Source: an optimization exercise on an open RTL-to-GDS flow (aim: small area, a short achievable clock period and few clock cycles per item). Production flows keep margins and buffers that such runs may drop.
In this exercise RTL edits were held to simulation tests only and were not proved equivalent to the original.
The series may have gaps, and a smaller design here may also do less where the tests do not look.

==> flow/design.v, too long to show whole: its modules and the start of the top module <==
// module coeff_calc: 479 lines
// module fir: 5213 lines
// module fir_fa: 4 lines
// module fir_ha: 4 lines
module fir(
  clock,
  reset,
  calculate,
  data_in,
  data_out,
  data_good
);
  // ...
==> flow/flow/run.sh <==
#!/bin/bash
set -euo pipefail
MARGIN=$(cat flow/margin.txt)
TNS=$(cat flow/tns.txt)
# synthesis exactly as standard.sh does it
bash standard.sh synth > synth.log 2>&1
# the remaining steps: the same make command with the repair target added
sed -e "s|CLKGATE_MAP_FILE= |CLKGATE_MAP_FILE= SETUP_SLACK_MARGIN=$MARGIN TNS_END_PERCENT=$TNS 'BUFFER_PORTS_ARGS=-buffer_cell sky130_fd_sc_hd__buf_4' |" \
    standard.sh > flow_layout.sh
bash flow_layout.sh finish > layout.log 2>&1
test -f out/final.def
==> flow/flow/margin.txt <==
8.2
==> flow/flow/tns.txt <==
100
==> flow/standard.sh <==
#!/bin/bash
# synth_recipe.tcl (not shown) runs the flow's synth.tcl, then flattens the netlist and writes it again
# the make line also repeats each setting of config.mk as NAME=value (left out here)
make -C /OpenROAD-flow-scripts/flow DESIGN_CONFIG=/design/flow/config.mk WORK_HOME=/design/flow/orfs CLKGATE_MAP_FILE= SYNTH_SCRIPT=/design/flow/synth_recipe.tcl "${@:-finish}"
==> flow/config.mk <==
export PLATFORM = sky130hd
export DESIGN_NAME = fir
export DESIGN_NICKNAME = fir
export VERILOG_FILES = /design/flow/design.v
export SDC_FILE = /design/flow/constraint.sdc
export NUM_CORES = 4
export LEC_CHECK = 0
export ABC_CLOCK_PERIOD_IN_PS = 2000
export CAP_MARGIN = 20
export CORE_MARGIN = 2
export CORE_UTILIZATION = 65
export SLEW_MARGIN = 20
export SYNTH_HIERARCHICAL = 1
==> flow/constraint.sdc <==
create_clock -name core_clock -period 13.0 [get_ports {clock}]
set_input_delay 2.6000 -clock core_clock [delete_from_list [all_inputs] [get_ports {clock}]]
set_output_delay 2.6000 -clock core_clock [all_outputs]
set_load 0.01 [all_outputs]
==> run_1/congestion.png <==
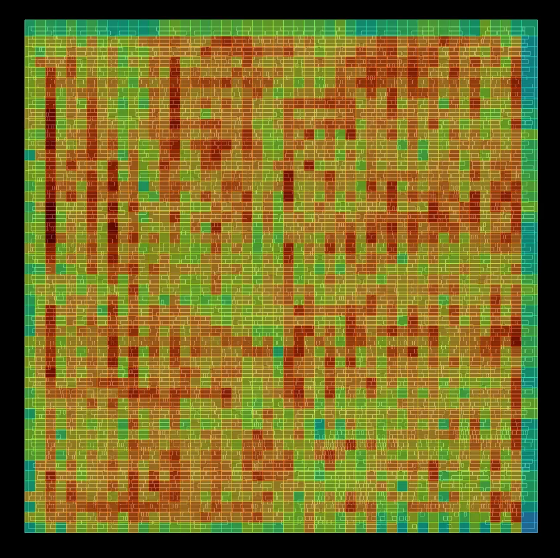
gr usage total: 30.3%
Routed WL per cell: 29.8 um

==> run_1/io_fan.png <==
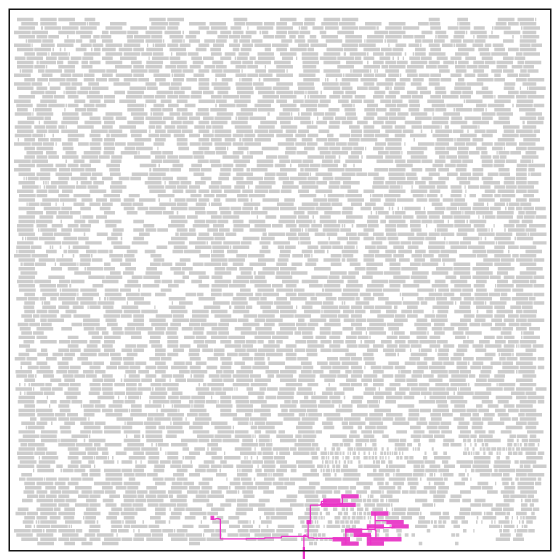
calculate -> magenta  # bits 1, direction input, edge bottom, end cells 17, buffers 1, wire 265 um
port bufs: 23
io pins: 24

==> run_1/logic_types.png <==
Bar = 100 um.
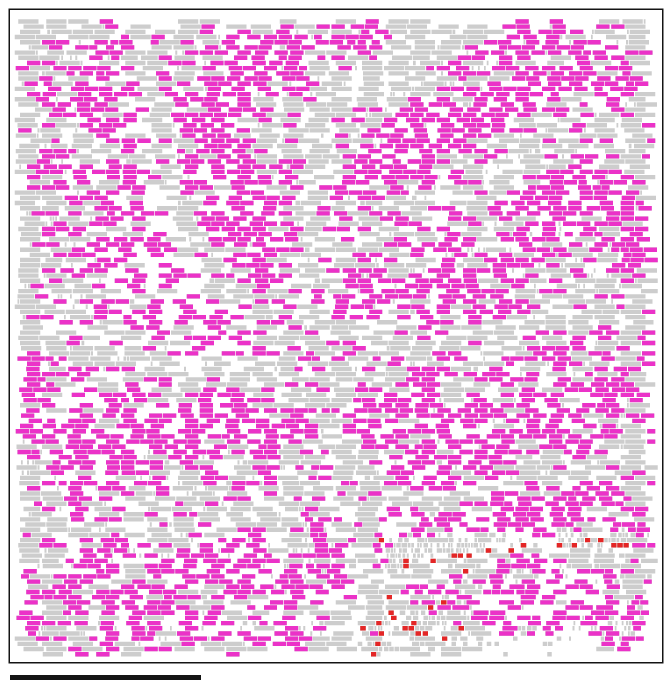
xor and xnor cells -> red  # cells 35
fa/ha/maj cells -> magenta  # cells 2085, where spread over the die
commonest non-fill, non-tap cell in the layout: fa_1
fraction of area in multi-input gates: 51.7%

==> qor.txt, run 1 <==
HPWL after DPL: 135 mm
critical path arrival: 5.21 ns
met3 wire length: 10.6 mm
Post-synth ARST share: 0.768%
Post-synth EDFFs: 1033
post-synthesis compound-gate area fraction: 0.716%
Netlist Area Pre-Place: 74200 um^2
critical path endpoint category: flop
Hold Path Class: reg -> reg
largest net degree at the start of global routing: 165
reg-to-reg setup timing slack: 8.34 ns
Most Crowded Layer GR: met2
routed vias/inst: 6.00
area leader, netlist: fa_1
post-synthesis mux area share: 0.121%
Cells after DPL: 5250
WHS Path Cells: 0
number of global-route vias before repair: 39.5k
clk_skew: 0.0323 ns
final non-filler cell total: 5481
post-synth top area share: 50.6%
most frequent cells after synthesis: fa_1, edfxtp_1, inv_1, ha_1, nand2_1
Multi-input gate area: 41700 um^2
DR top layer: met4
Net Count, Synth: 5824
Core Box Area: 113000 um^2
Worst Setup Slack, final: 8.23 ns
final hold slack: 0.412 ns
Reg clk slew, reported paths: 0.06 ns
clk root buf: clkbuf_16
row count: 123
clock insertion delay at the later pin of the skew report: 0.71 ns
WS Path Type: in -> reg
Die W: 342 um
share of post-route cells with drive strength above 1: 7.08%
depth of the worst register-to-register path: 12
Final min period: 4.77 ns
Die Y: 342 um
fillers: 6979
GR Overflow Total: 0
Worst Tran Pin Value: 0.921 ns
xor and xnor area share after synthesis: 0.413%
Reg area: 31200 um^2
status: timing/DRC/antenna clean
largest family of logic cells by synthesized area: adder cells
count of cell types in the netlist: 50
Testbench counts for the RTL of run 1, summed over its fixed seeds: cycles 4,000, items 4,000.
==> run 1: cell type report <==
type	instances	share of cell area (%)
multi-input combinational	2296	51.7
sequential	1041	38.7
clock buffer	126	3.62
tap	1500	2.33
inverter	383	1.80
clock inverter	84	1.23
timing repair buffer	51	0.582
==> run 1: worst max-delay path: stages <==
cell	delay (ns)
buf_4	0.14
fa_1	0.39
fa_1	0.53
fa_1	0.43
ha_1	0.32
a21o_1	0.17
a21o_1	0.21
a221oi_4	0.33
o21ai_2	0.11
==> run 1: what timing repair did <==
action                     CTS  global route
setup endpoints to repair  275           433
gates resized for setup      4            12
cloned                       0             1
pin swaps                    0             6
setup buffers               15             5
hold buffers                 0             0
==> run_1/sizes.png <==
Bar = 100 um.
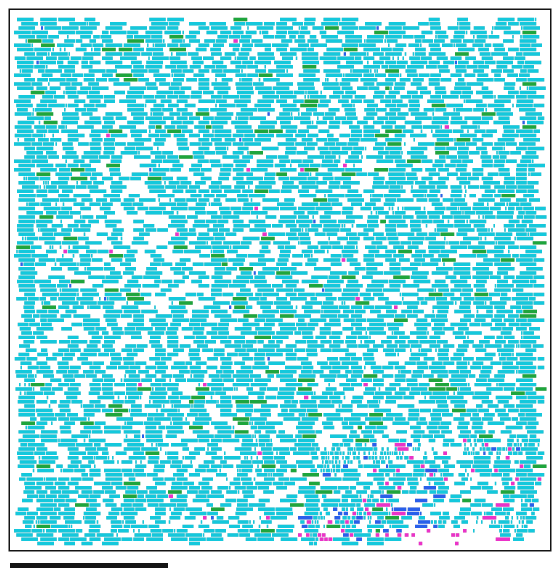

==> inputs of run 2 (changes only) <==
==> flow/flow/margin.txt (replaced) <==
8.5
==> run_2/sizes.png <==
Bar = 100 um.
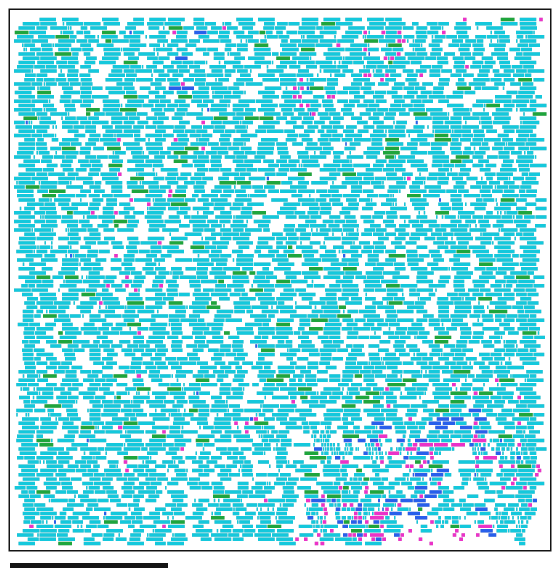
_2 cells -> blue  # cells 87, share 2.1%
_0 and _1 cells -> cyan  # cells 3660, share 90%
_6 and larger -> green  # cells 166, share 4.1%
_3 and _4 cells -> magenta  # cells 155, share 3.8%

==> qor.txt, run 2 <==
status: timing/DRC/antenna clean
row count: 123
Post-synth ARST share: 0.768%
Reg clk slew, reported paths: 0.06 ns
depth of the worst register-to-register path: 16
post-synthesis mux area share: 0.121%
io pins: 24
clk_skew: 0.0450 ns
Worst Tran Pin Value: 1.04 ns
HPWL after DPL: 134 mm
WHS Path Cells: 0
area leader, netlist: fa_1
largest family of logic cells by synthesized area: adder cells
xor and xnor area share after synthesis: 0.413%
most numerous cell on the critical path: fa_2
GR Overflow Total: 0
Die Y: 342 um
most frequent cells after synthesis: fa_1, edfxtp_1, inv_1, ha_1, nand2_1
count of cell types in the netlist: 50
Hold Path Class: reg -> reg
fillers: 6903
CP Buf/Inv Count: 3
gr usage total: 30.6%
Crit path max-delay family: adder cells
Netlist Area Pre-Place: 74200 um^2
post-synthesis compound-gate area fraction: 0.716%
Cells after DPL: 5253
Worst Setup Slack, final: 8.25 ns
commonest non-fill, non-tap cell in the layout: fa_1
critical path arrival: 5.20 ns
routed vias/inst: 5.96
# hold bufs at CTS: 0
Post-synth EDFFs: 1033
==> run_2/layer_met3.png <==
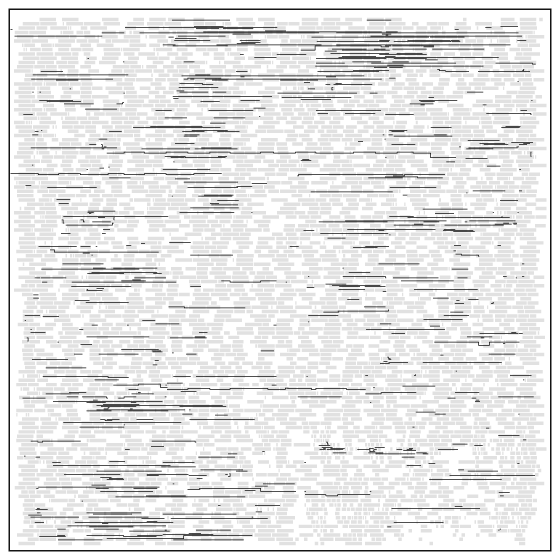
wire length on this layer = 10500 um
share of all routed wire = 6.4%
main direction = horizontal
grt met3 use: 5.63%
via count: 33.2k

-- run 2: cell counts after synthesis --
No cell type changed its count.
-- run 2: area by class of cell --
cell class	instances	area (um^2)	area share, %
clock buffers	138	2970	3.65
clock inverters	73	942	1.16
inverters	383	1490	1.83
multi-input cells	2296	41800	51.3
flip-flops and latches	1041	31200	38.3
well taps	1500	1880	2.30
repair buffers	137	1190	1.46
-- run 2: layer usage --
| metal | wire, um | GRT usage [%] | up-vias |
|---|---|---|---|
| met5 | 0 | 0 | - |
| met4 | 3750 | 6.51 | 0 |
| met3 | 10500 | 5.63 | 195 |
| met2 | 82800 | 48.3 | 1088 |
| met1 | 67800 | 46.4 | 19100 |
| li1 | - | - | 12800 |
-- run 2: through the flow --
| step | utilization, % | cell area, um^2 |
|---|---|---|
| floorplan | - | 74300 |
| global placement | 67.7 | 76400 |
| detailed placement | 67.7 | 76400 |
| CTS | 71.5 | 80800 |
| global route | 72.1 | 81500 |
| finish | 72.1 | 81500 |
-- run 2: repair_timing --
action	in CTS	in global routing
buffers inserted	37	64
resized for setup	25	60
setup endpoints to repair	410	246
pin swaps	11	43
gates cloned	2	1
==> run_2/io_fan.png <==
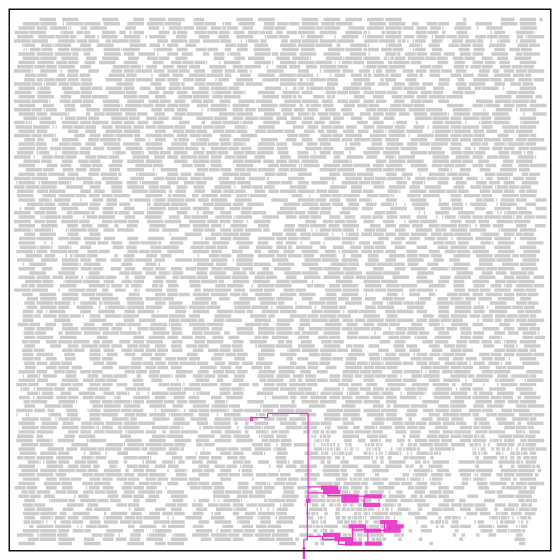

==> inputs of run 3 (changes only) <==
==> flow/flow/margin.txt (replaced) <==
8.2
--- a/flow/config.mk
+++ b/flow/config.mk
@@ -9,5 +9,5 @@
 export CAP_MARGIN = 20
 export CORE_MARGIN = 2
-export CORE_UTILIZATION = 65
+export CORE_UTILIZATION = 75
 export SLEW_MARGIN = 20
 export SYNTH_HIERARCHICAL = 1
==> run_3/io_fan.png <==
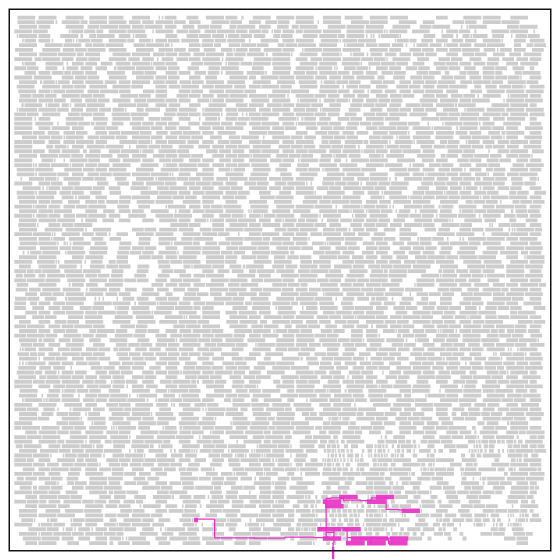
calculate -> magenta  # bits 1, direction input, edge bottom, end cells 17, buffers 1, wire 256 um

==> run_3/congestion.png <==
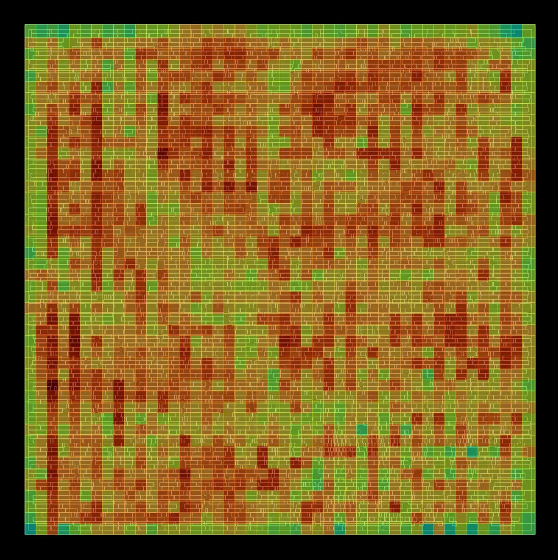
met1 Track Usage GR: 52.7%
met2 usage: 57.0%

==> qor.txt, run 3 <==
port bufs: 23
Hold Path Class: reg -> reg
Cells after DPL: 5038
Levels on crit path: 14
routed vias/inst: 6.45
status: timing/DRC/antenna clean
largest net degree at the start of global routing: 203
crit-path cells: buf_12 > inv_12 > fa_2 > fa_2 > fa_2 > ha_4 > inv_2 > fa_2 > nor2b_1 > o21ai_1 > nand3b_1 > a21o_1 > a21oi_1 > xnor2_1
DR WL met2: 84.6 mm
clock insertion delay at the later pin of the skew report: 0.71 ns
CP Buf/Inv Count: 3
Worst Tran Pin Value: 0.778 ns
most numerous cell on the critical path: fa_2
clk root buf: clkbuf_16
final non-filler cell total: 5272
Core Box Area: 98300 um^2
Final Util: 81.6%
GR Overflow Total: 0
M1 WL: 62.8 mm
reg-to-reg setup timing slack: 8.28 ns
critical path endpoint category: flop
Post-synth EDFFs: 1033
commonest non-fill, non-tap cell in the layout: fa_1
final hold slack: 0.413 ns
Worst Setup Slack, final: 8.23 ns
WS Path Type: in -> reg
Netlist Area Pre-Place: 74200 um^2
-- run 3: cell families after synthesis --
group	synth area share (%)
compound gates	0.716
xor+xnor	0.413
fa+ha+maj	54.1
buf+inv	1.99
flops	42.1
mux	0.121
other cells	0.00505
simple gates	0.585
-- run 3: repair_timing --
item                                    in CTS  in global routing
gates resized for setup                      8                 11
cloned                                       4                  0
buffers inserted                            13                  8
pin swaps                                    2                  3
endpoints found under the setup margin     507                295
-- run 3: layout make-up --
| cell class | count | area, um^2 | share of cell area (%) |
|---|---|---|---|
| inverters | 383 | 1450 | 1.81 |
| multi-input cells | 2296 | 41600 | 51.9 |
| well taps | 1287 | 1610 | 2.01 |
| clock buffers | 122 | 2820 | 3.51 |
| diodes | 1 | 2.50 | 0.00312 |
| flip-flops and latches | 1041 | 31200 | 38.9 |
| repair buffers | 57 | 631 | 0.786 |
| clock inverters | 85 | 860 | 1.07 |
==> run_3/logic_types.png <==
Bar = 100 um.
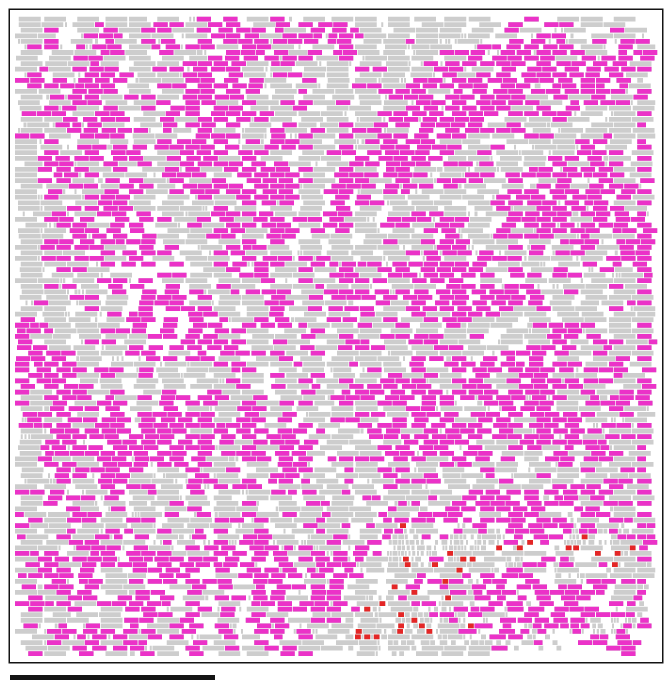

==> inputs of run 4 (changes only) <==
--- a/flow/config.mk
+++ b/flow/config.mk
@@ -9,5 +9,7 @@
 export CAP_MARGIN = 20
 export CORE_MARGIN = 2
-export CORE_UTILIZATION = 75
+export CORE_UTILIZATION = 65
+export CTS_CLUSTER_DIAMETER = 100
+export CTS_CLUSTER_SIZE = 30
 export SLEW_MARGIN = 20
 export SYNTH_HIERARCHICAL = 1
==> run_4/logic_types.png <==
Bar = 100 um.
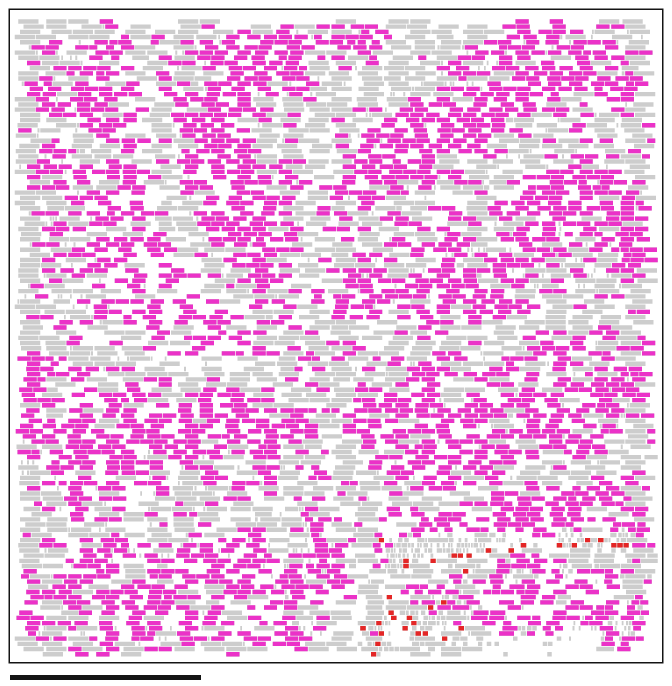
xor and xnor cells -> red  # cells 35
fa/ha/maj cells -> magenta  # cells 2085, where spread over the die

==> qor.txt, run 4 <==
Worst Tran Pin Value: 0.908 ns
final hold slack: 0.433 ns
largest net degree at the start of global routing: 165
Post-synth EDFFs: 1033
critical path endpoint category: flop
status: timing/DRC/antenna clean
# Post-CTS Setup Buffers: 15
# hold bufs at CTS: 0
post-synth top area share: 50.6%
commonest non-fill, non-tap cell in the layout: fa_1
fin area: 78200 um^2
met1 Track Usage GR: 45.8%
HPWL after DPL: 135 mm
Multi-input gate area: 41600 um^2
Hold Path Class: reg -> reg
Reg clk slew, reported paths: 0.12 ns
area leader, netlist: fa_1
fillers: 7234
DR WL met2: 80.8 mm
via count: 32.3k
Reg area: 31200 um^2
Net Count, Synth: 5824
Final min period: 4.73 ns
gr usage total: 29.8%
Post-synth ARST share: 0.768%
clk_skew: 0.0424 ns
Core Box Area: 113000 um^2
row count: 123
grt met3 use: 4.37%
met3 wire length: 9.90 mm
DR top layer: met4
io pins: 24
Most Crowded Layer GR: met2
Final Util: 69.2%
depth of the worst register-to-register path: 8
GR Overflow Total: 0
routed vias/inst: 6.03
clock insertion delay at the later pin of the skew report: 0.71 ns
reg-to-reg setup timing slack: 8.34 ns
Placement Cell Area: 76400 um^2
count of cell types in the netlist: 50
final non-filler cell total: 5345
M1 WL: 67.1 mm
==> run_4/io_fan.png <==
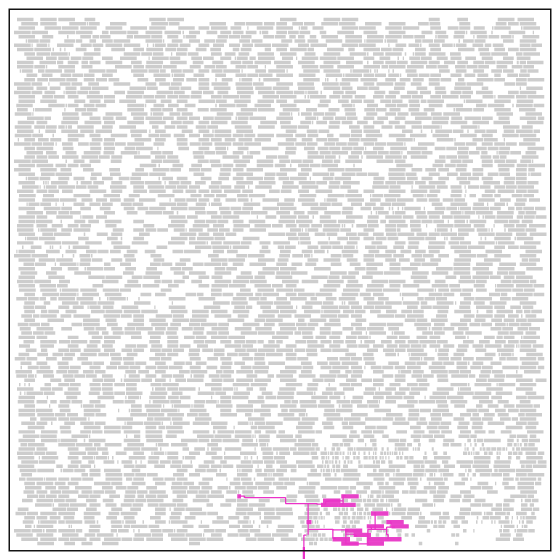

-- run 4: cell counts after synthesis --
Identical to the previous run, type by type.
-- run 4: cells by family after synthesis --
logic type	share of synthesized area (%)
compound gates	0.716
xor+xnor	0.413
other cells	0.00505
buf+inv	1.99
simple gates	0.585
flops	42.1
mux	0.121
fa+ha+maj	54.1
-- run 4: final cells by class --
| class | instances | area share, % |
|---|---|---|
| multi-input cells | 2296 | 53.2 |
| flip-flops and latches | 1041 | 39.9 |
| well taps | 1500 | 2.40 |
| inverters | 383 | 1.85 |
| clock buffers | 47 | 1.50 |
| repair buffers | 51 | 0.616 |
| clock inverters | 27 | 0.459 |
-- run 4: critical path, stage by stage --
cell and delay [ns]:
buf_12 0.11, inv_12 0.03, fa_2 0.33, fa_2 0.34, fa_2 0.57, ha_4 0.14
inv_2 0.03, fa_2 0.35, nor2b_1 0.12, o21ai_1 0.09, nand3b_1 0.13, a21o_1 0.12
a21oi_1 0.07, xnor2_1 0.13
==> run_4/layer_met3.png <==
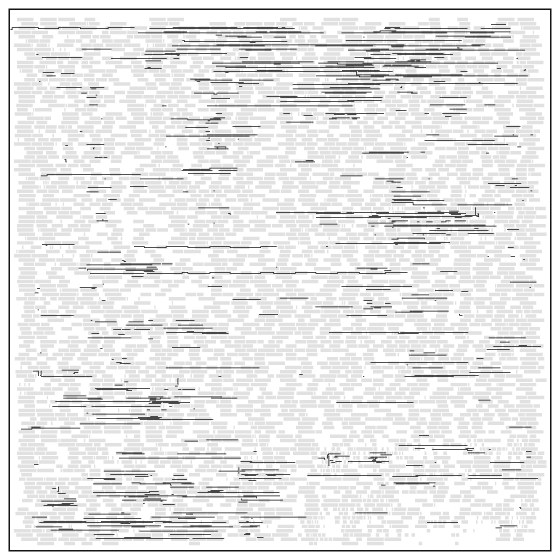

==> inputs of run 5 (changes only) <==
--- a/flow/config.mk
+++ b/flow/config.mk
@@ -11,5 +11,5 @@
 export CORE_UTILIZATION = 65
 export CTS_CLUSTER_DIAMETER = 100
-export CTS_CLUSTER_SIZE = 30
+export CTS_CLUSTER_SIZE = 24
 export SLEW_MARGIN = 20
 export SYNTH_HIERARCHICAL = 1
==> run_5/layer_met3.png <==
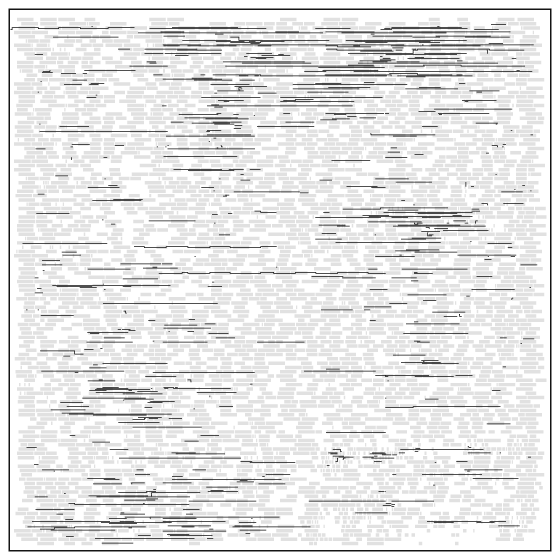
wire length on this layer = 10500 um
longest straight run = 119 um
nets with wire on the layer = 430
grt met3 use: 4.56%
total wire length: 161 mm

==> qor.txt, run 5 <==
status: timing/DRC/antenna clean
row count: 123
ant diodes: 0
critical path endpoint category: flop
Die Y: 342 um
Net Count, Synth: 5824
Final Util: 69.3%
Reg clk slew, reported paths: 0.09 ns
# Post-CTS Setup Buffers: 15
# hold bufs at CTS: 0
most frequent cells after synthesis: fa_1, edfxtp_1, inv_1, ha_1, nand2_1
Crit path max-delay family: adder cells
crit-path cells: buf_12 > inv_12 > fa_2 > fa_2 > fa_2 > ha_4 > inv_2 > fa_2 > nor2b_1 > o21ai_1 > nand3b_1 > a21o_1 > a21oi_1 > xnor2_1
Worst Tran Pin Value: 0.915 ns
slowest CP cell: fa_2
critical path arrival: 5.18 ns
Levels on crit path: 14
commonest non-fill, non-tap cell in the layout: fa_1
clk root buf: clkbuf_16
Crit path largest cell delay: 0.57 ns
largest net degree at the start of global routing: 165
Netlist Area Pre-Place: 74200 um^2
final hold slack: 0.427 ns
Hold Path Class: reg -> reg
io pins: 24
Die W: 342 um
Core Box Area: 113000 um^2
post-synth top area share: 50.6%
==> run_5/congestion.png <==
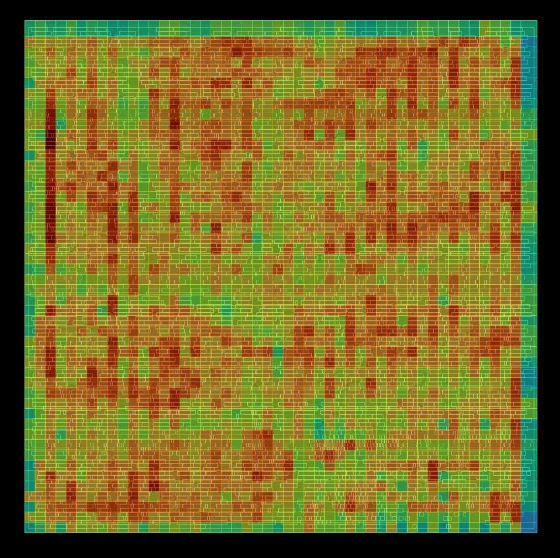
Routed WL per cell: 30.1 um
met2 usage: 47.2%
met1 Track Usage GR: 45.9%
Most Crowded Layer GR: met2
gr usage total: 29.9%

[run 5: cell counts after synthesis]
Identical to the previous run, type by type.
[run 5: routing by layer]
| layer | routed length [um] | global-route usage (%) |
|---|---|---|
| met1 | 66300 | 45.9 |
| met2 | 80500 | 47.2 |
| met3 | 10500 | 4.56 |
| met4 | 3570 | 6.26 |
| met5 | 15 | 0 |
[run 5: area by class of cell]
cell class / instances / area [um^2]
Multi-Input combinational cell: 2296 / 41600
Fill cell: 7228 / 34700
Sequential cell: 1041 / 31200
Tap cell: 1500 / 1880
Inverter: 383 / 1450
Clock buffer: 61 / 1400
Timing Repair Buffer: 56 / 519
Clock inverter: 16 / 154
[run 5: through the flow]
step | cell area, um^2 | setup WS [ns]
floorplan | 74300 | 2.61
global placement | 76400 | 7.39
detailed placement | 76400 | 7.23
CTS | 78100 | 8.21
global route | 78300 | 8.17
finish | 78300 | 8.25
[run 5: kinds of logic (layout without fill, tap and decap cells)]
family          after synthesis  count (layout)  synth area share [%]
xor+xnor                     35              35                 0.413
compound gates               78              78                 0.716
mux                           8               8                 0.121
flops                      1041            1041                  42.1
fa+ha+maj                  2085            2085                  54.1
simple gates                 88              89                 0.585
buf+inv                     390             516                  1.99
other cells                   1               1               0.00505
==> run_5/sizes.png <==
Bar = 100 um.
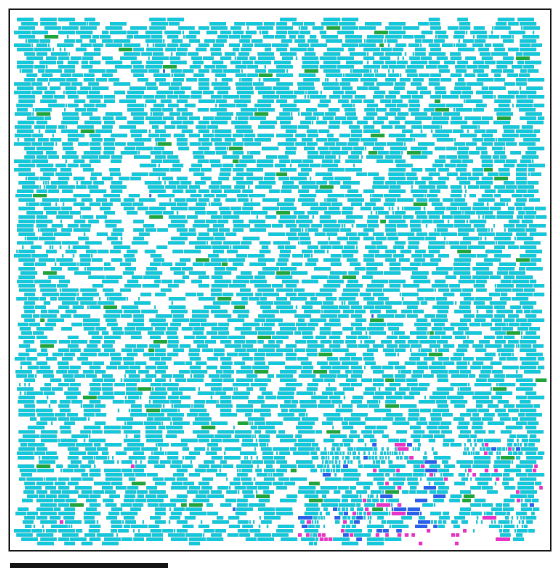

==> inputs of run 6 (changes only) <==
==> flow/flow/margin.txt (replaced) <==
8.3
==> run_6/sizes.png <==
Bar = 100 um.
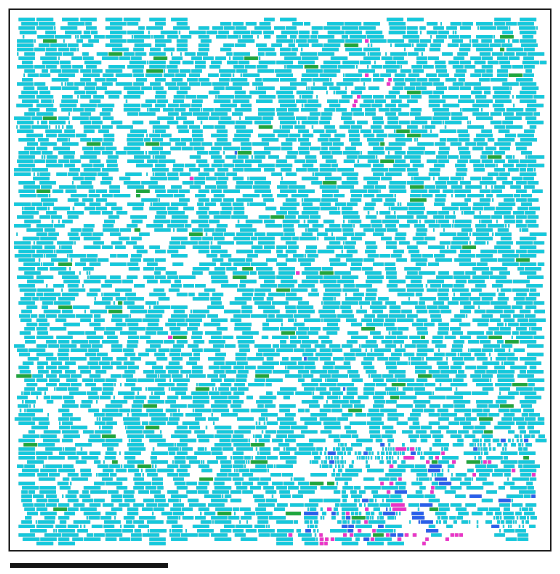
_2 cells -> blue  # cells 40, share 1.0%
_3 and _4 cells -> magenta  # cells 57, share 1.5%
_0 and _1 cells -> cyan  # cells 3680, share 95%
_6 and larger -> green  # cells 77, share 2.0%
fin area: 78300 um^2
nonclk buf count: 59

==> qor.txt, run 6 <==
status: timing/DRC/antenna clean
Crit path largest cell delay: 0.57 ns
Netlist Area Pre-Place: 74200 um^2
Post-synth ARST share: 0.768%
Routed WL per cell: 30.2 um
largest net degree at the start of global routing: 176
reg-to-reg setup timing slack: 8.31 ns
slowest CP cell: fa_2
Reg clk slew, reported paths: 0.10 ns
WHS Path Cells: 0
clk root buf: clkbuf_16
Crit path max-delay family: adder cells
CP Buf/Inv Count: 3
count of cell types in the netlist: 50
Post-synth EDFFs: 1033
clk_skew: 0.0460 ns
Hold Path Class: reg -> reg
Reg area: 31200 um^2
Die W: 342 um
Worst Tran Pin Value: 1.02 ns
area leader, netlist: fa_1
CTS-repair resized insts: 8
critical path arrival: 5.20 ns
number of global-route vias before repair: 39.0k
==> run_6/io_fan.png <==
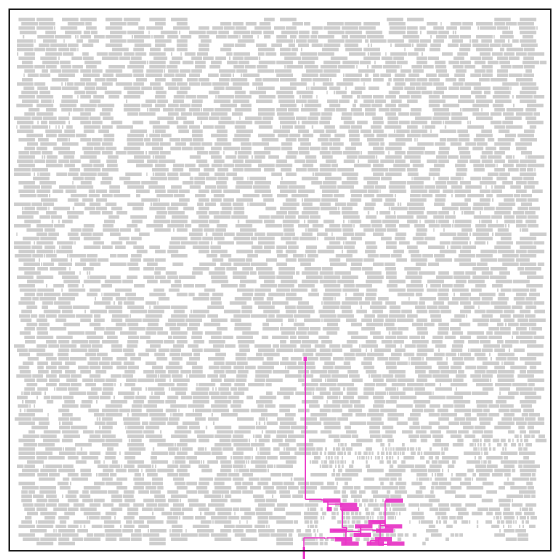

## run 6: area by class of cell
type | count | share of cell area (%)
clock buffers | 60 | 1.75
clock inverters | 15 | 0.251
inverters | 383 | 1.86
multi-input cells | 2296 | 53.1
flip-flops and latches | 1041 | 39.9
well taps | 1500 | 2.40
repair buffers | 59 | 0.746
## run 6: stage by stage
step	worst slack (ns)	cells	util, %	area (um^2)
3_5_place_dp	7.11	5250	67.7	76400
6_report	8.23	5354	69.3	78300
2_1_floorplan	2.61	3726	-	74300
5_1_grt	8.14	5354	69.3	78300
3_3_place_gp	7.28	5250	67.7	76400
4_1_cts	8.24	5341	69.2	78200
## run 6: routing by layer
layer  GRT usage, %  part of all wire [%]
met1           45.7                    42
met2           48.1                    50
met3           5.32                   6.2
met4           5.38                   1.9
met5              0                 0.012
## run 6: cells by family after synthesis
| family | after synthesis | share of synthesized area (%) |
|---|---|---|
| fa+ha+maj | 2085 | 54.1 |
| compound gates | 78 | 0.716 |
| simple gates | 88 | 0.585 |
| other cells | 1 | 0.00505 |
| flops | 1041 | 42.1 |
| xor+xnor | 35 | 0.413 |
| mux | 8 | 0.121 |
| buf+inv | 390 | 1.99 |
==> run_6/logic_types.png <==
Bar = 100 um.
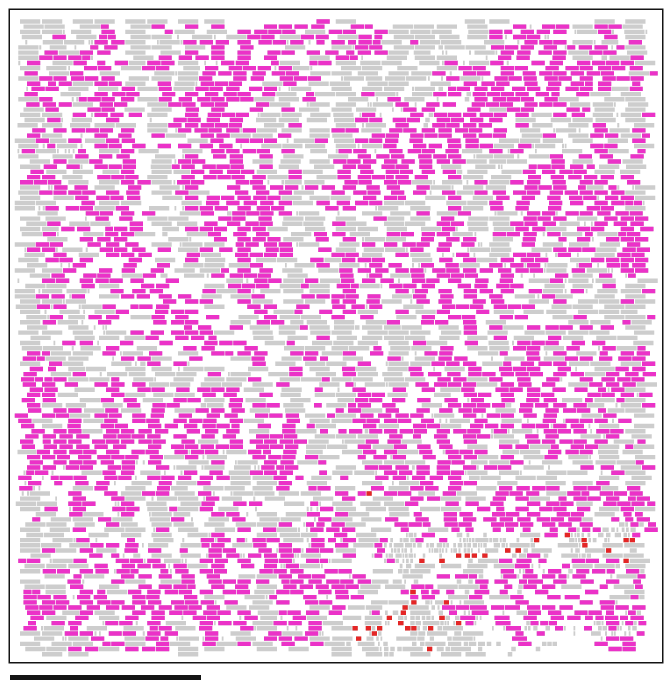

==> inputs of run 7 (changes only) <==
==> flow/flow/margin.txt (replaced) <==
8.2
--- a/flow/config.mk
+++ b/flow/config.mk
@@ -12,4 +12,5 @@
 export CTS_CLUSTER_DIAMETER = 100
 export CTS_CLUSTER_SIZE = 24
+export PLACE_DENSITY = 0.75
 export SLEW_MARGIN = 20
 export SYNTH_HIERARCHICAL = 1
==> run_7/logic_types.png <==
Bar = 100 um.
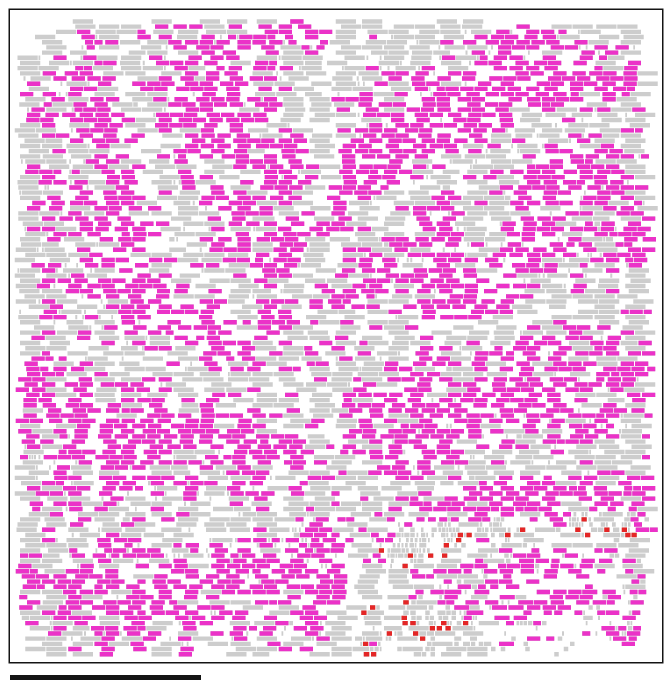
fraction of area in multi-input gates: 53.2%
final non-filler cell total: 5344

==> run_7/sizes.png <==
Bar = 100 um.
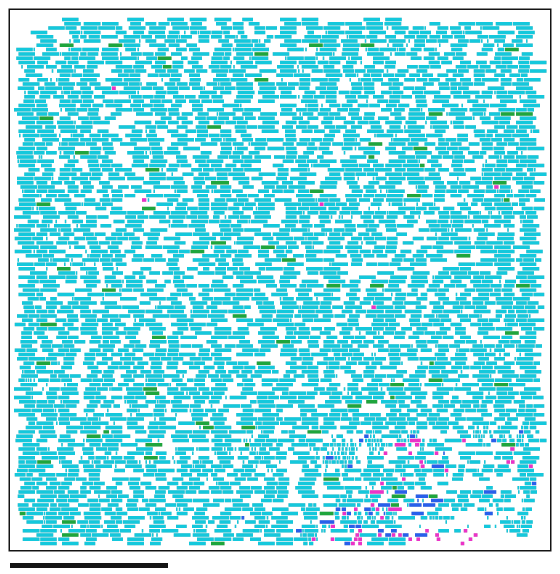
_6 and larger -> green  # cells 74, share 1.9%
_3 and _4 cells -> magenta  # cells 49, share 1.3%
_0 and _1 cells -> cyan  # cells 3683, share 96%
_2 cells -> blue  # cells 37, share 0.96%

==> qor.txt, run 7 <==
status: timing/DRC/antenna clean
clk_skew: 0.0379 ns
adder-cell share of the synthesized area: 54.1%
routed vias/inst: 5.97
Worst Tran Pin Value: 0.956 ns
critical path endpoint category: flop
post-synthesis compound-gate area fraction: 0.716%
Netlist Area Pre-Place: 74200 um^2
fin area: 78200 um^2
Die Y: 342 um
Post-synth ARST share: 0.768%
number of global-route vias before repair: 38.7k
xor and xnor area share after synthesis: 0.413%
Die W: 342 um
pre-CTS setup slack: 7.16 ns
Crit path max-delay family: adder cells
slowest CP cell: fa_2
clock insertion delay at the later pin of the skew report: 0.71 ns
Post-synth EDFFs: 1033
register share of the cell area: 39.9%
Inverters: 383
Placement Cell Area: 76400 um^2
Worst Setup Slack, final: 8.24 ns
count of cell types in the netlist: 50
io pins: 24
tap cells: 1500
depth of the worst register-to-register path: 16
WHS Path Cells: 0
Hold Path Class: reg -> reg
HPWL after DPL: 132 mm
CP Buf/Inv Count: 3
post-synthesis mux area share: 0.121%
clk root buf: clkbuf_16
largest family of logic cells by synthesized area: adder cells
port bufs: 23
Cells after DPL: 5251
clock buffers: 59
total wire length: 159 mm
most numerous cell on the critical path: fa_2
==> run 7: cell count changes in the layout (fill, tap and decap cells not counted), sizes merged <==
| cell | delta |
|---|---|
| bufbuf | +1 |
| buf | -9 |
| diode | +1 |
| clkinv | +1 |
| clkinvlp | -3 |
| bufinv | +1 |
| clkbuf | -4 |
| inv | +2 |
==> run 7: stage by stage <==
stage | util [%] | hold slack, ns
2_1_floorplan | - | 0.400
3_3_place_gp | 67.7 | 0.401
3_5_place_dp | 67.7 | 0.405
4_1_cts | 69.2 | 0.429
5_1_grt | 69.2 | 0.436
6_report | 69.2 | 0.429
==> run 7: routing by layer <==
metal  track usage, %  routed length, um
met5                0                  0
met4             6.41               3670
met3             7.11              12100
met2             46.3              78800
met1             43.3              64100
==> run 7: timing repair <==
item,4_1_cts,5_1_grt
hold buffers,0,0
buffers inserted,12,3
pin swaps,1,4
setup endpoints to repair,701,3
resized for setup,5,10
gates cloned,2,0
==> run_7/layer_met3.png <==
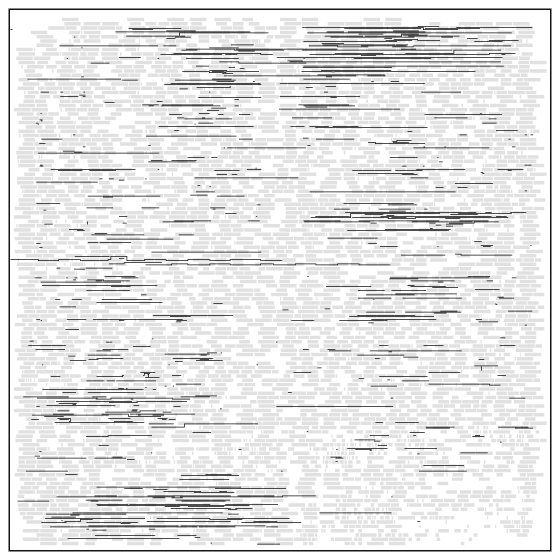

==> inputs of run 8 (changes only) <==
--- a/flow/config.mk
+++ b/flow/config.mk
@@ -10,7 +10,6 @@
 export CORE_MARGIN = 2
 export CORE_UTILIZATION = 65
-export CTS_CLUSTER_DIAMETER = 100
-export CTS_CLUSTER_SIZE = 24
-export PLACE_DENSITY = 0.75
+export CTS_CLUSTER_DIAMETER = 60
+export CTS_CLUSTER_SIZE = 30
 export SLEW_MARGIN = 20
 export SYNTH_HIERARCHICAL = 1
==> run_8/layer_met3.png <==
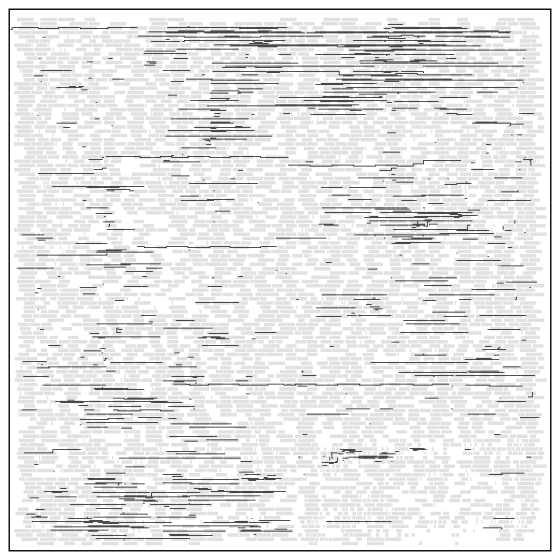
via count: 32.8k
total wire length: 163 mm
grt met3 use: 5.48%

==> run_8/logic_types.png <==
Bar = 100 um.
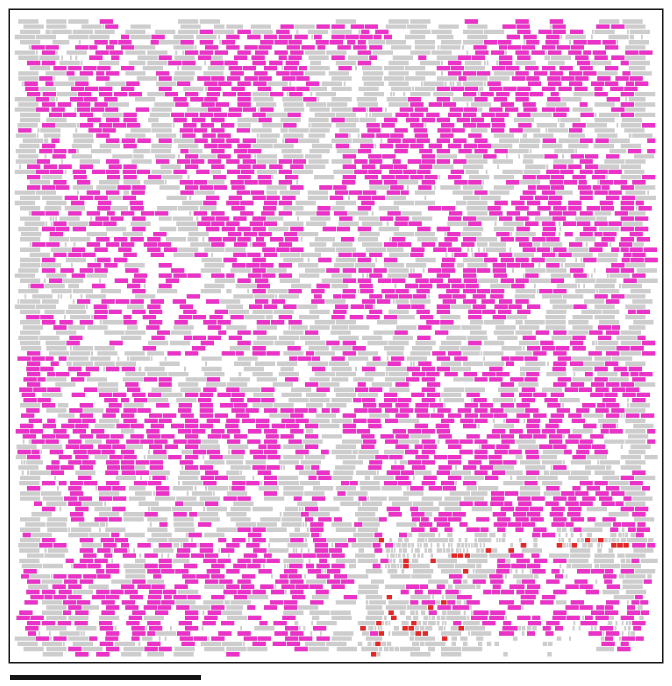
fa/ha/maj cells -> magenta  # cells 2085, where spread over the die
xor and xnor cells -> red  # cells 35

==> qor.txt, run 8 <==
Core Box Area: 113000 um^2
gr usage total: 30.4%
critical path arrival: 5.18 ns
share of post-route cells with drive strength above 1: 7.19%
fillers: 6974
HPWL after DPL: 135 mm
Worst Setup Slack, final: 8.25 ns
Cells after DPL: 5250
GR Overflow Total: 0
Die Y: 342 um
Net Count, Synth: 5824
count of cell types in the netlist: 50
most frequent cells after synthesis: fa_1, edfxtp_1, inv_1, ha_1, nand2_1
Routed WL per cell: 29.9 um
Reg clk slew, reported paths: 0.07 ns
row count: 123
Post-synth ARST share: 0.768%
port bufs: 23
Placement Cell Area: 76400 um^2
CP Buf/Inv Count: 1
WS Path Type: in -> reg
ant diodes: 0
Crit path largest cell delay: 0.53 ns
Levels on crit path: 9
fin area: 80500 um^2
largest net degree at the start of global routing: 165
clk root buf: clkbuf_16
area leader, netlist: fa_1
pre-CTS setup slack: 7.23 ns
commonest non-fill, non-tap cell in the layout: fa_1
Hold Path Class: reg -> reg
status: timing/DRC/antenna clean
number of global-route vias before repair: 39.5k
clk_skew: 0.0433 ns
post-synth top area share: 50.6%
most numerous cell on the critical path: fa_1
final hold slack: 0.421 ns
Final min period: 4.75 ns
final non-filler cell total: 5466
WHS Path Cells: 0
routed vias/inst: 6.00
clock insertion delay at the later pin of the skew report: 0.73 ns
## run 8: timing repair
action                     4_1_cts  5_1_grt
cloned                           0        1
setup endpoints to repair      198      419
resized for setup                4       11
pin swaps                        0        5
buffers inserted                15        7
## run 8: logic make-up after synthesis
logic type	synth area share, %
flip-flops	42.1
AND/OR/NAND/NOR	0.585
adder cells (fa/ha/maj)	54.1
other	0.00505
buffers and inverters	1.99
AO/OA/AOI/OAI	0.716
XOR/XNOR	0.413
multiplexers	0.121
## run 8: per-layer routing
metal | vias to the layer above | share of wire [%] | GRT usage, %
met2 | 1109 | 50 | 48.2
met5 | - | 0 | 0
li1 | 12700 | - | -
met3 | 211 | 6.6 | 5.48
met4 | 0 | 2.4 | 6.62
met1 | 18800 | 41 | 45.9
## run 8: layout make-up
| type | instances | area (um^2) | share of cell area (%) |
|---|---|---|---|
| clock buffer | 109 | 2620 | 3.25 |
| multi-input combinational | 2296 | 41600 | 51.7 |
| sequential | 1041 | 31200 | 38.8 |
| tap | 1500 | 1880 | 2.33 |
| inverter | 383 | 1450 | 1.81 |
| clock inverter | 84 | 1240 | 1.55 |
| timing repair buffer | 53 | 484 | 0.601 |
==> run_8/io_fan.png <==
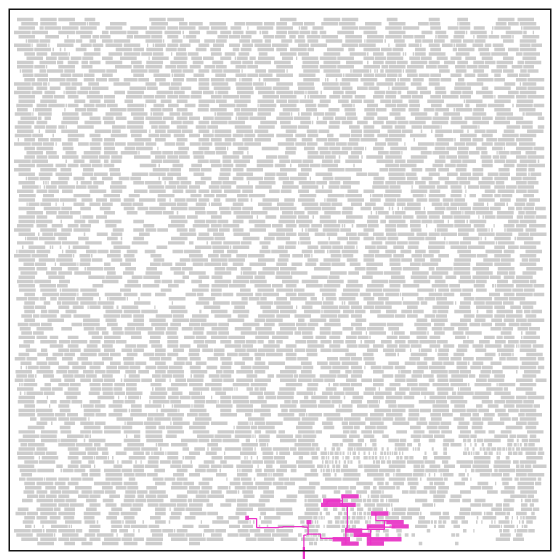

==> inputs of run 9 (changes only) <==
--- a/flow/config.mk
+++ b/flow/config.mk
@@ -10,6 +10,6 @@
 export CORE_MARGIN = 2
 export CORE_UTILIZATION = 65
-export CTS_CLUSTER_DIAMETER = 60
-export CTS_CLUSTER_SIZE = 30
+export CTS_CLUSTER_DIAMETER = 110
+export CTS_CLUSTER_SIZE = 27
 export SLEW_MARGIN = 20
 export SYNTH_HIERARCHICAL = 1
==> run_9/io_fan.png <==
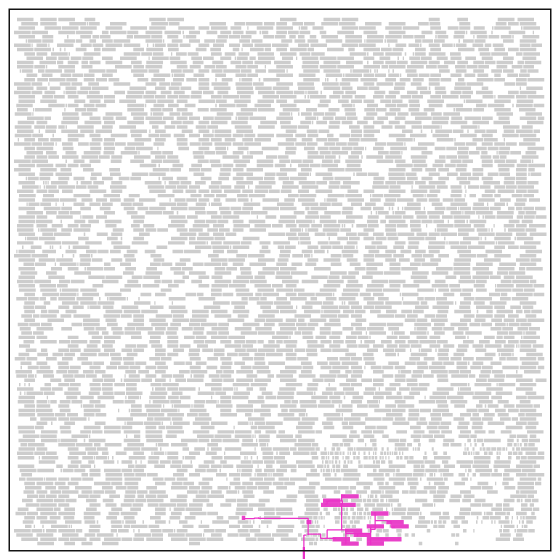

==> run_9/logic_types.png <==
Bar = 100 um.
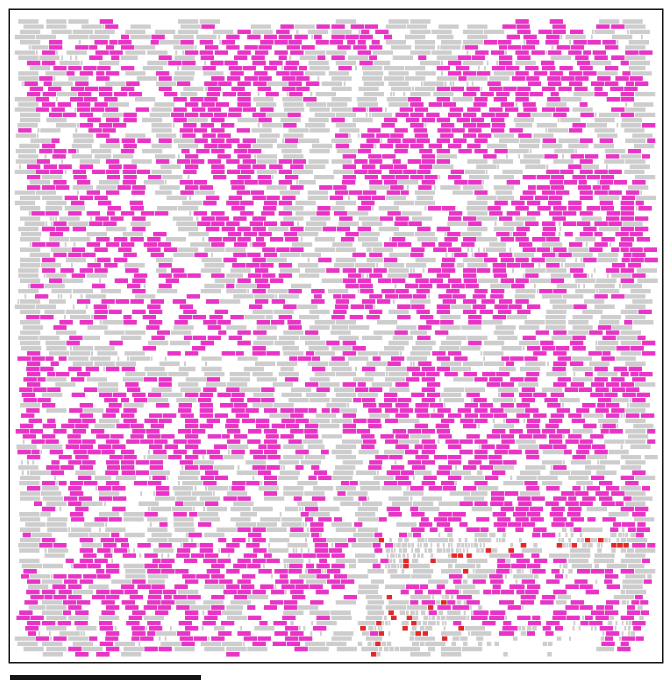
fa/ha/maj cells -> magenta  # cells 2085, where spread over the die
xor and xnor cells -> red  # cells 35

==> qor.txt, run 9 <==
routed vias/inst: 6.03
Core Box Area: 113000 um^2
most numerous cell on the critical path: fa_2
critical path arrival: 5.17 ns
io pins: 24
Simple-Gate Fraction of Synth Area: 0.585%
largest net degree at the start of global routing: 165
met1 Track Usage GR: 46.0%
Most Crowded Layer GR: met2
Post-synth ARST share: 0.768%
adder-cell share of the synthesized area: 54.1%
critical path endpoint category: flop
CP Buf/Inv Count: 3
Post-synth EDFFs: 1033
count of cell types in the netlist: 50
M1 WL: 67.0 mm
Hold Path Class: reg -> reg
total wire length: 161 mm
Crit path largest cell delay: 0.57 ns
status: timing/DRC/antenna clean
Netlist Area Pre-Place: 74200 um^2
row count: 123
met3 wire length: 9.85 mm
gr usage total: 29.9%
DR top layer: met5
Final min period: 4.75 ns
grt met3 use: 4.28%
port bufs: 23
post-synth top area share: 50.6%
number of global-route vias before repair: 38.6k
Levels on crit path: 14
Crit path max-delay family: adder cells
reg-to-reg setup timing slack: 8.34 ns
met2 usage: 47.5%
Placement Cell Area: 76400 um^2
largest family of logic cells by synthesized area: adder cells
-- run 9: cell types whose count changed in the layout (fill, tap and decap cells not counted), sizes merged --
cell	change
bufinv	-5
clkinv	-22
clkinvlp	-4
inv	-44
buf	-2
clkbuf	-56
-- run 9: timing repair --
item / in CTS / in global routing
setup buffers: 15 / 5
endpoints found under the setup margin: 294 / 487
gates cloned: 0 / 1
hold buffers: 0 / 0
resized for setup: 4 / 10
pin swaps: 0 / 5
-- run 9: through the flow --
stage / utilization, %
2_1_floorplan: -
4_1_cts: 69.0
3_3_place_gp: 67.7
5_1_grt: 69.0
3_5_place_dp: 67.7
6_report: 69.0
-- run 9: cell type report --
type	count	area, um^2
Fill cell	7247	35000
Clock inverter	9	116
Sequential cell	1041	31200
Tap cell	1500	1880
Multi-Input combinational cell	2296	41600
Clock buffer	53	1200
Inverter	383	1450
Timing Repair Buffer	51	482
==> run_9/layer_met3.png <==
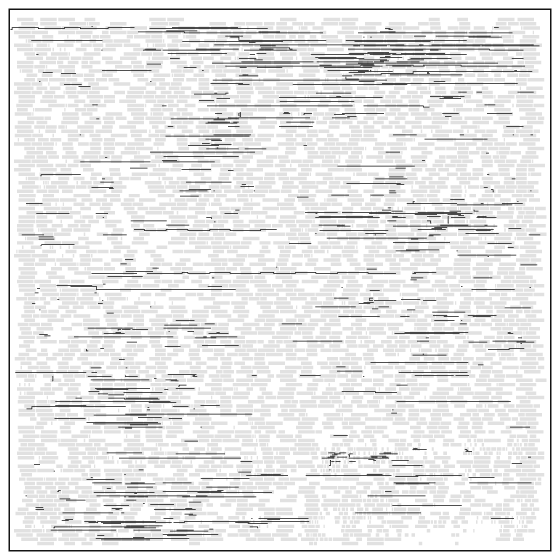

==> inputs of run 10 (changes only) <==
--- a/flow/config.mk
+++ b/flow/config.mk
@@ -9,7 +9,7 @@
 export CAP_MARGIN = 20
 export CORE_MARGIN = 2
-export CORE_UTILIZATION = 65
-export CTS_CLUSTER_DIAMETER = 110
-export CTS_CLUSTER_SIZE = 27
+export CORE_UTILIZATION = 75
+export CTS_CLUSTER_DIAMETER = 100
+export CTS_CLUSTER_SIZE = 24
 export SLEW_MARGIN = 20
 export SYNTH_HIERARCHICAL = 1
==> run_10/layer_met3.png <==
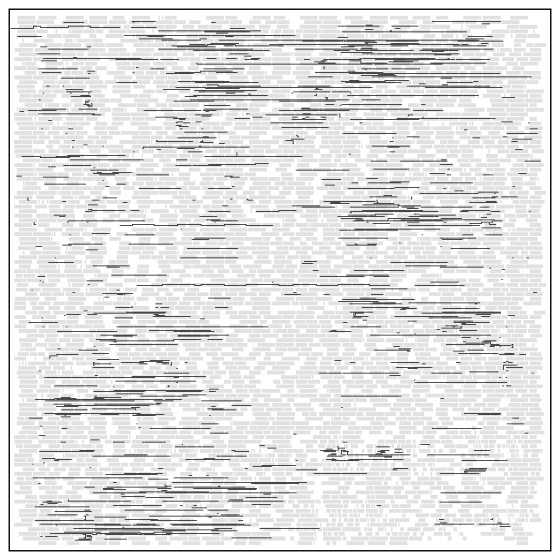
longest straight run = 112 um
share of all routed wire = 7.9%
wire length on this layer = 12600 um
nets with wire on the layer = 624

==> qor.txt, run 10 <==
status: timing/DRC/antenna clean
Post-synth ARST share: 0.768%
ant diodes: 0
crit-path cells: buf_12 > inv_12 > fa_2 > fa_2 > fa_2 > ha_4 > inv_2 > fa_2 > nor2b_1 > o21ai_1 > nand3b_1 > a21o_1 > a21oi_1 > xnor2_1
most numerous cell on the critical path: fa_2
Netlist Area Pre-Place: 74200 um^2
Levels on crit path: 14
clk_skew: 0.0420 ns
fin area: 78000 um^2
Hold Path Class: reg -> reg
Reg area: 31200 um^2
commonest non-fill, non-tap cell in the layout: fa_1
final non-filler cell total: 5136
depth of the worst register-to-register path: 11
Multi-input gate area: 41600 um^2
Reg clk slew, reported paths: 0.10 ns
post-synth top area share: 50.6%
Cells after DPL: 5038
count of cell types in the netlist: 50
routed vias/inst: 6.45
Final min period: 4.79 ns
most frequent cells after synthesis: fa_1, edfxtp_1, inv_1, ha_1, nand2_1
HPWL after DPL: 133 mm
reg-to-reg setup timing slack: 8.30 ns
port bufs: 23
number of global-route vias before repair: 39.7k
CP Buf/Inv Count: 3
Net Count, Synth: 5824
# hold bufs at CTS: 0
==> run_10/congestion.png <==
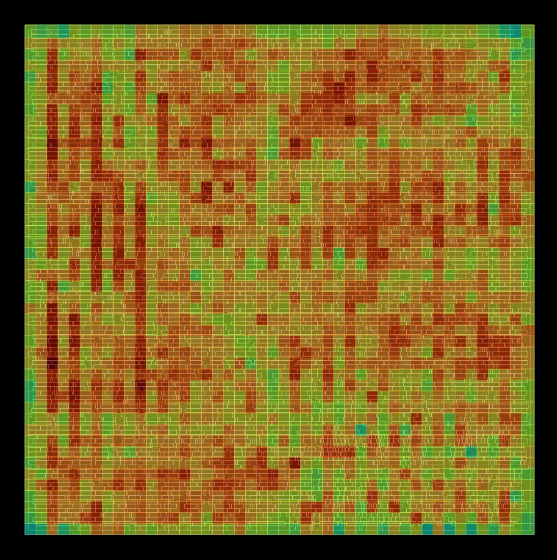
Final Util: 79.4%
Routed WL per cell: 31.2 um
grt met3 use: 6.09%
met2 usage: 54.9%
gr usage total: 34.6%

## run 10: cell counts after synthesis
Identical to the previous run, type by type.
## run 10: what timing repair did
action,4_1_cts,5_1_grt
pin swaps,2,4
gates cloned,4,0
buffers inserted,13,9
gates resized for setup,8,11
setup endpoints to repair,497,333
## run 10: routing by layer
metal / track usage, % / wire length (um) / vias up
met5: 0 / 13 / -
met4: 8.79 / 4560 / 2
met3: 6.09 / 12600 / 230
met2: 54.9 / 81000 / 1564
met1: 52.2 / 62200 / 18900
li1: - / - / 12500
## run 10: area by class of cell
class                   count  area share, %
multi-input cells        2296           53.4
flip-flops and latches   1041           40.0
well taps                1287           2.06
inverters                 383           1.86
clock buffers              60           1.73
repair buffers             58          0.823
clock inverters            11          0.127
## run 10: cells by family (layout without fill, tap and decap cells)
family	after synthesis	count (layout)	synth area share (%)
muxes	8	8	0.121
adders and majority gates	2085	2085	54.1
DFF	1041	1041	42.1
other	1	1	0.00505
buffers and inverters	390	512	1.99
and+or+nand+nor	88	89	0.585
xor gates and xnor gates	35	35	0.413
AOI/OAI and AO/OA	78	78	0.716
==> run_10/logic_types.png <==
Bar = 100 um.
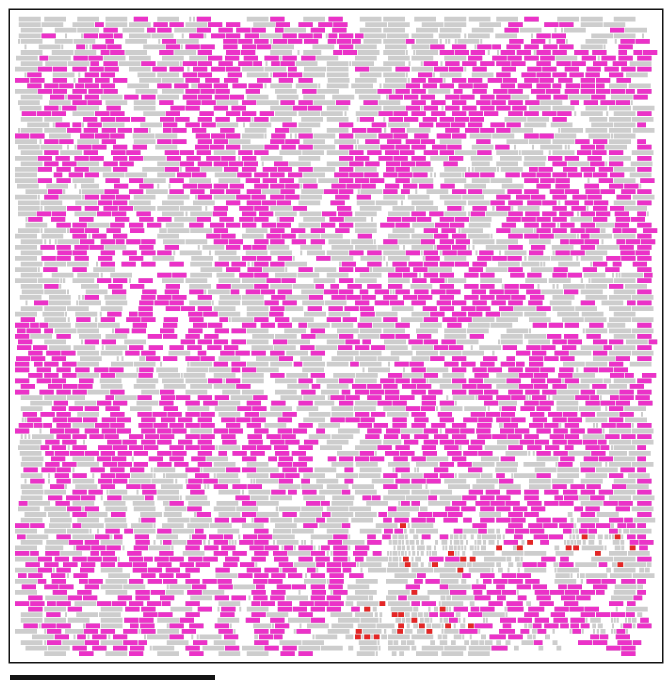

==> inputs of run 11 (changes only) <==
--- a/flow/config.mk
+++ b/flow/config.mk
@@ -6,8 +6,8 @@
 export NUM_CORES = 4
 export LEC_CHECK = 0
-export ABC_CLOCK_PERIOD_IN_PS = 2000
+export ABC_CLOCK_PERIOD_IN_PS = 1000
 export CAP_MARGIN = 20
 export CORE_MARGIN = 2
-export CORE_UTILIZATION = 75
+export CORE_UTILIZATION = 65
 export CTS_CLUSTER_DIAMETER = 100
 export CTS_CLUSTER_SIZE = 24
==> run_11/logic_types.png <==
Bar = 100 um.
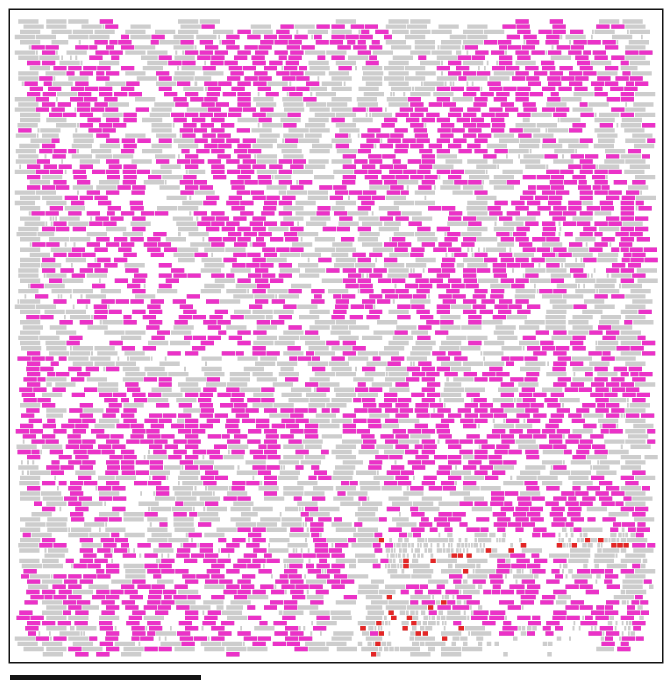
final non-filler cell total: 5353
fraction of area in multi-input gates: 53.2%

==> qor.txt, run 11 <==
status: timing/DRC/antenna clean
clk_skew: 0.0336 ns
row count: 123
Die Y: 342 um
Inverters: 383
ant diodes: 0
total wire length: 161 mm
port bufs: 23
Post-synth EDFFs: 1033
area leader, netlist: fa_1
Multi-input gate area: 41600 um^2
Placement Cell Area: 76400 um^2
clock buffers: 61
GR Overflow Total: 0
io pins: 24
number of global-route vias before repair: 38.8k
most frequent cells after synthesis: fa_1, edfxtp_1, inv_1, ha_1, nand2_1
final hold slack: 0.427 ns
Worst Tran Pin Value: 0.915 ns
Simple-Gate Fraction of Synth Area: 0.585%
Cells after DPL: 5250
grt met3 use: 4.56%
WHS Path Cells: 0
Core Box Area: 113000 um^2
critical path arrival: 5.18 ns
Reg clk slew, reported paths: 0.09 ns
met2 usage: 47.2%
Worst Setup Slack, final: 8.25 ns
Netlist Area Pre-Place: 74200 um^2
WS Path Type: in -> reg
Crit path largest cell delay: 0.57 ns
crit-path cells: buf_12 > inv_12 > fa_2 > fa_2 > fa_2 > ha_4 > inv_2 > fa_2 > nor2b_1 > o21ai_1 > nand3b_1 > a21o_1 > a21oi_1 > xnor2_1
CP Buf/Inv Count: 3
most numerous cell on the critical path: fa_2
largest family of logic cells by synthesized area: adder cells
HPWL after DPL: 135 mm
met1 Track Usage GR: 45.9%
Reg area: 31200 um^2
fin area: 78300 um^2
share of post-route cells with drive strength above 1: 4.41%
==> run_11/io_fan.png <==
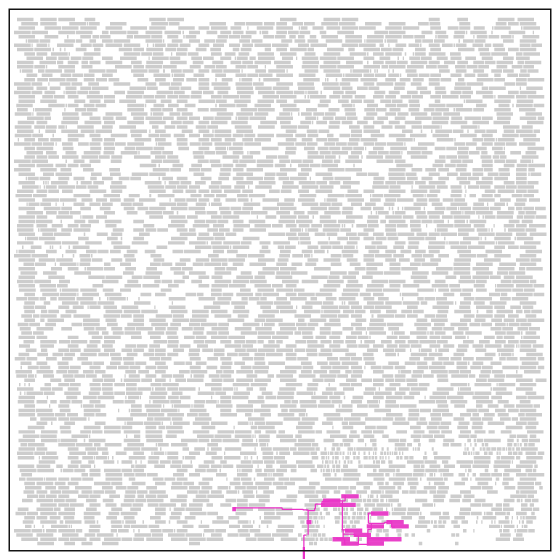

-- run 11: layer usage --
metal,wire length [um],up-vias
met1,66300,18600
met4,3570,2
li1,-,12500
met5,15,-
met3,10500,159
met2,80500,1082
-- run 11: what timing repair did --
item | CTS | global route
endpoints found under the setup margin | 236 | 460
pin swaps | 0 | 5
setup buffers | 15 | 10
gates cloned | 0 | 1
gates resized for setup | 4 | 11
-- run 11: kinds of logic (layout without fill, tap and decap cells) --
kind of cell | after synthesis | in the layout
other cells | 1 | 1
buf+inv | 390 | 516
fa+ha+maj | 2085 | 2085
simple gates | 88 | 89
mux | 8 | 8
flops | 1041 | 1041
compound gates | 78 | 78
xor+xnor | 35 | 35
-- run 11: through the flow --
stage | util (%)
floorplan | -
global placement | 67.7
detailed placement | 67.7
CTS | 69.2
global route | 69.3
finish | 69.3
==> inputs of run 12 (changes only) <==
--- a/flow/config.mk
+++ b/flow/config.mk
@@ -6,5 +6,5 @@
 export NUM_CORES = 4
 export LEC_CHECK = 0
-export ABC_CLOCK_PERIOD_IN_PS = 1000
+export ABC_CLOCK_PERIOD_IN_PS = 4000
 export CAP_MARGIN = 20
 export CORE_MARGIN = 2
==> qor.txt, run 12 <==
Post-synth ARST share: 0.768%
Reg clk slew, reported paths: 0.09 ns
clock insertion delay at the later pin of the skew report: 0.70 ns
critical path endpoint category: flop
# hold bufs at CTS: 0
WS Path Type: in -> reg
slowest CP cell: fa_2
count of cell types in the netlist: 50
met1 Track Usage GR: 45.9%
grt met3 use: 4.56%
commonest non-fill, non-tap cell in the layout: fa_1
post-synth top area share: 50.6%
Net Count, Synth: 5824
Crit path largest cell delay: 0.57 ns
post-synthesis mux area share: 0.121%
Cells after DPL: 5250
number of global-route vias before repair: 38.8k
Die Y: 342 um
CTS-repair resized insts: 4
Die W: 342 um
routed vias/inst: 6.03
most numerous cell on the critical path: fa_2
crit-path cells: buf_12 > inv_12 > fa_2 > fa_2 > fa_2 > ha_4 > inv_2 > fa_2 > nor2b_1 > o21ai_1 > nand3b_1 > a21o_1 > a21oi_1 > xnor2_1
total wire length: 161 mm
Hold Path Class: reg -> reg
most frequent cells after synthesis: fa_1, edfxtp_1, inv_1, ha_1, nand2_1
Levels on crit path: 14
largest net degree at the start of global routing: 165
share of post-route cells with drive strength above 1: 4.41%
DR WL met2: 80.5 mm
Core Box Area: 113000 um^2
port bufs: 23
GR Overflow Total: 0
WHS Path Cells: 0
# Post-CTS Setup Buffers: 15
adder-cell share of the synthesized area: 54.1%
depth of the worst register-to-register path: 11
Routed WL per cell: 30.1 um
status: timing/DRC/antenna clean
DR top layer: met5
fillers: 7228
via count: 32.3k
M1 WL: 66.3 mm
area leader, netlist: fa_1
xor and xnor area share after synthesis: 0.413%
clk root buf: clkbuf_16
Crit path max-delay family: adder cells
clk_skew: 0.0336 ns
final non-filler cell total: 5353
met2 usage: 47.2%
gr usage total: 29.9%
Simple-Gate Fraction of Synth Area: 0.585%
HPWL after DPL: 135 mm
==> run 12: cell counts in the layout (fill, tap and decap cells not counted) <==
No cell type changed its count.
==> run 12: per-stage QoR <==
| stage | area (um^2) | setup WS (ns) | util, % |
|---|---|---|---|
| 2_1_floorplan | 74300 | 2.61 | - |
| 3_3_place_gp | 76400 | 7.39 | 67.7 |
| 3_5_place_dp | 76400 | 7.23 | 67.7 |
| 4_1_cts | 78100 | 8.21 | 69.2 |
| 5_1_grt | 78300 | 8.17 | 69.3 |
| 6_report | 78300 | 8.25 | 69.3 |
==> run 12: area by class of cell <==
cell class / instances / area [um^2] / share of cell area [%]
clock buffer: 61 / 1400 / 1.79
tap: 1500 / 1880 / 2.40
clock inverter: 16 / 154 / 0.197
sequential: 1041 / 31200 / 39.9
multi-input combinational: 2296 / 41600 / 53.2
timing repair buffer: 56 / 519 / 0.663
inverter: 383 / 1450 / 1.85
==> inputs of run 13 (changes only) <==
--- a/flow/design.v
+++ b/flow/design.v
@@ -892,5 +892,5 @@
   reg R8_21_0;
   reg [6:0] Y0, Y1;
-  reg C15;
+  reg GL, GH, PH;
   wire [9:0] nH61 = ~H61;
   wire [9:0] nH62 = ~H62;
@@ -5173,94 +5173,70 @@
   wire [6:0] hp = hi_a ^ hi_b;
   wire [6:0] hg = hi_a & hi_b;
-  wire kl_g0_1 = lg[1] | (lp[1] & lg[0]);
-  wire kl_p0_1 = lp[1] & lp[0];
-  wire kl_g0_2 = lg[2] | (lp[2] & lg[1]);
-  wire kl_p0_2 = lp[2] & lp[1];
-  wire kl_g0_3 = lg[3] | (lp[3] & lg[2]);
-  wire kl_p0_3 = lp[3] & lp[2];
-  wire kl_g0_4 = lg[4] | (lp[4] & lg[3]);
-  wire kl_p0_4 = lp[4] & lp[3];
-  wire kl_g0_5 = lg[5] | (lp[5] & lg[4]);
-  wire kl_p0_5 = lp[5] & lp[4];
-  wire kl_g0_6 = lg[6] | (lp[6] & lg[5]);
-  wire kl_p0_6 = lp[6] & lp[5];
-  wire kl_g0_7 = lg[7] | (lp[7] & lg[6]);
-  wire kl_p0_7 = lp[7] & lp[6];
-  wire kl_g0_8 = lg[8] | (lp[8] & lg[7]);
-  wire kl_p0_8 = lp[8] & lp[7];
-  wire kl_g0_9 = lg[9] | (lp[9] & lg[8]);
-  wire kl_p0_9 = lp[9] & lp[8];
-  wire kl_g0_10 = lg[10] | (lp[10] & lg[9]);
-  wire kl_p0_10 = lp[10] & lp[9];
-  wire kl_g0_11 = lg[11] | (lp[11] & lg[10]);
-  wire kl_p0_11 = lp[11] & lp[10];
-  wire kl_g0_12 = lg[12] | (lp[12] & lg[11]);
-  wire kl_p0_12 = lp[12] & lp[11];
-  wire kl_g0_13 = lg[13] | (lp[13] & lg[12]);
-  wire kl_p0_13 = lp[13] & lp[12];
-  wire kl_g0_14 = lg[14] | (lp[14] & lg[13]);
-  wire kl_p0_14 = lp[14] & lp[13];
-  wire kl_g1_2 = kl_g0_2 | (kl_p0_2 & lg[0]);
-  wire kl_p1_2 = kl_p0_2 & lp[0];
-  wire kl_g1_3 = kl_g0_3 | (kl_p0_3 & kl_g0_1);
-  wire kl_p1_3 = kl_p0_3 & kl_p0_1;
-  wire kl_g1_4 = kl_g0_4 | (kl_p0_4 & kl_g0_2);
-  wire kl_p1_4 = kl_p0_4 & kl_p0_2;
-  wire kl_g1_5 = kl_g0_5 | (kl_p0_5 & kl_g0_3);
-  wire kl_p1_5 = kl_p0_5 & kl_p0_3;
-  wire kl_g1_6 = kl_g0_6 | (kl_p0_6 & kl_g0_4);
-  wire kl_p1_6 = kl_p0_6 & kl_p0_4;
-  wire kl_g1_7 = kl_g0_7 | (kl_p0_7 & kl_g0_5);
-  wire kl_p1_7 = kl_p0_7 & kl_p0_5;
-  wire kl_g1_8 = kl_g0_8 | (kl_p0_8 & kl_g0_6);
-  wire kl_p1_8 = kl_p0_8 & kl_p0_6;
-  wire kl_g1_9 = kl_g0_9 | (kl_p0_9 & kl_g0_7);
-  wire kl_p1_9 = kl_p0_9 & kl_p0_7;
-  wire kl_g1_10 = kl_g0_10 | (kl_p0_10 & kl_g0_8);
-  wire kl_p1_10 = kl_p0_10 & kl_p0_8;
-  wire kl_g1_11 = kl_g0_11 | (kl_p0_11 & kl_g0_9);
-  wire kl_p1_11 = kl_p0_11 & kl_p0_9;
-  wire kl_g1_12 = kl_g0_12 | (kl_p0_12 & kl_g0_10);
-  wire kl_p1_12 = kl_p0_12 & kl_p0_10;
-  wire kl_g1_13 = kl_g0_13 | (kl_p0_13 & kl_g0_11);
-  wire kl_p1_13 = kl_p0_13 & kl_p0_11;
-  wire kl_g1_14 = kl_g0_14 | (kl_p0_14 & kl_g0_12);
-  wire kl_p1_14 = kl_p0_14 & kl_p0_12;
-  wire kl_g2_4 = kl_g1_4 | (kl_p1_4 & lg[0]);
-  wire kl_p2_4 = kl_p1_4 & lp[0];
-  wire kl_g2_5 = kl_g1_5 | (kl_p1_5 & kl_g0_1);
-  wire kl_p2_5 = kl_p1_5 & kl_p0_1;
-  wire kl_g2_6 = kl_g1_6 | (kl_p1_6 & kl_g1_2);
-  wire kl_p2_6 = kl_p1_6 & kl_p1_2;
-  wire kl_g2_7 = kl_g1_7 | (kl_p1_7 & kl_g1_3);
-  wire kl_p2_7 = kl_p1_7 & kl_p1_3;
-  wire kl_g2_8 = kl_g1_8 | (kl_p1_8 & kl_g1_4);
-  wire kl_p2_8 = kl_p1_8 & kl_p1_4;
-  wire kl_g2_9 = kl_g1_9 | (kl_p1_9 & kl_g1_5);
-  wire kl_p2_9 = kl_p1_9 & kl_p1_5;
-  wire kl_g2_10 = kl_g1_10 | (kl_p1_10 & kl_g1_6);
-  wire kl_p2_10 = kl_p1_10 & kl_p1_6;
-  wire kl_g2_11 = kl_g1_11 | (kl_p1_11 & kl_g1_7);
-  wire kl_p2_11 = kl_p1_11 & kl_p1_7;
-  wire kl_g2_12 = kl_g1_12 | (kl_p1_12 & kl_g1_8);
-  wire kl_p2_12 = kl_p1_12 & kl_p1_8;
-  wire kl_g2_13 = kl_g1_13 | (kl_p1_13 & kl_g1_9);
-  wire kl_p2_13 = kl_p1_13 & kl_p1_9;
-  wire kl_g2_14 = kl_g1_14 | (kl_p1_14 & kl_g1_10);
-  wire kl_p2_14 = kl_p1_14 & kl_p1_10;
-  wire kl_g3_8 = kl_g2_8 | (kl_p2_8 & lg[0]);
-  wire kl_p3_8 = kl_p2_8 & lp[0];
-  wire kl_g3_9 = kl_g2_9 | (kl_p2_9 & kl_g0_1);
-  wire kl_p3_9 = kl_p2_9 & kl_p0_1;
-  wire kl_g3_10 = kl_g2_10 | (kl_p2_10 & kl_g1_2);
-  wire kl_p3_10 = kl_p2_10 & kl_p1_2;
-  wire kl_g3_11 = kl_g2_11 | (kl_p2_11 & kl_g1_3);
-  wire kl_p3_11 = kl_p2_11 & kl_p1_3;
-  wire kl_g3_12 = kl_g2_12 | (kl_p2_12 & kl_g2_4);
-  wire kl_p3_12 = kl_p2_12 & kl_p2_4;
-  wire kl_g3_13 = kl_g2_13 | (kl_p2_13 & kl_g2_5);
-  wire kl_p3_13 = kl_p2_13 & kl_p2_5;
-  wire kl_g3_14 = kl_g2_14 | (kl_p2_14 & kl_g2_6);
-  wire kl_p3_14 = kl_p2_14 & kl_p2_6;
+  wire [7:0] lpa = lp[7:0];
+  wire [7:0] lga = lg[7:0];
+  wire [6:0] lpb = lp[14:8];
+  wire [6:0] lgb = lg[14:8];
+  wire ka_g0_1 = lga[1] | (lpa[1] & lga[0]);
+  wire ka_p0_1 = lpa[1] & lpa[0];
+  wire ka_g0_2 = lga[2] | (lpa[2] & lga[1]);
+  wire ka_p0_2 = lpa[2] & lpa[1];
+  wire ka_g0_3 = lga[3] | (lpa[3] & lga[2]);
+  wire ka_p0_3 = lpa[3] & lpa[2];
+  wire ka_g0_4 = lga[4] | (lpa[4] & lga[3]);
+  wire ka_p0_4 = lpa[4] & lpa[3];
+  wire ka_g0_5 = lga[5] | (lpa[5] & lga[4]);
+  wire ka_p0_5 = lpa[5] & lpa[4];
+  wire ka_g0_6 = lga[6] | (lpa[6] & lga[5]);
+  wire ka_p0_6 = lpa[6] & lpa[5];
+  wire ka_g0_7 = lga[7] | (lpa[7] & lga[6]);
+  wire ka_p0_7 = lpa[7] & lpa[6];
+  wire ka_g1_2 = ka_g0_2 | (ka_p0_2 & lga[0]);
+  wire ka_p1_2 = ka_p0_2 & lpa[0];
+  wire ka_g1_3 = ka_g0_3 | (ka_p0_3 & ka_g0_1);
+  wire ka_p1_3 = ka_p0_3 & ka_p0_1;
+  wire ka_g1_4 = ka_g0_4 | (ka_p0_4 & ka_g0_2);
+  wire ka_p1_4 = ka_p0_4 & ka_p0_2;
+  wire ka_g1_5 = ka_g0_5 | (ka_p0_5 & ka_g0_3);
+  wire ka_p1_5 = ka_p0_5 & ka_p0_3;
+  wire ka_g1_6 = ka_g0_6 | (ka_p0_6 & ka_g0_4);
+  wire ka_p1_6 = ka_p0_6 & ka_p0_4;
+  wire ka_g1_7 = ka_g0_7 | (ka_p0_7 & ka_g0_5);
+  wire ka_p1_7 = ka_p0_7 & ka_p0_5;
+  wire ka_g2_4 = ka_g1_4 | (ka_p1_4 & lga[0]);
+  wire ka_p2_4 = ka_p1_4 & lpa[0];
+  wire ka_g2_5 = ka_g1_5 | (ka_p1_5 & ka_g0_1);
+  wire ka_p2_5 = ka_p1_5 & ka_p0_1;
+  wire ka_g2_6 = ka_g1_6 | (ka_p1_6 & ka_g1_2);
+  wire ka_p2_6 = ka_p1_6 & ka_p1_2;
+  wire ka_g2_7 = ka_g1_7 | (ka_p1_7 & ka_g1_3);
+  wire ka_p2_7 = ka_p1_7 & ka_p1_3;
+  wire kb_g0_1 = lgb[1] | (lpb[1] & lgb[0]);
+  wire kb_p0_1 = lpb[1] & lpb[0];
+  wire kb_g0_2 = lgb[2] | (lpb[2] & lgb[1]);
+  wire kb_p0_2 = lpb[2] & lpb[1];
+  wire kb_g0_3 = lgb[3] | (lpb[3] & lgb[2]);
+  wire kb_p0_3 = lpb[3] & lpb[2];
+  wire kb_g0_4 = lgb[4] | (lpb[4] & lgb[3]);
+  wire kb_p0_4 = lpb[4] & lpb[3];
+  wire kb_g0_5 = lgb[5] | (lpb[5] & lgb[4]);
+  wire kb_p0_5 = lpb[5] & lpb[4];
+  wire kb_g0_6 = lgb[6] | (lpb[6] & lgb[5]);
+  wire kb_p0_6 = lpb[6] & lpb[5];
+  wire kb_g1_2 = kb_g0_2 | (kb_p0_2 & lgb[0]);
+  wire kb_p1_2 = kb_p0_2 & lpb[0];
+  wire kb_g1_3 = kb_g0_3 | (kb_p0_3 & kb_g0_1);
+  wire kb_p1_3 = kb_p0_3 & kb_p0_1;
+  wire kb_g1_4 = kb_g0_4 | (kb_p0_4 & kb_g0_2);
+  wire kb_p1_4 = kb_p0_4 & kb_p0_2;
+  wire kb_g1_5 = kb_g0_5 | (kb_p0_5 & kb_g0_3);
+  wire kb_p1_5 = kb_p0_5 & kb_p0_3;
+  wire kb_g1_6 = kb_g0_6 | (kb_p0_6 & kb_g0_4);
+  wire kb_p1_6 = kb_p0_6 & kb_p0_4;
+  wire kb_g2_4 = kb_g1_4 | (kb_p1_4 & lgb[0]);
+  wire kb_p2_4 = kb_p1_4 & lpb[0];
+  wire kb_g2_5 = kb_g1_5 | (kb_p1_5 & kb_g0_1);
+  wire kb_p2_5 = kb_p1_5 & kb_p0_1;
+  wire kb_g2_6 = kb_g1_6 | (kb_p1_6 & kb_g1_2);
+  wire kb_p2_6 = kb_p1_6 & kb_p1_2;
   wire kh_g0_1 = hg[1] | (hp[1] & hg[0]);
   wire kh_p0_1 = hp[1] & hp[0];
@@ -5291,5 +5267,7 @@
   wire kh_g2_6 = kh_g1_6 | (kh_p1_6 & kh_g1_2);
   wire kh_p2_6 = kh_p1_6 & kh_p1_2;
-  wire c15 = kl_g3_14;
+  wire g_lo = ka_g2_7;
+  wire g_hi = kb_g2_6;
+  wire p_hi = kb_p2_6;
   wire [6:0] hi0 = {hp[6] ^ kh_g2_5, hp[5] ^ kh_g2_4, hp[4] ^ kh_g1_3, hp[3] ^ kh_g1_2, hp[2] ^ kh_g0_1, hp[1] ^ hg[0], hp[0]};
   wire [6:0] hi1 = {hp[6] ^ (kh_g2_5 | kh_p2_5), hp[5] ^ (kh_g2_4 | kh_p2_4), hp[4] ^ (kh_g1_3 | kh_p1_3), hp[3] ^ (kh_g1_2 | kh_p1_2), hp[2] ^ (kh_g0_1 | kh_p0_1), hp[1] ^ (hg[0] | hp[0]), ~hp[0]};
@@ -5685,8 +5663,11 @@
       Y0  <= hi0;
       Y1  <= hi1;
-      C15 <= c15;
+      GL <= g_lo;
+      GH <= g_hi;
+      PH <= p_hi;
     end
   end
-  wire [6:0] y_hi = C15 ? Y1 : Y0;
+  wire c15 = GH | (PH & GL);
+  wire [6:0] y_hi = c15 ? Y1 : Y0;
   assign data_out = {{3{y_hi[6]}}, y_hi};
 endmodule
==> flow/flow/margin.txt (replaced) <==
8.4
--- a/flow/config.mk
+++ b/flow/config.mk
@@ -6,10 +6,8 @@
 export NUM_CORES = 4
 export LEC_CHECK = 0
-export ABC_CLOCK_PERIOD_IN_PS = 4000
+export ABC_CLOCK_PERIOD_IN_PS = 2000
 export CAP_MARGIN = 20
 export CORE_MARGIN = 2
 export CORE_UTILIZATION = 65
-export CTS_CLUSTER_DIAMETER = 100
-export CTS_CLUSTER_SIZE = 24
 export SLEW_MARGIN = 20
 export SYNTH_HIERARCHICAL = 1
==> run_13/io_fan.png <==
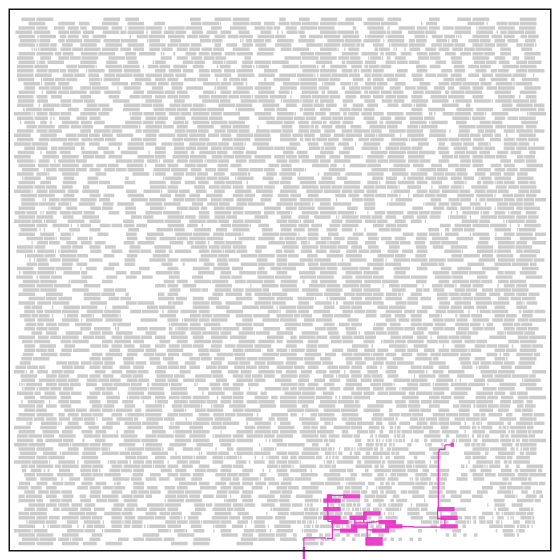
calculate -> magenta  # bits 1, direction input, edge bottom, end cells 19, buffers 1, wire 259 um

==> run_13/sizes.png <==
Bar = 100 um.
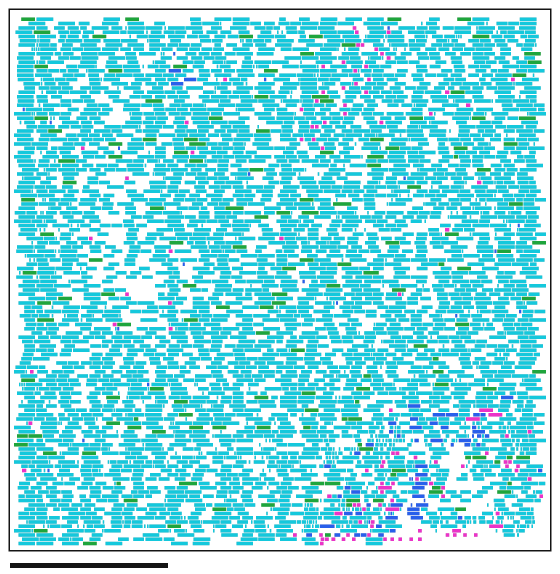
_3 and _4 cells -> magenta  # cells 114, share 2.8%
_0 and _1 cells -> cyan  # cells 3657, share 91%
_2 cells -> blue  # cells 82, share 2.0%
_6 and larger -> green  # cells 152, share 3.8%
fin area: 80800 um^2
Worst Setup Slack, final: 8.10 ns
nonclk buf count: 101
Layout area overhead: 9.00%

==> qor.txt, run 13 <==
status: timing/DRC/antenna clean
Clock buf/inv share: 4.47%
Placement Cell Area: 76400 um^2
WS Path Type: in -> reg
share of post-route cells with drive strength above 1: 8.69%
area leader, netlist: fa_1
commonest non-fill, non-tap cell in the layout: fa_1
critical path arrival: 5.35 ns
largest net degree at the start of global routing: 157
Post-synth EDFFs: 1035
# Post-CTS Setup Buffers: 36
Inverters: 384
DR WL met2: 82.2 mm
ant diodes: 0
post-synthesis mux area share: 0.121%
Reg clk slew, reported paths: 0.06 ns
Final min period: 4.90 ns
CTS-repair resized insts: 24
xor and xnor area share after synthesis: 0.413%
clock insertion delay at the later pin of the skew report: 0.71 ns
Seq cells: 1043
HPWL after DPL: 135 mm
most frequent cells after synthesis: fa_1, edfxtp_1, inv_1, ha_1, a21oi_1
clock buffers: 134
Worst Tran Pin Value: 0.954 ns
post-synth top area share: 50.6%
clk root buf: clkbuf_16
Hold Path Class: reg -> reg
register share of the cell area: 38.7%
Multi-input gate area: 41600 um^2
post-synthesis compound-gate area fraction: 0.746%
adder-cell share of the synthesized area: 54.2%
met2 usage: 48.2%
grt met3 use: 6.08%
count of cell types in the netlist: 45
Reg area: 31300 um^2
largest family of logic cells by synthesized area: adder cells
port bufs: 23
reg-to-reg setup timing slack: 8.14 ns
Testbench counts for the RTL of run 13, summed over its fixed seeds: cycles 4,000, items 4,000.
## run 13: worst max-delay path, stage by stage
cell and delay (ns):
buf_4 0.15, fa_1 0.53, fa_1 0.44, fa_1 0.55, ha_4 0.22, a21o_1 0.16, a21o_1 0.16, a21o_1 0.16
a21oi_2 0.12, nor2b_1 0.06, o21ai_1 0.13, nand2b_1 0.07
## run 13: per-stage QoR
step | setup slack [ns] | instances | hold slack, ns
floorplan | 2.61 | 3705 | 0.400
global placement | 7.26 | 5230 | 0.401
detailed placement | 7.22 | 5230 | 0.405
CTS | 8.06 | 5473 | 0.419
global route | 8.03 | 5505 | 0.422
finish | 8.10 | 5505 | 0.420
==> run_13/layer_met3.png <==
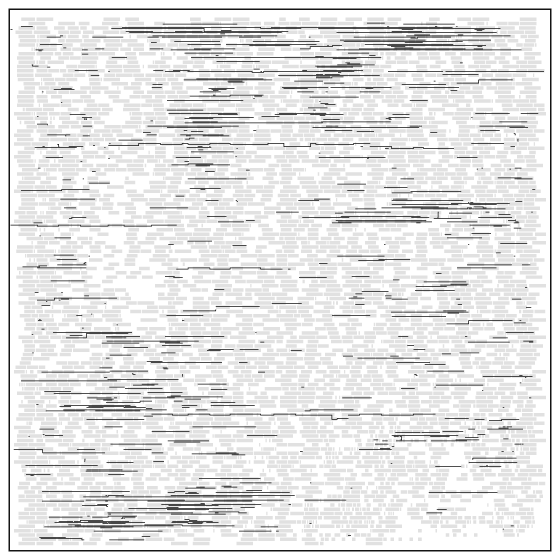

==> run 14: too many edits to list; what changed since run 13 <==
flow/design.v: 5681 -> 5450 lines; modules unchanged: 3
  fir: edited, 5194 -> 4963 lines
==> flow/flow/margin.txt (replaced) <==
8.2
--- a/flow/config.mk
+++ b/flow/config.mk
@@ -10,4 +10,6 @@
 export CORE_MARGIN = 2
 export CORE_UTILIZATION = 65
+export CTS_CLUSTER_DIAMETER = 100
+export CTS_CLUSTER_SIZE = 24
 export SLEW_MARGIN = 20
 export SYNTH_HIERARCHICAL = 1
==> run_14/layer_met3.png <==
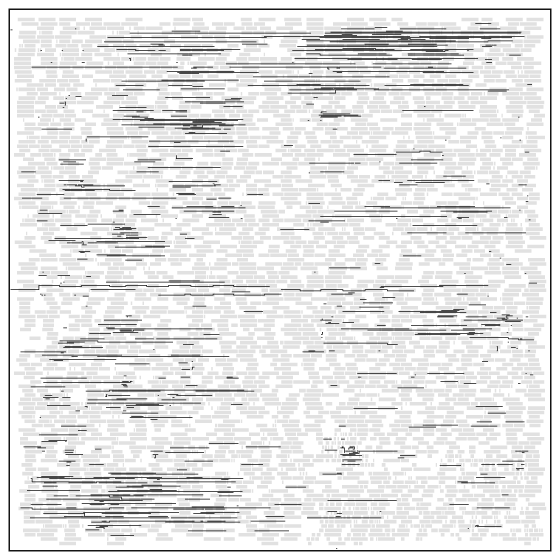
longest straight run = 122 um
nets with wire on the layer = 476
share of all routed wire = 7.5%
wire length on this layer = 11800 um
main direction = horizontal
via count: 30.9k
total wire length: 156 mm

==> qor.txt, run 14 <==
count of cell types in the netlist: 46
status: timing/DRC/antenna clean
commonest non-fill, non-tap cell in the layout: fa_1
clock insertion delay at the later pin of the skew report: 0.68 ns
Reg area: 30100 um^2
CTS-repair resized insts: 2
pre-CTS setup slack: 7.25 ns
most frequent cells after synthesis: fa_1, edfxtp_1, inv_1, ha_1, nand2_1
Crit path max-delay family: adder cells
fillers: 7012
Layout area overhead: 5.50%
Final min period: 4.85 ns
CP Buf/Inv Count: 3
# hold bufs at CTS: 0
Netlist Area Pre-Place: 71800 um^2
share of post-route cells with drive strength above 1: 4.40%
Levels on crit path: 13
Cells after DPL: 5066
Post-synth ARST share: 0.798%
number of global-route vias before repair: 37.5k
Worst Tran Pin Value: 1.15 ns
Core Box Area: 109000 um^2
ant diodes: 0
critical path arrival: 5.29 ns
Die W: 336 um
most numerous cell on the critical path: fa_2
io pins: 24
Testbench counts for the RTL of run 14, summed over its fixed seeds: cycles 4,000, items 4,000.
==> run_14/congestion.png <==
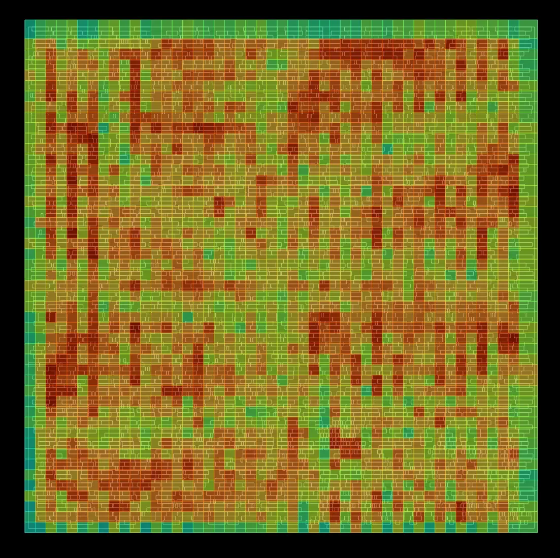
gr usage total: 30.3%
grt met3 use: 6.76%
met1 Track Usage GR: 45.3%
Final Util: 69.3%
met2 usage: 47.0%

run 14: changes by cell type after synthesis, moves of 3 or more:
| cell | before | now |
|---|---|---|
| ha_1 | 209 | 101 |
| a21o_1 | 18 | 10 |
| a211oi_1 | 1 | 5 |
| nand2_1 | 24 | 30 |
| o21bai_1 | 6 | 2 |
| nand3_1 | 4 | 10 |
| xnor2_1 | 26 | 23 |
| buf_6 | 0 | 3 |
| a31oi_1 | 3 | 6 |
| edfxtp_1 | 1035 | 995 |
| fa_1 | 1876 | 1887 |
| a21oi_1 | 27 | 19 |
| o21a_1 | 4 | 1 |
| nor3_1 | 2 | 5 |
run 14: cell type report:
class / count / area share [%]
clock inverters: 16 / 0.271
repair buffers: 53 / 0.651
flip-flops and latches: 1003 / 39.7
inverters: 384 / 1.92
well taps: 1476 / 2.44
clock buffers: 59 / 1.79
multi-input cells: 2171 / 53.2
run 14: per-layer routing:
layer / vias to the layer above / routed length [um] / global-route usage (%)
li1: 11800 / - / -
met1: 17700 / 63400 / 45.3
met2: 1173 / 76900 / 47.0
met3: 185 / 11800 / 6.76
met4: 0 / 4340 / 7.51
met5: - / 0 / 0
==> run_14/sizes.png <==
Bar = 100 um.
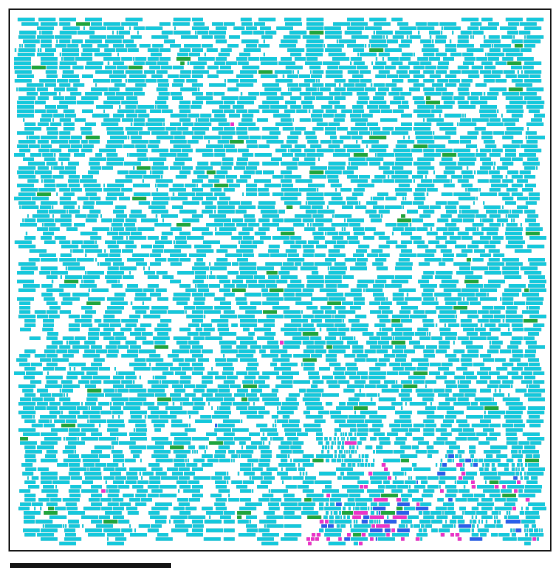

==> run 15: too many edits to list; what changed since run 14 <==
flow/design.v: 5450 -> 5286 lines; modules unchanged: 3
  fir: edited, 4963 -> 4799 lines
==> run_15/sizes.png <==
Bar = 100 um.
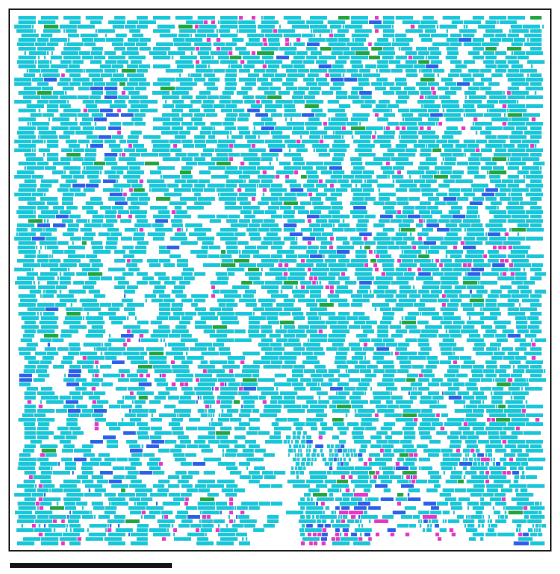
_2 cells -> blue  # cells 164, share 4.3%
_0 and _1 cells -> cyan  # cells 3324, share 86%
_3 and _4 cells -> magenta  # cells 272, share 7.1%
_6 and larger -> green  # cells 83, share 2.2%

==> qor.txt, run 15 <==
status: timing/DRC/antenna clean
pre-CTS setup slack: 7.30 ns
io pins: 24
final hold slack: 0.426 ns
fillers: 6590
Final Util: 71.0%
depth of the worst register-to-register path: 10
clk root buf: clkbuf_16
CTS-repair resized insts: 36
Die Y: 333 um
share of post-route cells with drive strength above 1: 13.5%
slowest CP cell: fa_2
routed vias/inst: 6.00
DR WL met2: 79.8 mm
critical path arrival: 5.23 ns
post-synth top area share: 53.9%
WS Path Type: in -> reg
met1 Track Usage GR: 47.8%
Crit path largest cell delay: 0.55 ns
Final min period: 4.80 ns
most frequent cells after synthesis: fa_1, edfxtp_1, inv_1, ha_1, nand2_1
clock insertion delay at the later pin of the skew report: 0.71 ns
number of global-route vias before repair: 37.8k
Layout area overhead: 8.34%
commonest non-fill, non-tap cell in the layout: fa_1
area leader, netlist: fa_1
critical path endpoint category: flop
Post-synth ARST share: 0.842%
met2 usage: 49.4%
M1 WL: 66.1 mm
Worst Setup Slack, final: 8.20 ns
WHS Path Cells: 0
via count: 31.5k
Testbench counts for the RTL of run 15, summed over its fixed seeds: cycles 4,000, items 4,000.
==> run_15/logic_types.png <==
Bar = 100 um.
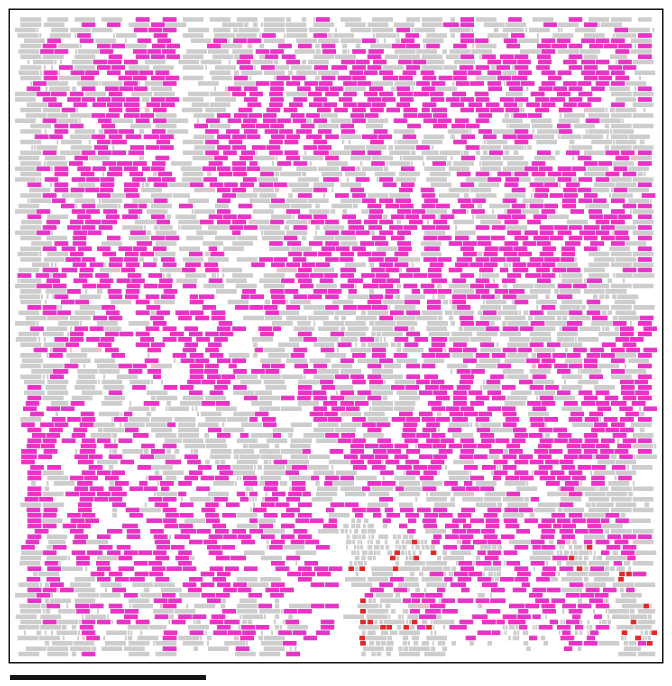
xor and xnor cells -> red  # cells 31
fa/ha/maj cells -> magenta  # cells 1979, where spread over the die

[run 15: cells by family after synthesis]
group           synth area share (%)
fa+ha+maj                       55.5
flops                           40.6
buf+inv                         2.07
compound gates                 0.744
simple gates                   0.587
xor+xnor                       0.387
mux                            0.128
[run 15: worst max-delay path: cells and delay by family]
kind / cells / cell delay [ns]
AOI/OAI and AO/OA: 4 / 0.77
adders and majority gates: 4 / 1.60
buffers and inverters: 2 / 0.23
[run 15: cell type report]
| cell class | count | area, um^2 | area share (%) |
|---|---|---|---|
| multi-input cells | 2175 | 40600 | 53.4 |
| flip-flops and latches | 950 | 28500 | 37.5 |
| repair buffers | 275 | 2310 | 3.03 |
| well taps | 1403 | 1760 | 2.31 |
| inverters | 371 | 1440 | 1.90 |
| clock buffers | 55 | 1240 | 1.63 |
| clock inverters | 17 | 203 | 0.267 |
| diodes | 1 | 2.50 | 0.00329 |
==> run_15/io_fan.png <==
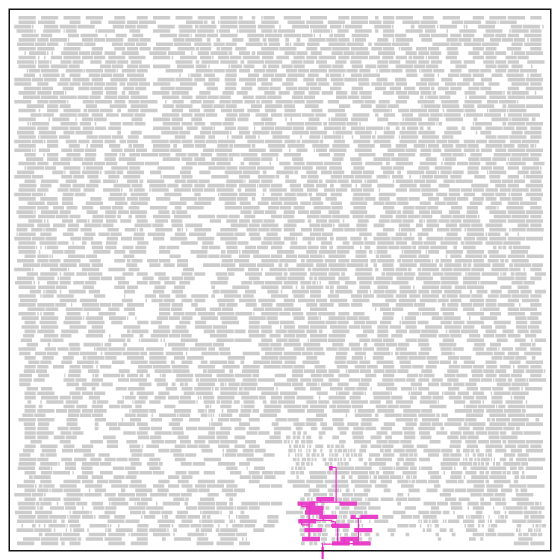

==> inputs of run 16 (changes only) <==
--- a/flow/design.v
+++ b/flow/design.v
@@ -4524,163 +4524,77 @@
   wire [21:0] r1_p = r1_a ^ r1_b;
   wire [21:0] r1_g = r1_a & r1_b;
-  wire r1_g0_1 = r1_g[1] | (r1_p[1] & r1_g[0]);
-  wire r1_p0_1 = r1_p[1] & r1_p[0];
-  wire r1_g0_2 = r1_g[2] | (r1_p[2] & r1_g[1]);
-  wire r1_p0_2 = r1_p[2] & r1_p[1];
-  wire r1_g0_3 = r1_g[3] | (r1_p[3] & r1_g[2]);
-  wire r1_p0_3 = r1_p[3] & r1_p[2];
-  wire r1_g0_4 = r1_g[4] | (r1_p[4] & r1_g[3]);
-  wire r1_p0_4 = r1_p[4] & r1_p[3];
-  wire r1_g0_5 = r1_g[5] | (r1_p[5] & r1_g[4]);
-  wire r1_p0_5 = r1_p[5] & r1_p[4];
-  wire r1_g0_6 = r1_g[6] | (r1_p[6] & r1_g[5]);
-  wire r1_p0_6 = r1_p[6] & r1_p[5];
-  wire r1_g0_7 = r1_g[7] | (r1_p[7] & r1_g[6]);
-  wire r1_p0_7 = r1_p[7] & r1_p[6];
-  wire r1_g0_8 = r1_g[8] | (r1_p[8] & r1_g[7]);
-  wire r1_p0_8 = r1_p[8] & r1_p[7];
-  wire r1_g0_9 = r1_g[9] | (r1_p[9] & r1_g[8]);
-  wire r1_p0_9 = r1_p[9] & r1_p[8];
-  wire r1_g0_10 = r1_g[10] | (r1_p[10] & r1_g[9]);
-  wire r1_p0_10 = r1_p[10] & r1_p[9];
-  wire r1_g0_11 = r1_g[11] | (r1_p[11] & r1_g[10]);
-  wire r1_p0_11 = r1_p[11] & r1_p[10];
-  wire r1_g0_12 = r1_g[12] | (r1_p[12] & r1_g[11]);
-  wire r1_p0_12 = r1_p[12] & r1_p[11];
-  wire r1_g0_13 = r1_g[13] | (r1_p[13] & r1_g[12]);
-  wire r1_p0_13 = r1_p[13] & r1_p[12];
-  wire r1_g0_14 = r1_g[14] | (r1_p[14] & r1_g[13]);
-  wire r1_p0_14 = r1_p[14] & r1_p[13];
-  wire r1_g0_15 = r1_g[15] | (r1_p[15] & r1_g[14]);
-  wire r1_p0_15 = r1_p[15] & r1_p[14];
-  wire r1_g0_16 = r1_g[16] | (r1_p[16] & r1_g[15]);
-  wire r1_p0_16 = r1_p[16] & r1_p[15];
-  wire r1_g0_17 = r1_g[17] | (r1_p[17] & r1_g[16]);
-  wire r1_p0_17 = r1_p[17] & r1_p[16];
-  wire r1_g0_18 = r1_g[18] | (r1_p[18] & r1_g[17]);
-  wire r1_p0_18 = r1_p[18] & r1_p[17];
-  wire r1_g0_19 = r1_g[19] | (r1_p[19] & r1_g[18]);
-  wire r1_p0_19 = r1_p[19] & r1_p[18];
-  wire r1_g0_20 = r1_g[20] | (r1_p[20] & r1_g[19]);
-  wire r1_p0_20 = r1_p[20] & r1_p[19];
-  wire r1_g0_21 = r1_g[21] | (r1_p[21] & r1_g[20]);
-  wire r1_p0_21 = r1_p[21] & r1_p[20];
-  wire r1_g1_2 = r1_g0_2 | (r1_p0_2 & r1_g[0]);
-  wire r1_p1_2 = r1_p0_2 & r1_p[0];
-  wire r1_g1_3 = r1_g0_3 | (r1_p0_3 & r1_g0_1);
-  wire r1_p1_3 = r1_p0_3 & r1_p0_1;
-  wire r1_g1_4 = r1_g0_4 | (r1_p0_4 & r1_g0_2);
-  wire r1_p1_4 = r1_p0_4 & r1_p0_2;
-  wire r1_g1_5 = r1_g0_5 | (r1_p0_5 & r1_g0_3);
-  wire r1_p1_5 = r1_p0_5 & r1_p0_3;
-  wire r1_g1_6 = r1_g0_6 | (r1_p0_6 & r1_g0_4);
-  wire r1_p1_6 = r1_p0_6 & r1_p0_4;
-  wire r1_g1_7 = r1_g0_7 | (r1_p0_7 & r1_g0_5);
-  wire r1_p1_7 = r1_p0_7 & r1_p0_5;
-  wire r1_g1_8 = r1_g0_8 | (r1_p0_8 & r1_g0_6);
-  wire r1_p1_8 = r1_p0_8 & r1_p0_6;
-  wire r1_g1_9 = r1_g0_9 | (r1_p0_9 & r1_g0_7);
-  wire r1_p1_9 = r1_p0_9 & r1_p0_7;
-  wire r1_g1_10 = r1_g0_10 | (r1_p0_10 & r1_g0_8);
-  wire r1_p1_10 = r1_p0_10 & r1_p0_8;
-  wire r1_g1_11 = r1_g0_11 | (r1_p0_11 & r1_g0_9);
-  wire r1_p1_11 = r1_p0_11 & r1_p0_9;
-  wire r1_g1_12 = r1_g0_12 | (r1_p0_12 & r1_g0_10);
-  wire r1_p1_12 = r1_p0_12 & r1_p0_10;
-  wire r1_g1_13 = r1_g0_13 | (r1_p0_13 & r1_g0_11);
-  wire r1_p1_13 = r1_p0_13 & r1_p0_11;
-  wire r1_g1_14 = r1_g0_14 | (r1_p0_14 & r1_g0_12);
-  wire r1_p1_14 = r1_p0_14 & r1_p0_12;
-  wire r1_g1_15 = r1_g0_15 | (r1_p0_15 & r1_g0_13);
-  wire r1_p1_15 = r1_p0_15 & r1_p0_13;
-  wire r1_g1_16 = r1_g0_16 | (r1_p0_16 & r1_g0_14);
-  wire r1_p1_16 = r1_p0_16 & r1_p0_14;
-  wire r1_g1_17 = r1_g0_17 | (r1_p0_17 & r1_g0_15);
-  wire r1_p1_17 = r1_p0_17 & r1_p0_15;
-  wire r1_g1_18 = r1_g0_18 | (r1_p0_18 & r1_g0_16);
-  wire r1_p1_18 = r1_p0_18 & r1_p0_16;
-  wire r1_g1_19 = r1_g0_19 | (r1_p0_19 & r1_g0_17);
-  wire r1_p1_19 = r1_p0_19 & r1_p0_17;
-  wire r1_g1_20 = r1_g0_20 | (r1_p0_20 & r1_g0_18);
-  wire r1_p1_20 = r1_p0_20 & r1_p0_18;
-  wire r1_g1_21 = r1_g0_21 | (r1_p0_21 & r1_g0_19);
-  wire r1_p1_21 = r1_p0_21 & r1_p0_19;
-  wire r1_g2_4 = r1_g1_4 | (r1_p1_4 & r1_g[0]);
-  wire r1_p2_4 = r1_p1_4 & r1_p[0];
-  wire r1_g2_5 = r1_g1_5 | (r1_p1_5 & r1_g0_1);
-  wire r1_p2_5 = r1_p1_5 & r1_p0_1;
-  wire r1_g2_6 = r1_g1_6 | (r1_p1_6 & r1_g1_2);
-  wire r1_p2_6 = r1_p1_6 & r1_p1_2;
-  wire r1_g2_7 = r1_g1_7 | (r1_p1_7 & r1_g1_3);
-  wire r1_p2_7 = r1_p1_7 & r1_p1_3;
-  wire r1_g2_8 = r1_g1_8 | (r1_p1_8 & r1_g1_4);
-  wire r1_p2_8 = r1_p1_8 & r1_p1_4;
-  wire r1_g2_9 = r1_g1_9 | (r1_p1_9 & r1_g1_5);
-  wire r1_p2_9 = r1_p1_9 & r1_p1_5;
-  wire r1_g2_10 = r1_g1_10 | (r1_p1_10 & r1_g1_6);
-  wire r1_p2_10 = r1_p1_10 & r1_p1_6;
-  wire r1_g2_11 = r1_g1_11 | (r1_p1_11 & r1_g1_7);
-  wire r1_p2_11 = r1_p1_11 & r1_p1_7;
-  wire r1_g2_12 = r1_g1_12 | (r1_p1_12 & r1_g1_8);
-  wire r1_p2_12 = r1_p1_12 & r1_p1_8;
-  wire r1_g2_13 = r1_g1_13 | (r1_p1_13 & r1_g1_9);
-  wire r1_p2_13 = r1_p1_13 & r1_p1_9;
-  wire r1_g2_14 = r1_g1_14 | (r1_p1_14 & r1_g1_10);
-  wire r1_p2_14 = r1_p1_14 & r1_p1_10;
-  wire r1_g2_15 = r1_g1_15 | (r1_p1_15 & r1_g1_11);
-  wire r1_p2_15 = r1_p1_15 & r1_p1_11;
-  wire r1_g2_16 = r1_g1_16 | (r1_p1_16 & r1_g1_12);
-  wire r1_p2_16 = r1_p1_16 & r1_p1_12;
-  wire r1_g2_17 = r1_g1_17 | (r1_p1_17 & r1_g1_13);
-  wire r1_p2_17 = r1_p1_17 & r1_p1_13;
-  wire r1_g2_18 = r1_g1_18 | (r1_p1_18 & r1_g1_14);
-  wire r1_p2_18 = r1_p1_18 & r1_p1_14;
-  wire r1_g2_19 = r1_g1_19 | (r1_p1_19 & r1_g1_15);
-  wire r1_p2_19 = r1_p1_19 & r1_p1_15;
-  wire r1_g2_20 = r1_g1_20 | (r1_p1_20 & r1_g1_16);
-  wire r1_p2_20 = r1_p1_20 & r1_p1_16;
-  wire r1_g2_21 = r1_g1_21 | (r1_p1_21 & r1_g1_17);
-  wire r1_p2_21 = r1_p1_21 & r1_p1_17;
-  wire r1_g3_8 = r1_g2_8 | (r1_p2_8 & r1_g[0]);
-  wire r1_p3_8 = r1_p2_8 & r1_p[0];
-  wire r1_g3_9 = r1_g2_9 | (r1_p2_9 & r1_g0_1);
-  wire r1_p3_9 = r1_p2_9 & r1_p0_1;
-  wire r1_g3_10 = r1_g2_10 | (r1_p2_10 & r1_g1_2);
-  wire r1_p3_10 = r1_p2_10 & r1_p1_2;
-  wire r1_g3_11 = r1_g2_11 | (r1_p2_11 & r1_g1_3);
-  wire r1_p3_11 = r1_p2_11 & r1_p1_3;
-  wire r1_g3_12 = r1_g2_12 | (r1_p2_12 & r1_g2_4);
-  wire r1_p3_12 = r1_p2_12 & r1_p2_4;
-  wire r1_g3_13 = r1_g2_13 | (r1_p2_13 & r1_g2_5);
-  wire r1_p3_13 = r1_p2_13 & r1_p2_5;
-  wire r1_g3_14 = r1_g2_14 | (r1_p2_14 & r1_g2_6);
-  wire r1_p3_14 = r1_p2_14 & r1_p2_6;
-  wire r1_g3_15 = r1_g2_15 | (r1_p2_15 & r1_g2_7);
-  wire r1_p3_15 = r1_p2_15 & r1_p2_7;
-  wire r1_g3_16 = r1_g2_16 | (r1_p2_16 & r1_g2_8);
-  wire r1_p3_16 = r1_p2_16 & r1_p2_8;
-  wire r1_g3_17 = r1_g2_17 | (r1_p2_17 & r1_g2_9);
-  wire r1_p3_17 = r1_p2_17 & r1_p2_9;
-  wire r1_g3_18 = r1_g2_18 | (r1_p2_18 & r1_g2_10);
-  wire r1_p3_18 = r1_p2_18 & r1_p2_10;
-  wire r1_g3_19 = r1_g2_19 | (r1_p2_19 & r1_g2_11);
-  wire r1_p3_19 = r1_p2_19 & r1_p2_11;
-  wire r1_g3_20 = r1_g2_20 | (r1_p2_20 & r1_g2_12);
-  wire r1_p3_20 = r1_p2_20 & r1_p2_12;
-  wire r1_g3_21 = r1_g2_21 | (r1_p2_21 & r1_g2_13);
-  wire r1_p3_21 = r1_p2_21 & r1_p2_13;
-  wire r1_g4_16 = r1_g3_16 | (r1_p3_16 & r1_g[0]);
-  wire r1_p4_16 = r1_p3_16 & r1_p[0];
-  wire r1_g4_17 = r1_g3_17 | (r1_p3_17 & r1_g0_1);
-  wire r1_p4_17 = r1_p3_17 & r1_p0_1;
-  wire r1_g4_18 = r1_g3_18 | (r1_p3_18 & r1_g1_2);
-  wire r1_p4_18 = r1_p3_18 & r1_p1_2;
-  wire r1_g4_19 = r1_g3_19 | (r1_p3_19 & r1_g1_3);
-  wire r1_p4_19 = r1_p3_19 & r1_p1_3;
-  wire r1_g4_20 = r1_g3_20 | (r1_p3_20 & r1_g2_4);
-  wire r1_p4_20 = r1_p3_20 & r1_p2_4;
-  wire r1_g4_21 = r1_g3_21 | (r1_p3_21 & r1_g2_5);
-  wire r1_p4_21 = r1_p3_21 & r1_p2_5;
-  wire [21:0] r1_sum = {r1_p[21] ^ r1_g4_20, r1_p[20] ^ r1_g4_19, r1_p[19] ^ r1_g4_18, r1_p[18] ^ r1_g4_17, r1_p[17] ^ r1_g4_16, r1_p[16] ^ r1_g3_15, r1_p[15] ^ r1_g3_14, r1_p[14] ^ r1_g3_13, r1_p[13] ^ r1_g3_12, r1_p[12] ^ r1_g3_11, r1_p[11] ^ r1_g3_10, r1_p[10] ^ r1_g3_9, r1_p[9] ^ r1_g3_8, r1_p[8] ^ r1_g2_7, r1_p[7] ^ r1_g2_6, r1_p[6] ^ r1_g2_5, r1_p[5] ^ r1_g2_4, r1_p[4] ^ r1_g1_3, r1_p[3] ^ r1_g1_2, r1_p[2] ^ r1_g0_1, r1_p[1] ^ r1_g[0], r1_p[0]};
+  wire r1_bg0 = r1_g[1] | (r1_p[1] & r1_g[0]);
+  wire r1_bp0 = r1_p[1] & r1_p[0];
+  wire r1_bg1 = r1_g[3] | (r1_p[3] & r1_g[2]);
+  wire r1_bp1 = r1_p[3] & r1_p[2];
+  wire r1_bg2 = r1_g[5] | (r1_p[5] & r1_g[4]);
+  wire r1_bp2 = r1_p[5] & r1_p[4];
+  wire r1_bg3 = r1_g[7] | (r1_p[7] & r1_g[6]);
+  wire r1_bp3 = r1_p[7] & r1_p[6];
+  wire r1_bg4 = r1_g[9] | (r1_p[9] & r1_g[8]);
+  wire r1_bp4 = r1_p[9] & r1_p[8];
+  wire r1_bg5 = r1_g[11] | (r1_p[11] & r1_g[10]);
+  wire r1_bp5 = r1_p[11] & r1_p[10];
+  wire r1_bg6 = r1_g[13] | (r1_p[13] & r1_g[12]);
+  wire r1_bp6 = r1_p[13] & r1_p[12];
+  wire r1_bg7 = r1_g[15] | (r1_p[15] & r1_g[14]);
+  wire r1_bp7 = r1_p[15] & r1_p[14];
+  wire r1_bg8 = r1_g[17] | (r1_p[17] & r1_g[16]);
+  wire r1_bp8 = r1_p[17] & r1_p[16];
+  wire r1_bg9 = r1_g[19] | (r1_p[19] & r1_g[18]);
+  wire r1_bp9 = r1_p[19] & r1_p[18];
+  wire r1_bg10 = r1_g[21] | (r1_p[21] & r1_g[20]);
+  wire r1_bp10 = r1_p[21] & r1_p[20];
+  wire r1_bg11 = r1_bg1 | (r1_bp1 & r1_bg0);
+  wire r1_bp11 = r1_bp1 & r1_bp0;
+  wire r1_bg12 = r1_bg3 | (r1_bp3 & r1_bg2);
+  wire r1_bp12 = r1_bp3 & r1_bp2;
+  wire r1_bg13 = r1_bg5 | (r1_bp5 & r1_bg4);
+  wire r1_bp13 = r1_bp5 & r1_bp4;
+  wire r1_bg14 = r1_bg7 | (r1_bp7 & r1_bg6);
+  wire r1_bp14 = r1_bp7 & r1_bp6;
+  wire r1_bg15 = r1_bg9 | (r1_bp9 & r1_bg8);
+  wire r1_bp15 = r1_bp9 & r1_bp8;
+  wire r1_bg16 = r1_bg12 | (r1_bp12 & r1_bg11);
+  wire r1_bp16 = r1_bp12 & r1_bp11;
+  wire r1_bg17 = r1_bg14 | (r1_bp14 & r1_bg13);
+  wire r1_bp17 = r1_bp14 & r1_bp13;
+  wire r1_bg18 = r1_bg17 | (r1_bp17 & r1_bg16);
+  wire r1_bp18 = r1_bp17 & r1_bp16;
+  wire r1_bg19 = r1_bg13 | (r1_bp13 & r1_bg16);
+  wire r1_bp19 = r1_bp13 & r1_bp16;
+  wire r1_bg20 = r1_bg15 | (r1_bp15 & r1_bg18);
+  wire r1_bp20 = r1_bp15 & r1_bp18;
+  wire r1_bg21 = r1_bg2 | (r1_bp2 & r1_bg11);
+  wire r1_bp21 = r1_bp2 & r1_bp11;
+  wire r1_bg22 = r1_bg4 | (r1_bp4 & r1_bg16);
+  wire r1_bp22 = r1_bp4 & r1_bp16;
+  wire r1_bg23 = r1_bg6 | (r1_bp6 & r1_bg19);
+  wire r1_bp23 = r1_bp6 & r1_bp19;
+  wire r1_bg24 = r1_bg8 | (r1_bp8 & r1_bg18);
+  wire r1_bp24 = r1_bp8 & r1_bp18;
+  wire r1_bg25 = r1_bg10 | (r1_bp10 & r1_bg20);
+  wire r1_bp25 = r1_bp10 & r1_bp20;
+  wire r1_bg26 = r1_g[2] | (r1_p[2] & r1_bg0);
+  wire r1_bp26 = r1_p[2] & r1_bp0;
+  wire r1_bg27 = r1_g[4] | (r1_p[4] & r1_bg11);
+  wire r1_bp27 = r1_p[4] & r1_bp11;
+  wire r1_bg28 = r1_g[6] | (r1_p[6] & r1_bg21);
+  wire r1_bp28 = r1_p[6] & r1_bp21;
+  wire r1_bg29 = r1_g[8] | (r1_p[8] & r1_bg16);
+  wire r1_bp29 = r1_p[8] & r1_bp16;
+  wire r1_bg30 = r1_g[10] | (r1_p[10] & r1_bg22);
+  wire r1_bp30 = r1_p[10] & r1_bp22;
+  wire r1_bg31 = r1_g[12] | (r1_p[12] & r1_bg19);
+  wire r1_bp31 = r1_p[12] & r1_bp19;
+  wire r1_bg32 = r1_g[14] | (r1_p[14] & r1_bg23);
+  wire r1_bp32 = r1_p[14] & r1_bp23;
+  wire r1_bg33 = r1_g[16] | (r1_p[16] & r1_bg18);
+  wire r1_bp33 = r1_p[16] & r1_bp18;
+  wire r1_bg34 = r1_g[18] | (r1_p[18] & r1_bg24);
+  wire r1_bp34 = r1_p[18] & r1_bp24;
+  wire r1_bg35 = r1_g[20] | (r1_p[20] & r1_bg20);
+  wire r1_bp35 = r1_p[20] & r1_bp20;
+  wire [21:0] r1_sum = {r1_p[21] ^ r1_bg35, r1_p[20] ^ r1_bg20, r1_p[19] ^ r1_bg34, r1_p[18] ^ r1_bg24, r1_p[17] ^ r1_bg33, r1_p[16] ^ r1_bg18, r1_p[15] ^ r1_bg32, r1_p[14] ^ r1_bg23, r1_p[13] ^ r1_bg31, r1_p[12] ^ r1_bg19, r1_p[11] ^ r1_bg30, r1_p[10] ^ r1_bg22, r1_p[9] ^ r1_bg29, r1_p[8] ^ r1_bg16, r1_p[7] ^ r1_bg28, r1_p[6] ^ r1_bg21, r1_p[5] ^ r1_bg27, r1_p[4] ^ r1_bg11, r1_p[3] ^ r1_bg26, r1_p[2] ^ r1_bg0, r1_p[1] ^ r1_g[0], r1_p[0]};
   wire [9:0] nH0 = ~H0;
   wire e_s1866, e_c1866;
==> run_16/io_fan.png <==
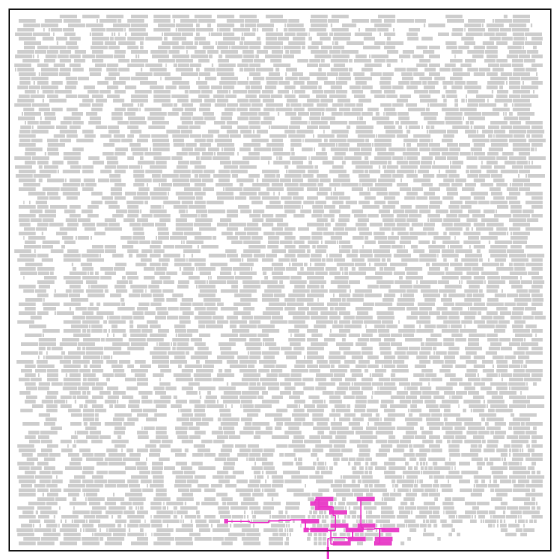
calculate -> magenta  # bits 1, direction input, edge bottom, end cells 17, buffers 1, wire 206 um

==> qor.txt, run 16 <==
status: timing/DRC/antenna clean
# Post-CTS Setup Buffers: 109
count of cell types in the netlist: 37
final non-filler cell total: 5181
final hold slack: 0.429 ns
Placement Cell Area: 71900 um^2
Net Count, Synth: 5437
Die W: 332 um
via count: 30.7k
Post-synth EDFFs: 942
GR Overflow Total: 0
pre-CTS setup slack: 7.23 ns
# hold bufs at CTS: 0
WS Path Type: reg -> reg
Final min period: 4.78 ns
Post-synth ARST share: 0.842%
crit-path cells: buf_4 > fa_1 > fa_1 > fa_1 > fa_2 > fa_2 > fa_1 > ha_1 > a21oi_1 > nor2_1 > a211oi_2 > o31a_1 > o21ai_0
total wire length: 163 mm
clk root buf: clkbuf_16
Core Box Area: 107000 um^2
Crit path max-delay family: adder cells
io pins: 24
Multi-input gate area: 40300 um^2
Routed WL per cell: 31.4 um
post-synth top area share: 54.4%
critical path endpoint category: flop
most numerous cell on the critical path: fa_1
area leader, netlist: fa_1
CP Buf/Inv Count: 1
Worst Tran Pin Value: 1.11 ns
WHS Path Cells: 0
row count: 120
share of post-route cells with drive strength above 1: 13.4%
Reg clk slew, reported paths: 0.09 ns
Crit path largest cell delay: 0.56 ns
CTS-repair resized insts: 32
clk_skew: 0.0387 ns
depth of the worst register-to-register path: 13
most frequent cells after synthesis: fa_1, edfxtp_1, inv_1, ha_1, nand2_1
port bufs: 23
number of global-route vias before repair: 37.2k
Hold Path Class: reg -> reg
HPWL after DPL: 137 mm
reg-to-reg setup timing slack: 8.22 ns
largest net degree at the start of global routing: 174
commonest non-fill, non-tap cell in the layout: fa_1
Testbench counts for the RTL of run 16, summed over its fixed seeds: cycles 4,000, items 4,000.
==> run_16/sizes.png <==
Bar = 100 um.
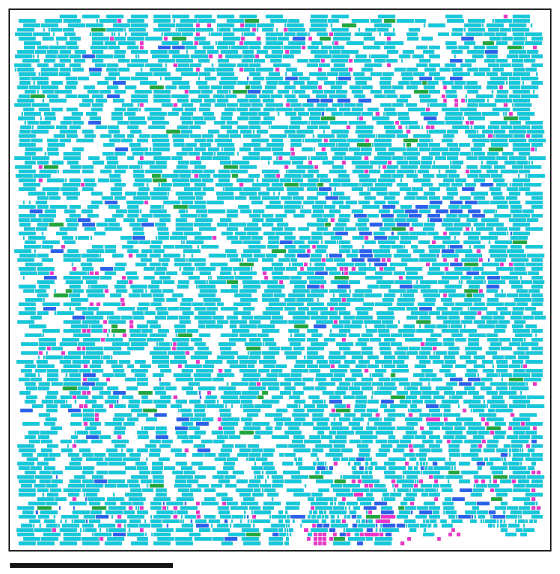
nonclk buf count: 271
Worst Setup Slack, final: 8.22 ns
fin area: 75500 um^2
Layout area overhead: 8.14%

[run 16: cell types whose count changed after synthesis, moves of 5 or more]
cell	delta
a21o_1	-5
a21oi_1	-12
fa_1	+8
inv_1	+7
nand2_1	-8
nand3_1	-6
o21ai_1	-5
xnor2_1	-6
[run 16: final cells by class]
cell class	count	share of cell area (%)
Clock inverter	15	0.164
Antenna cell	1	0.00331
Sequential cell	950	37.7
Clock buffer	59	1.67
Multi-Input combinational cell	2104	53.3
Inverter	378	1.94
Timing Repair Buffer	271	2.86
Tap cell	1403	2.32
[run 16: logic make-up (layout without fill, tap and decap cells)]
group / Yosys count / count (layout) / share of synthesized area [%]
fa+ha+maj: 1987 / 1987 / 56.0
flops: 950 / 950 / 40.8
buf+inv: 384 / 723 / 2.08
simple gates: 45 / 46 / 0.314
compound gates: 36 / 36 / 0.351
xor+xnor: 27 / 27 / 0.339
mux: 8 / 8 / 0.129
other cells: 0 / 1 / 0
[run 16: routing by layer]
metal | track usage [%] | wire length [um]
met2 | 49.0 | 79300
met5 | 0 | 0
met1 | 47.2 | 65300
met4 | 9.10 | 5670
met3 | 7.68 | 12300

==> gallery <==
Logic cells by family.
Bar = 100 um.
Plate I
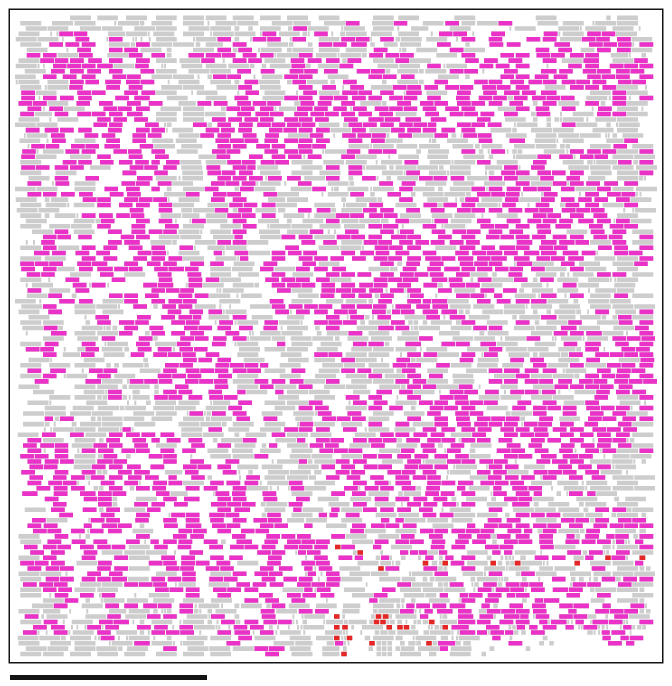
Plate II
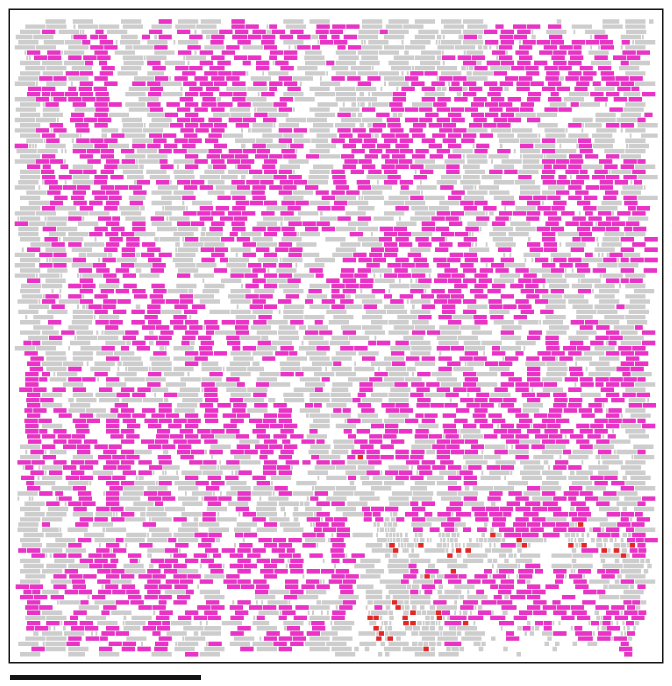
Plate II comes from run 2.
Plate I comes from run 16.

==> re-timing with driven ports <==
In the flow no input, the clock included, has a driving cell. The finished layouts below were timed again as built, in two steps. Step 1 assumes that a clkbuf_16 drives the clock port and a buf_2 every other input. Step 2 adds t to the input delays and takes it off the output delays; t is the mean of the earliest and latest rising clock arrival at the registers after step 1. Input paths then give back, and output paths get back, about the clock's delay inside the block. a / b / c = no drivers / after step 1 / after step 2; a / b = the first two.
run	shift t [ns]	setup WS [ns]	worst setup path after step 2	latest minus earliest clock arrival (ns)	worst register clock-pin slew, ns
run 1	0.767	8.227 / 8.272 / 7.505	input to register	0.041 / 0.040	0.07 / 0.07
run 2	0.778	8.248 / 8.253 / 7.475	input to register	0.045 / 0.045	0.07 / 0.07
run 3	0.771	8.227 / 8.237 / 7.466	input to register	0.027 / 0.028	0.07 / 0.07
run 4	0.764	8.266 / 8.266 / 7.502	input to register	0.053 / 0.053	0.12 / 0.12
run 5	0.758	8.246 / 8.245 / 7.487	input to register	0.037 / 0.037	0.11 / 0.11
run 6	0.754	8.232 / 8.236 / 7.481	input to register	0.061 / 0.061	0.11 / 0.11
run 7	0.752	8.243 / 8.246 / 7.494	input to register	0.048 / 0.047	0.11 / 0.11
run 8	0.778	8.254 / 8.270 / 7.492	input to register	0.061 / 0.061	0.10 / 0.10
run 9	0.750	8.248 / 8.247 / 7.496	input to register	0.037 / 0.037	0.12 / 0.12
run 10	0.756	8.207 / 8.214 / 7.458	input to register	0.045 / 0.046	0.11 / 0.11
run 11	0.758	8.246 / 8.245 / 7.487	input to register	0.037 / 0.037	0.11 / 0.11
run 12	0.758	8.246 / 8.245 / 7.487	input to register	0.037 / 0.037	0.11 / 0.11
run 13	0.766	8.102 / 8.111 / 7.346	input to register	0.037 / 0.037	0.07 / 0.07
run 14	0.742	8.147 / 8.136 / 7.394	input to register	0.024 / 0.024	0.11 / 0.11
run 15	0.762	8.204 / 8.198 / 7.437	input to register	0.046 / 0.045	0.11 / 0.11
run 16	0.752	8.223 / 8.223 / 7.489	input to register	0.043 / 0.043	0.11 / 0.11
After both steps every run listed still meets setup and hold. The setup slack of run 2, which loses most, moves by +0.005 ns with the drivers and by -0.773 ns with both steps.
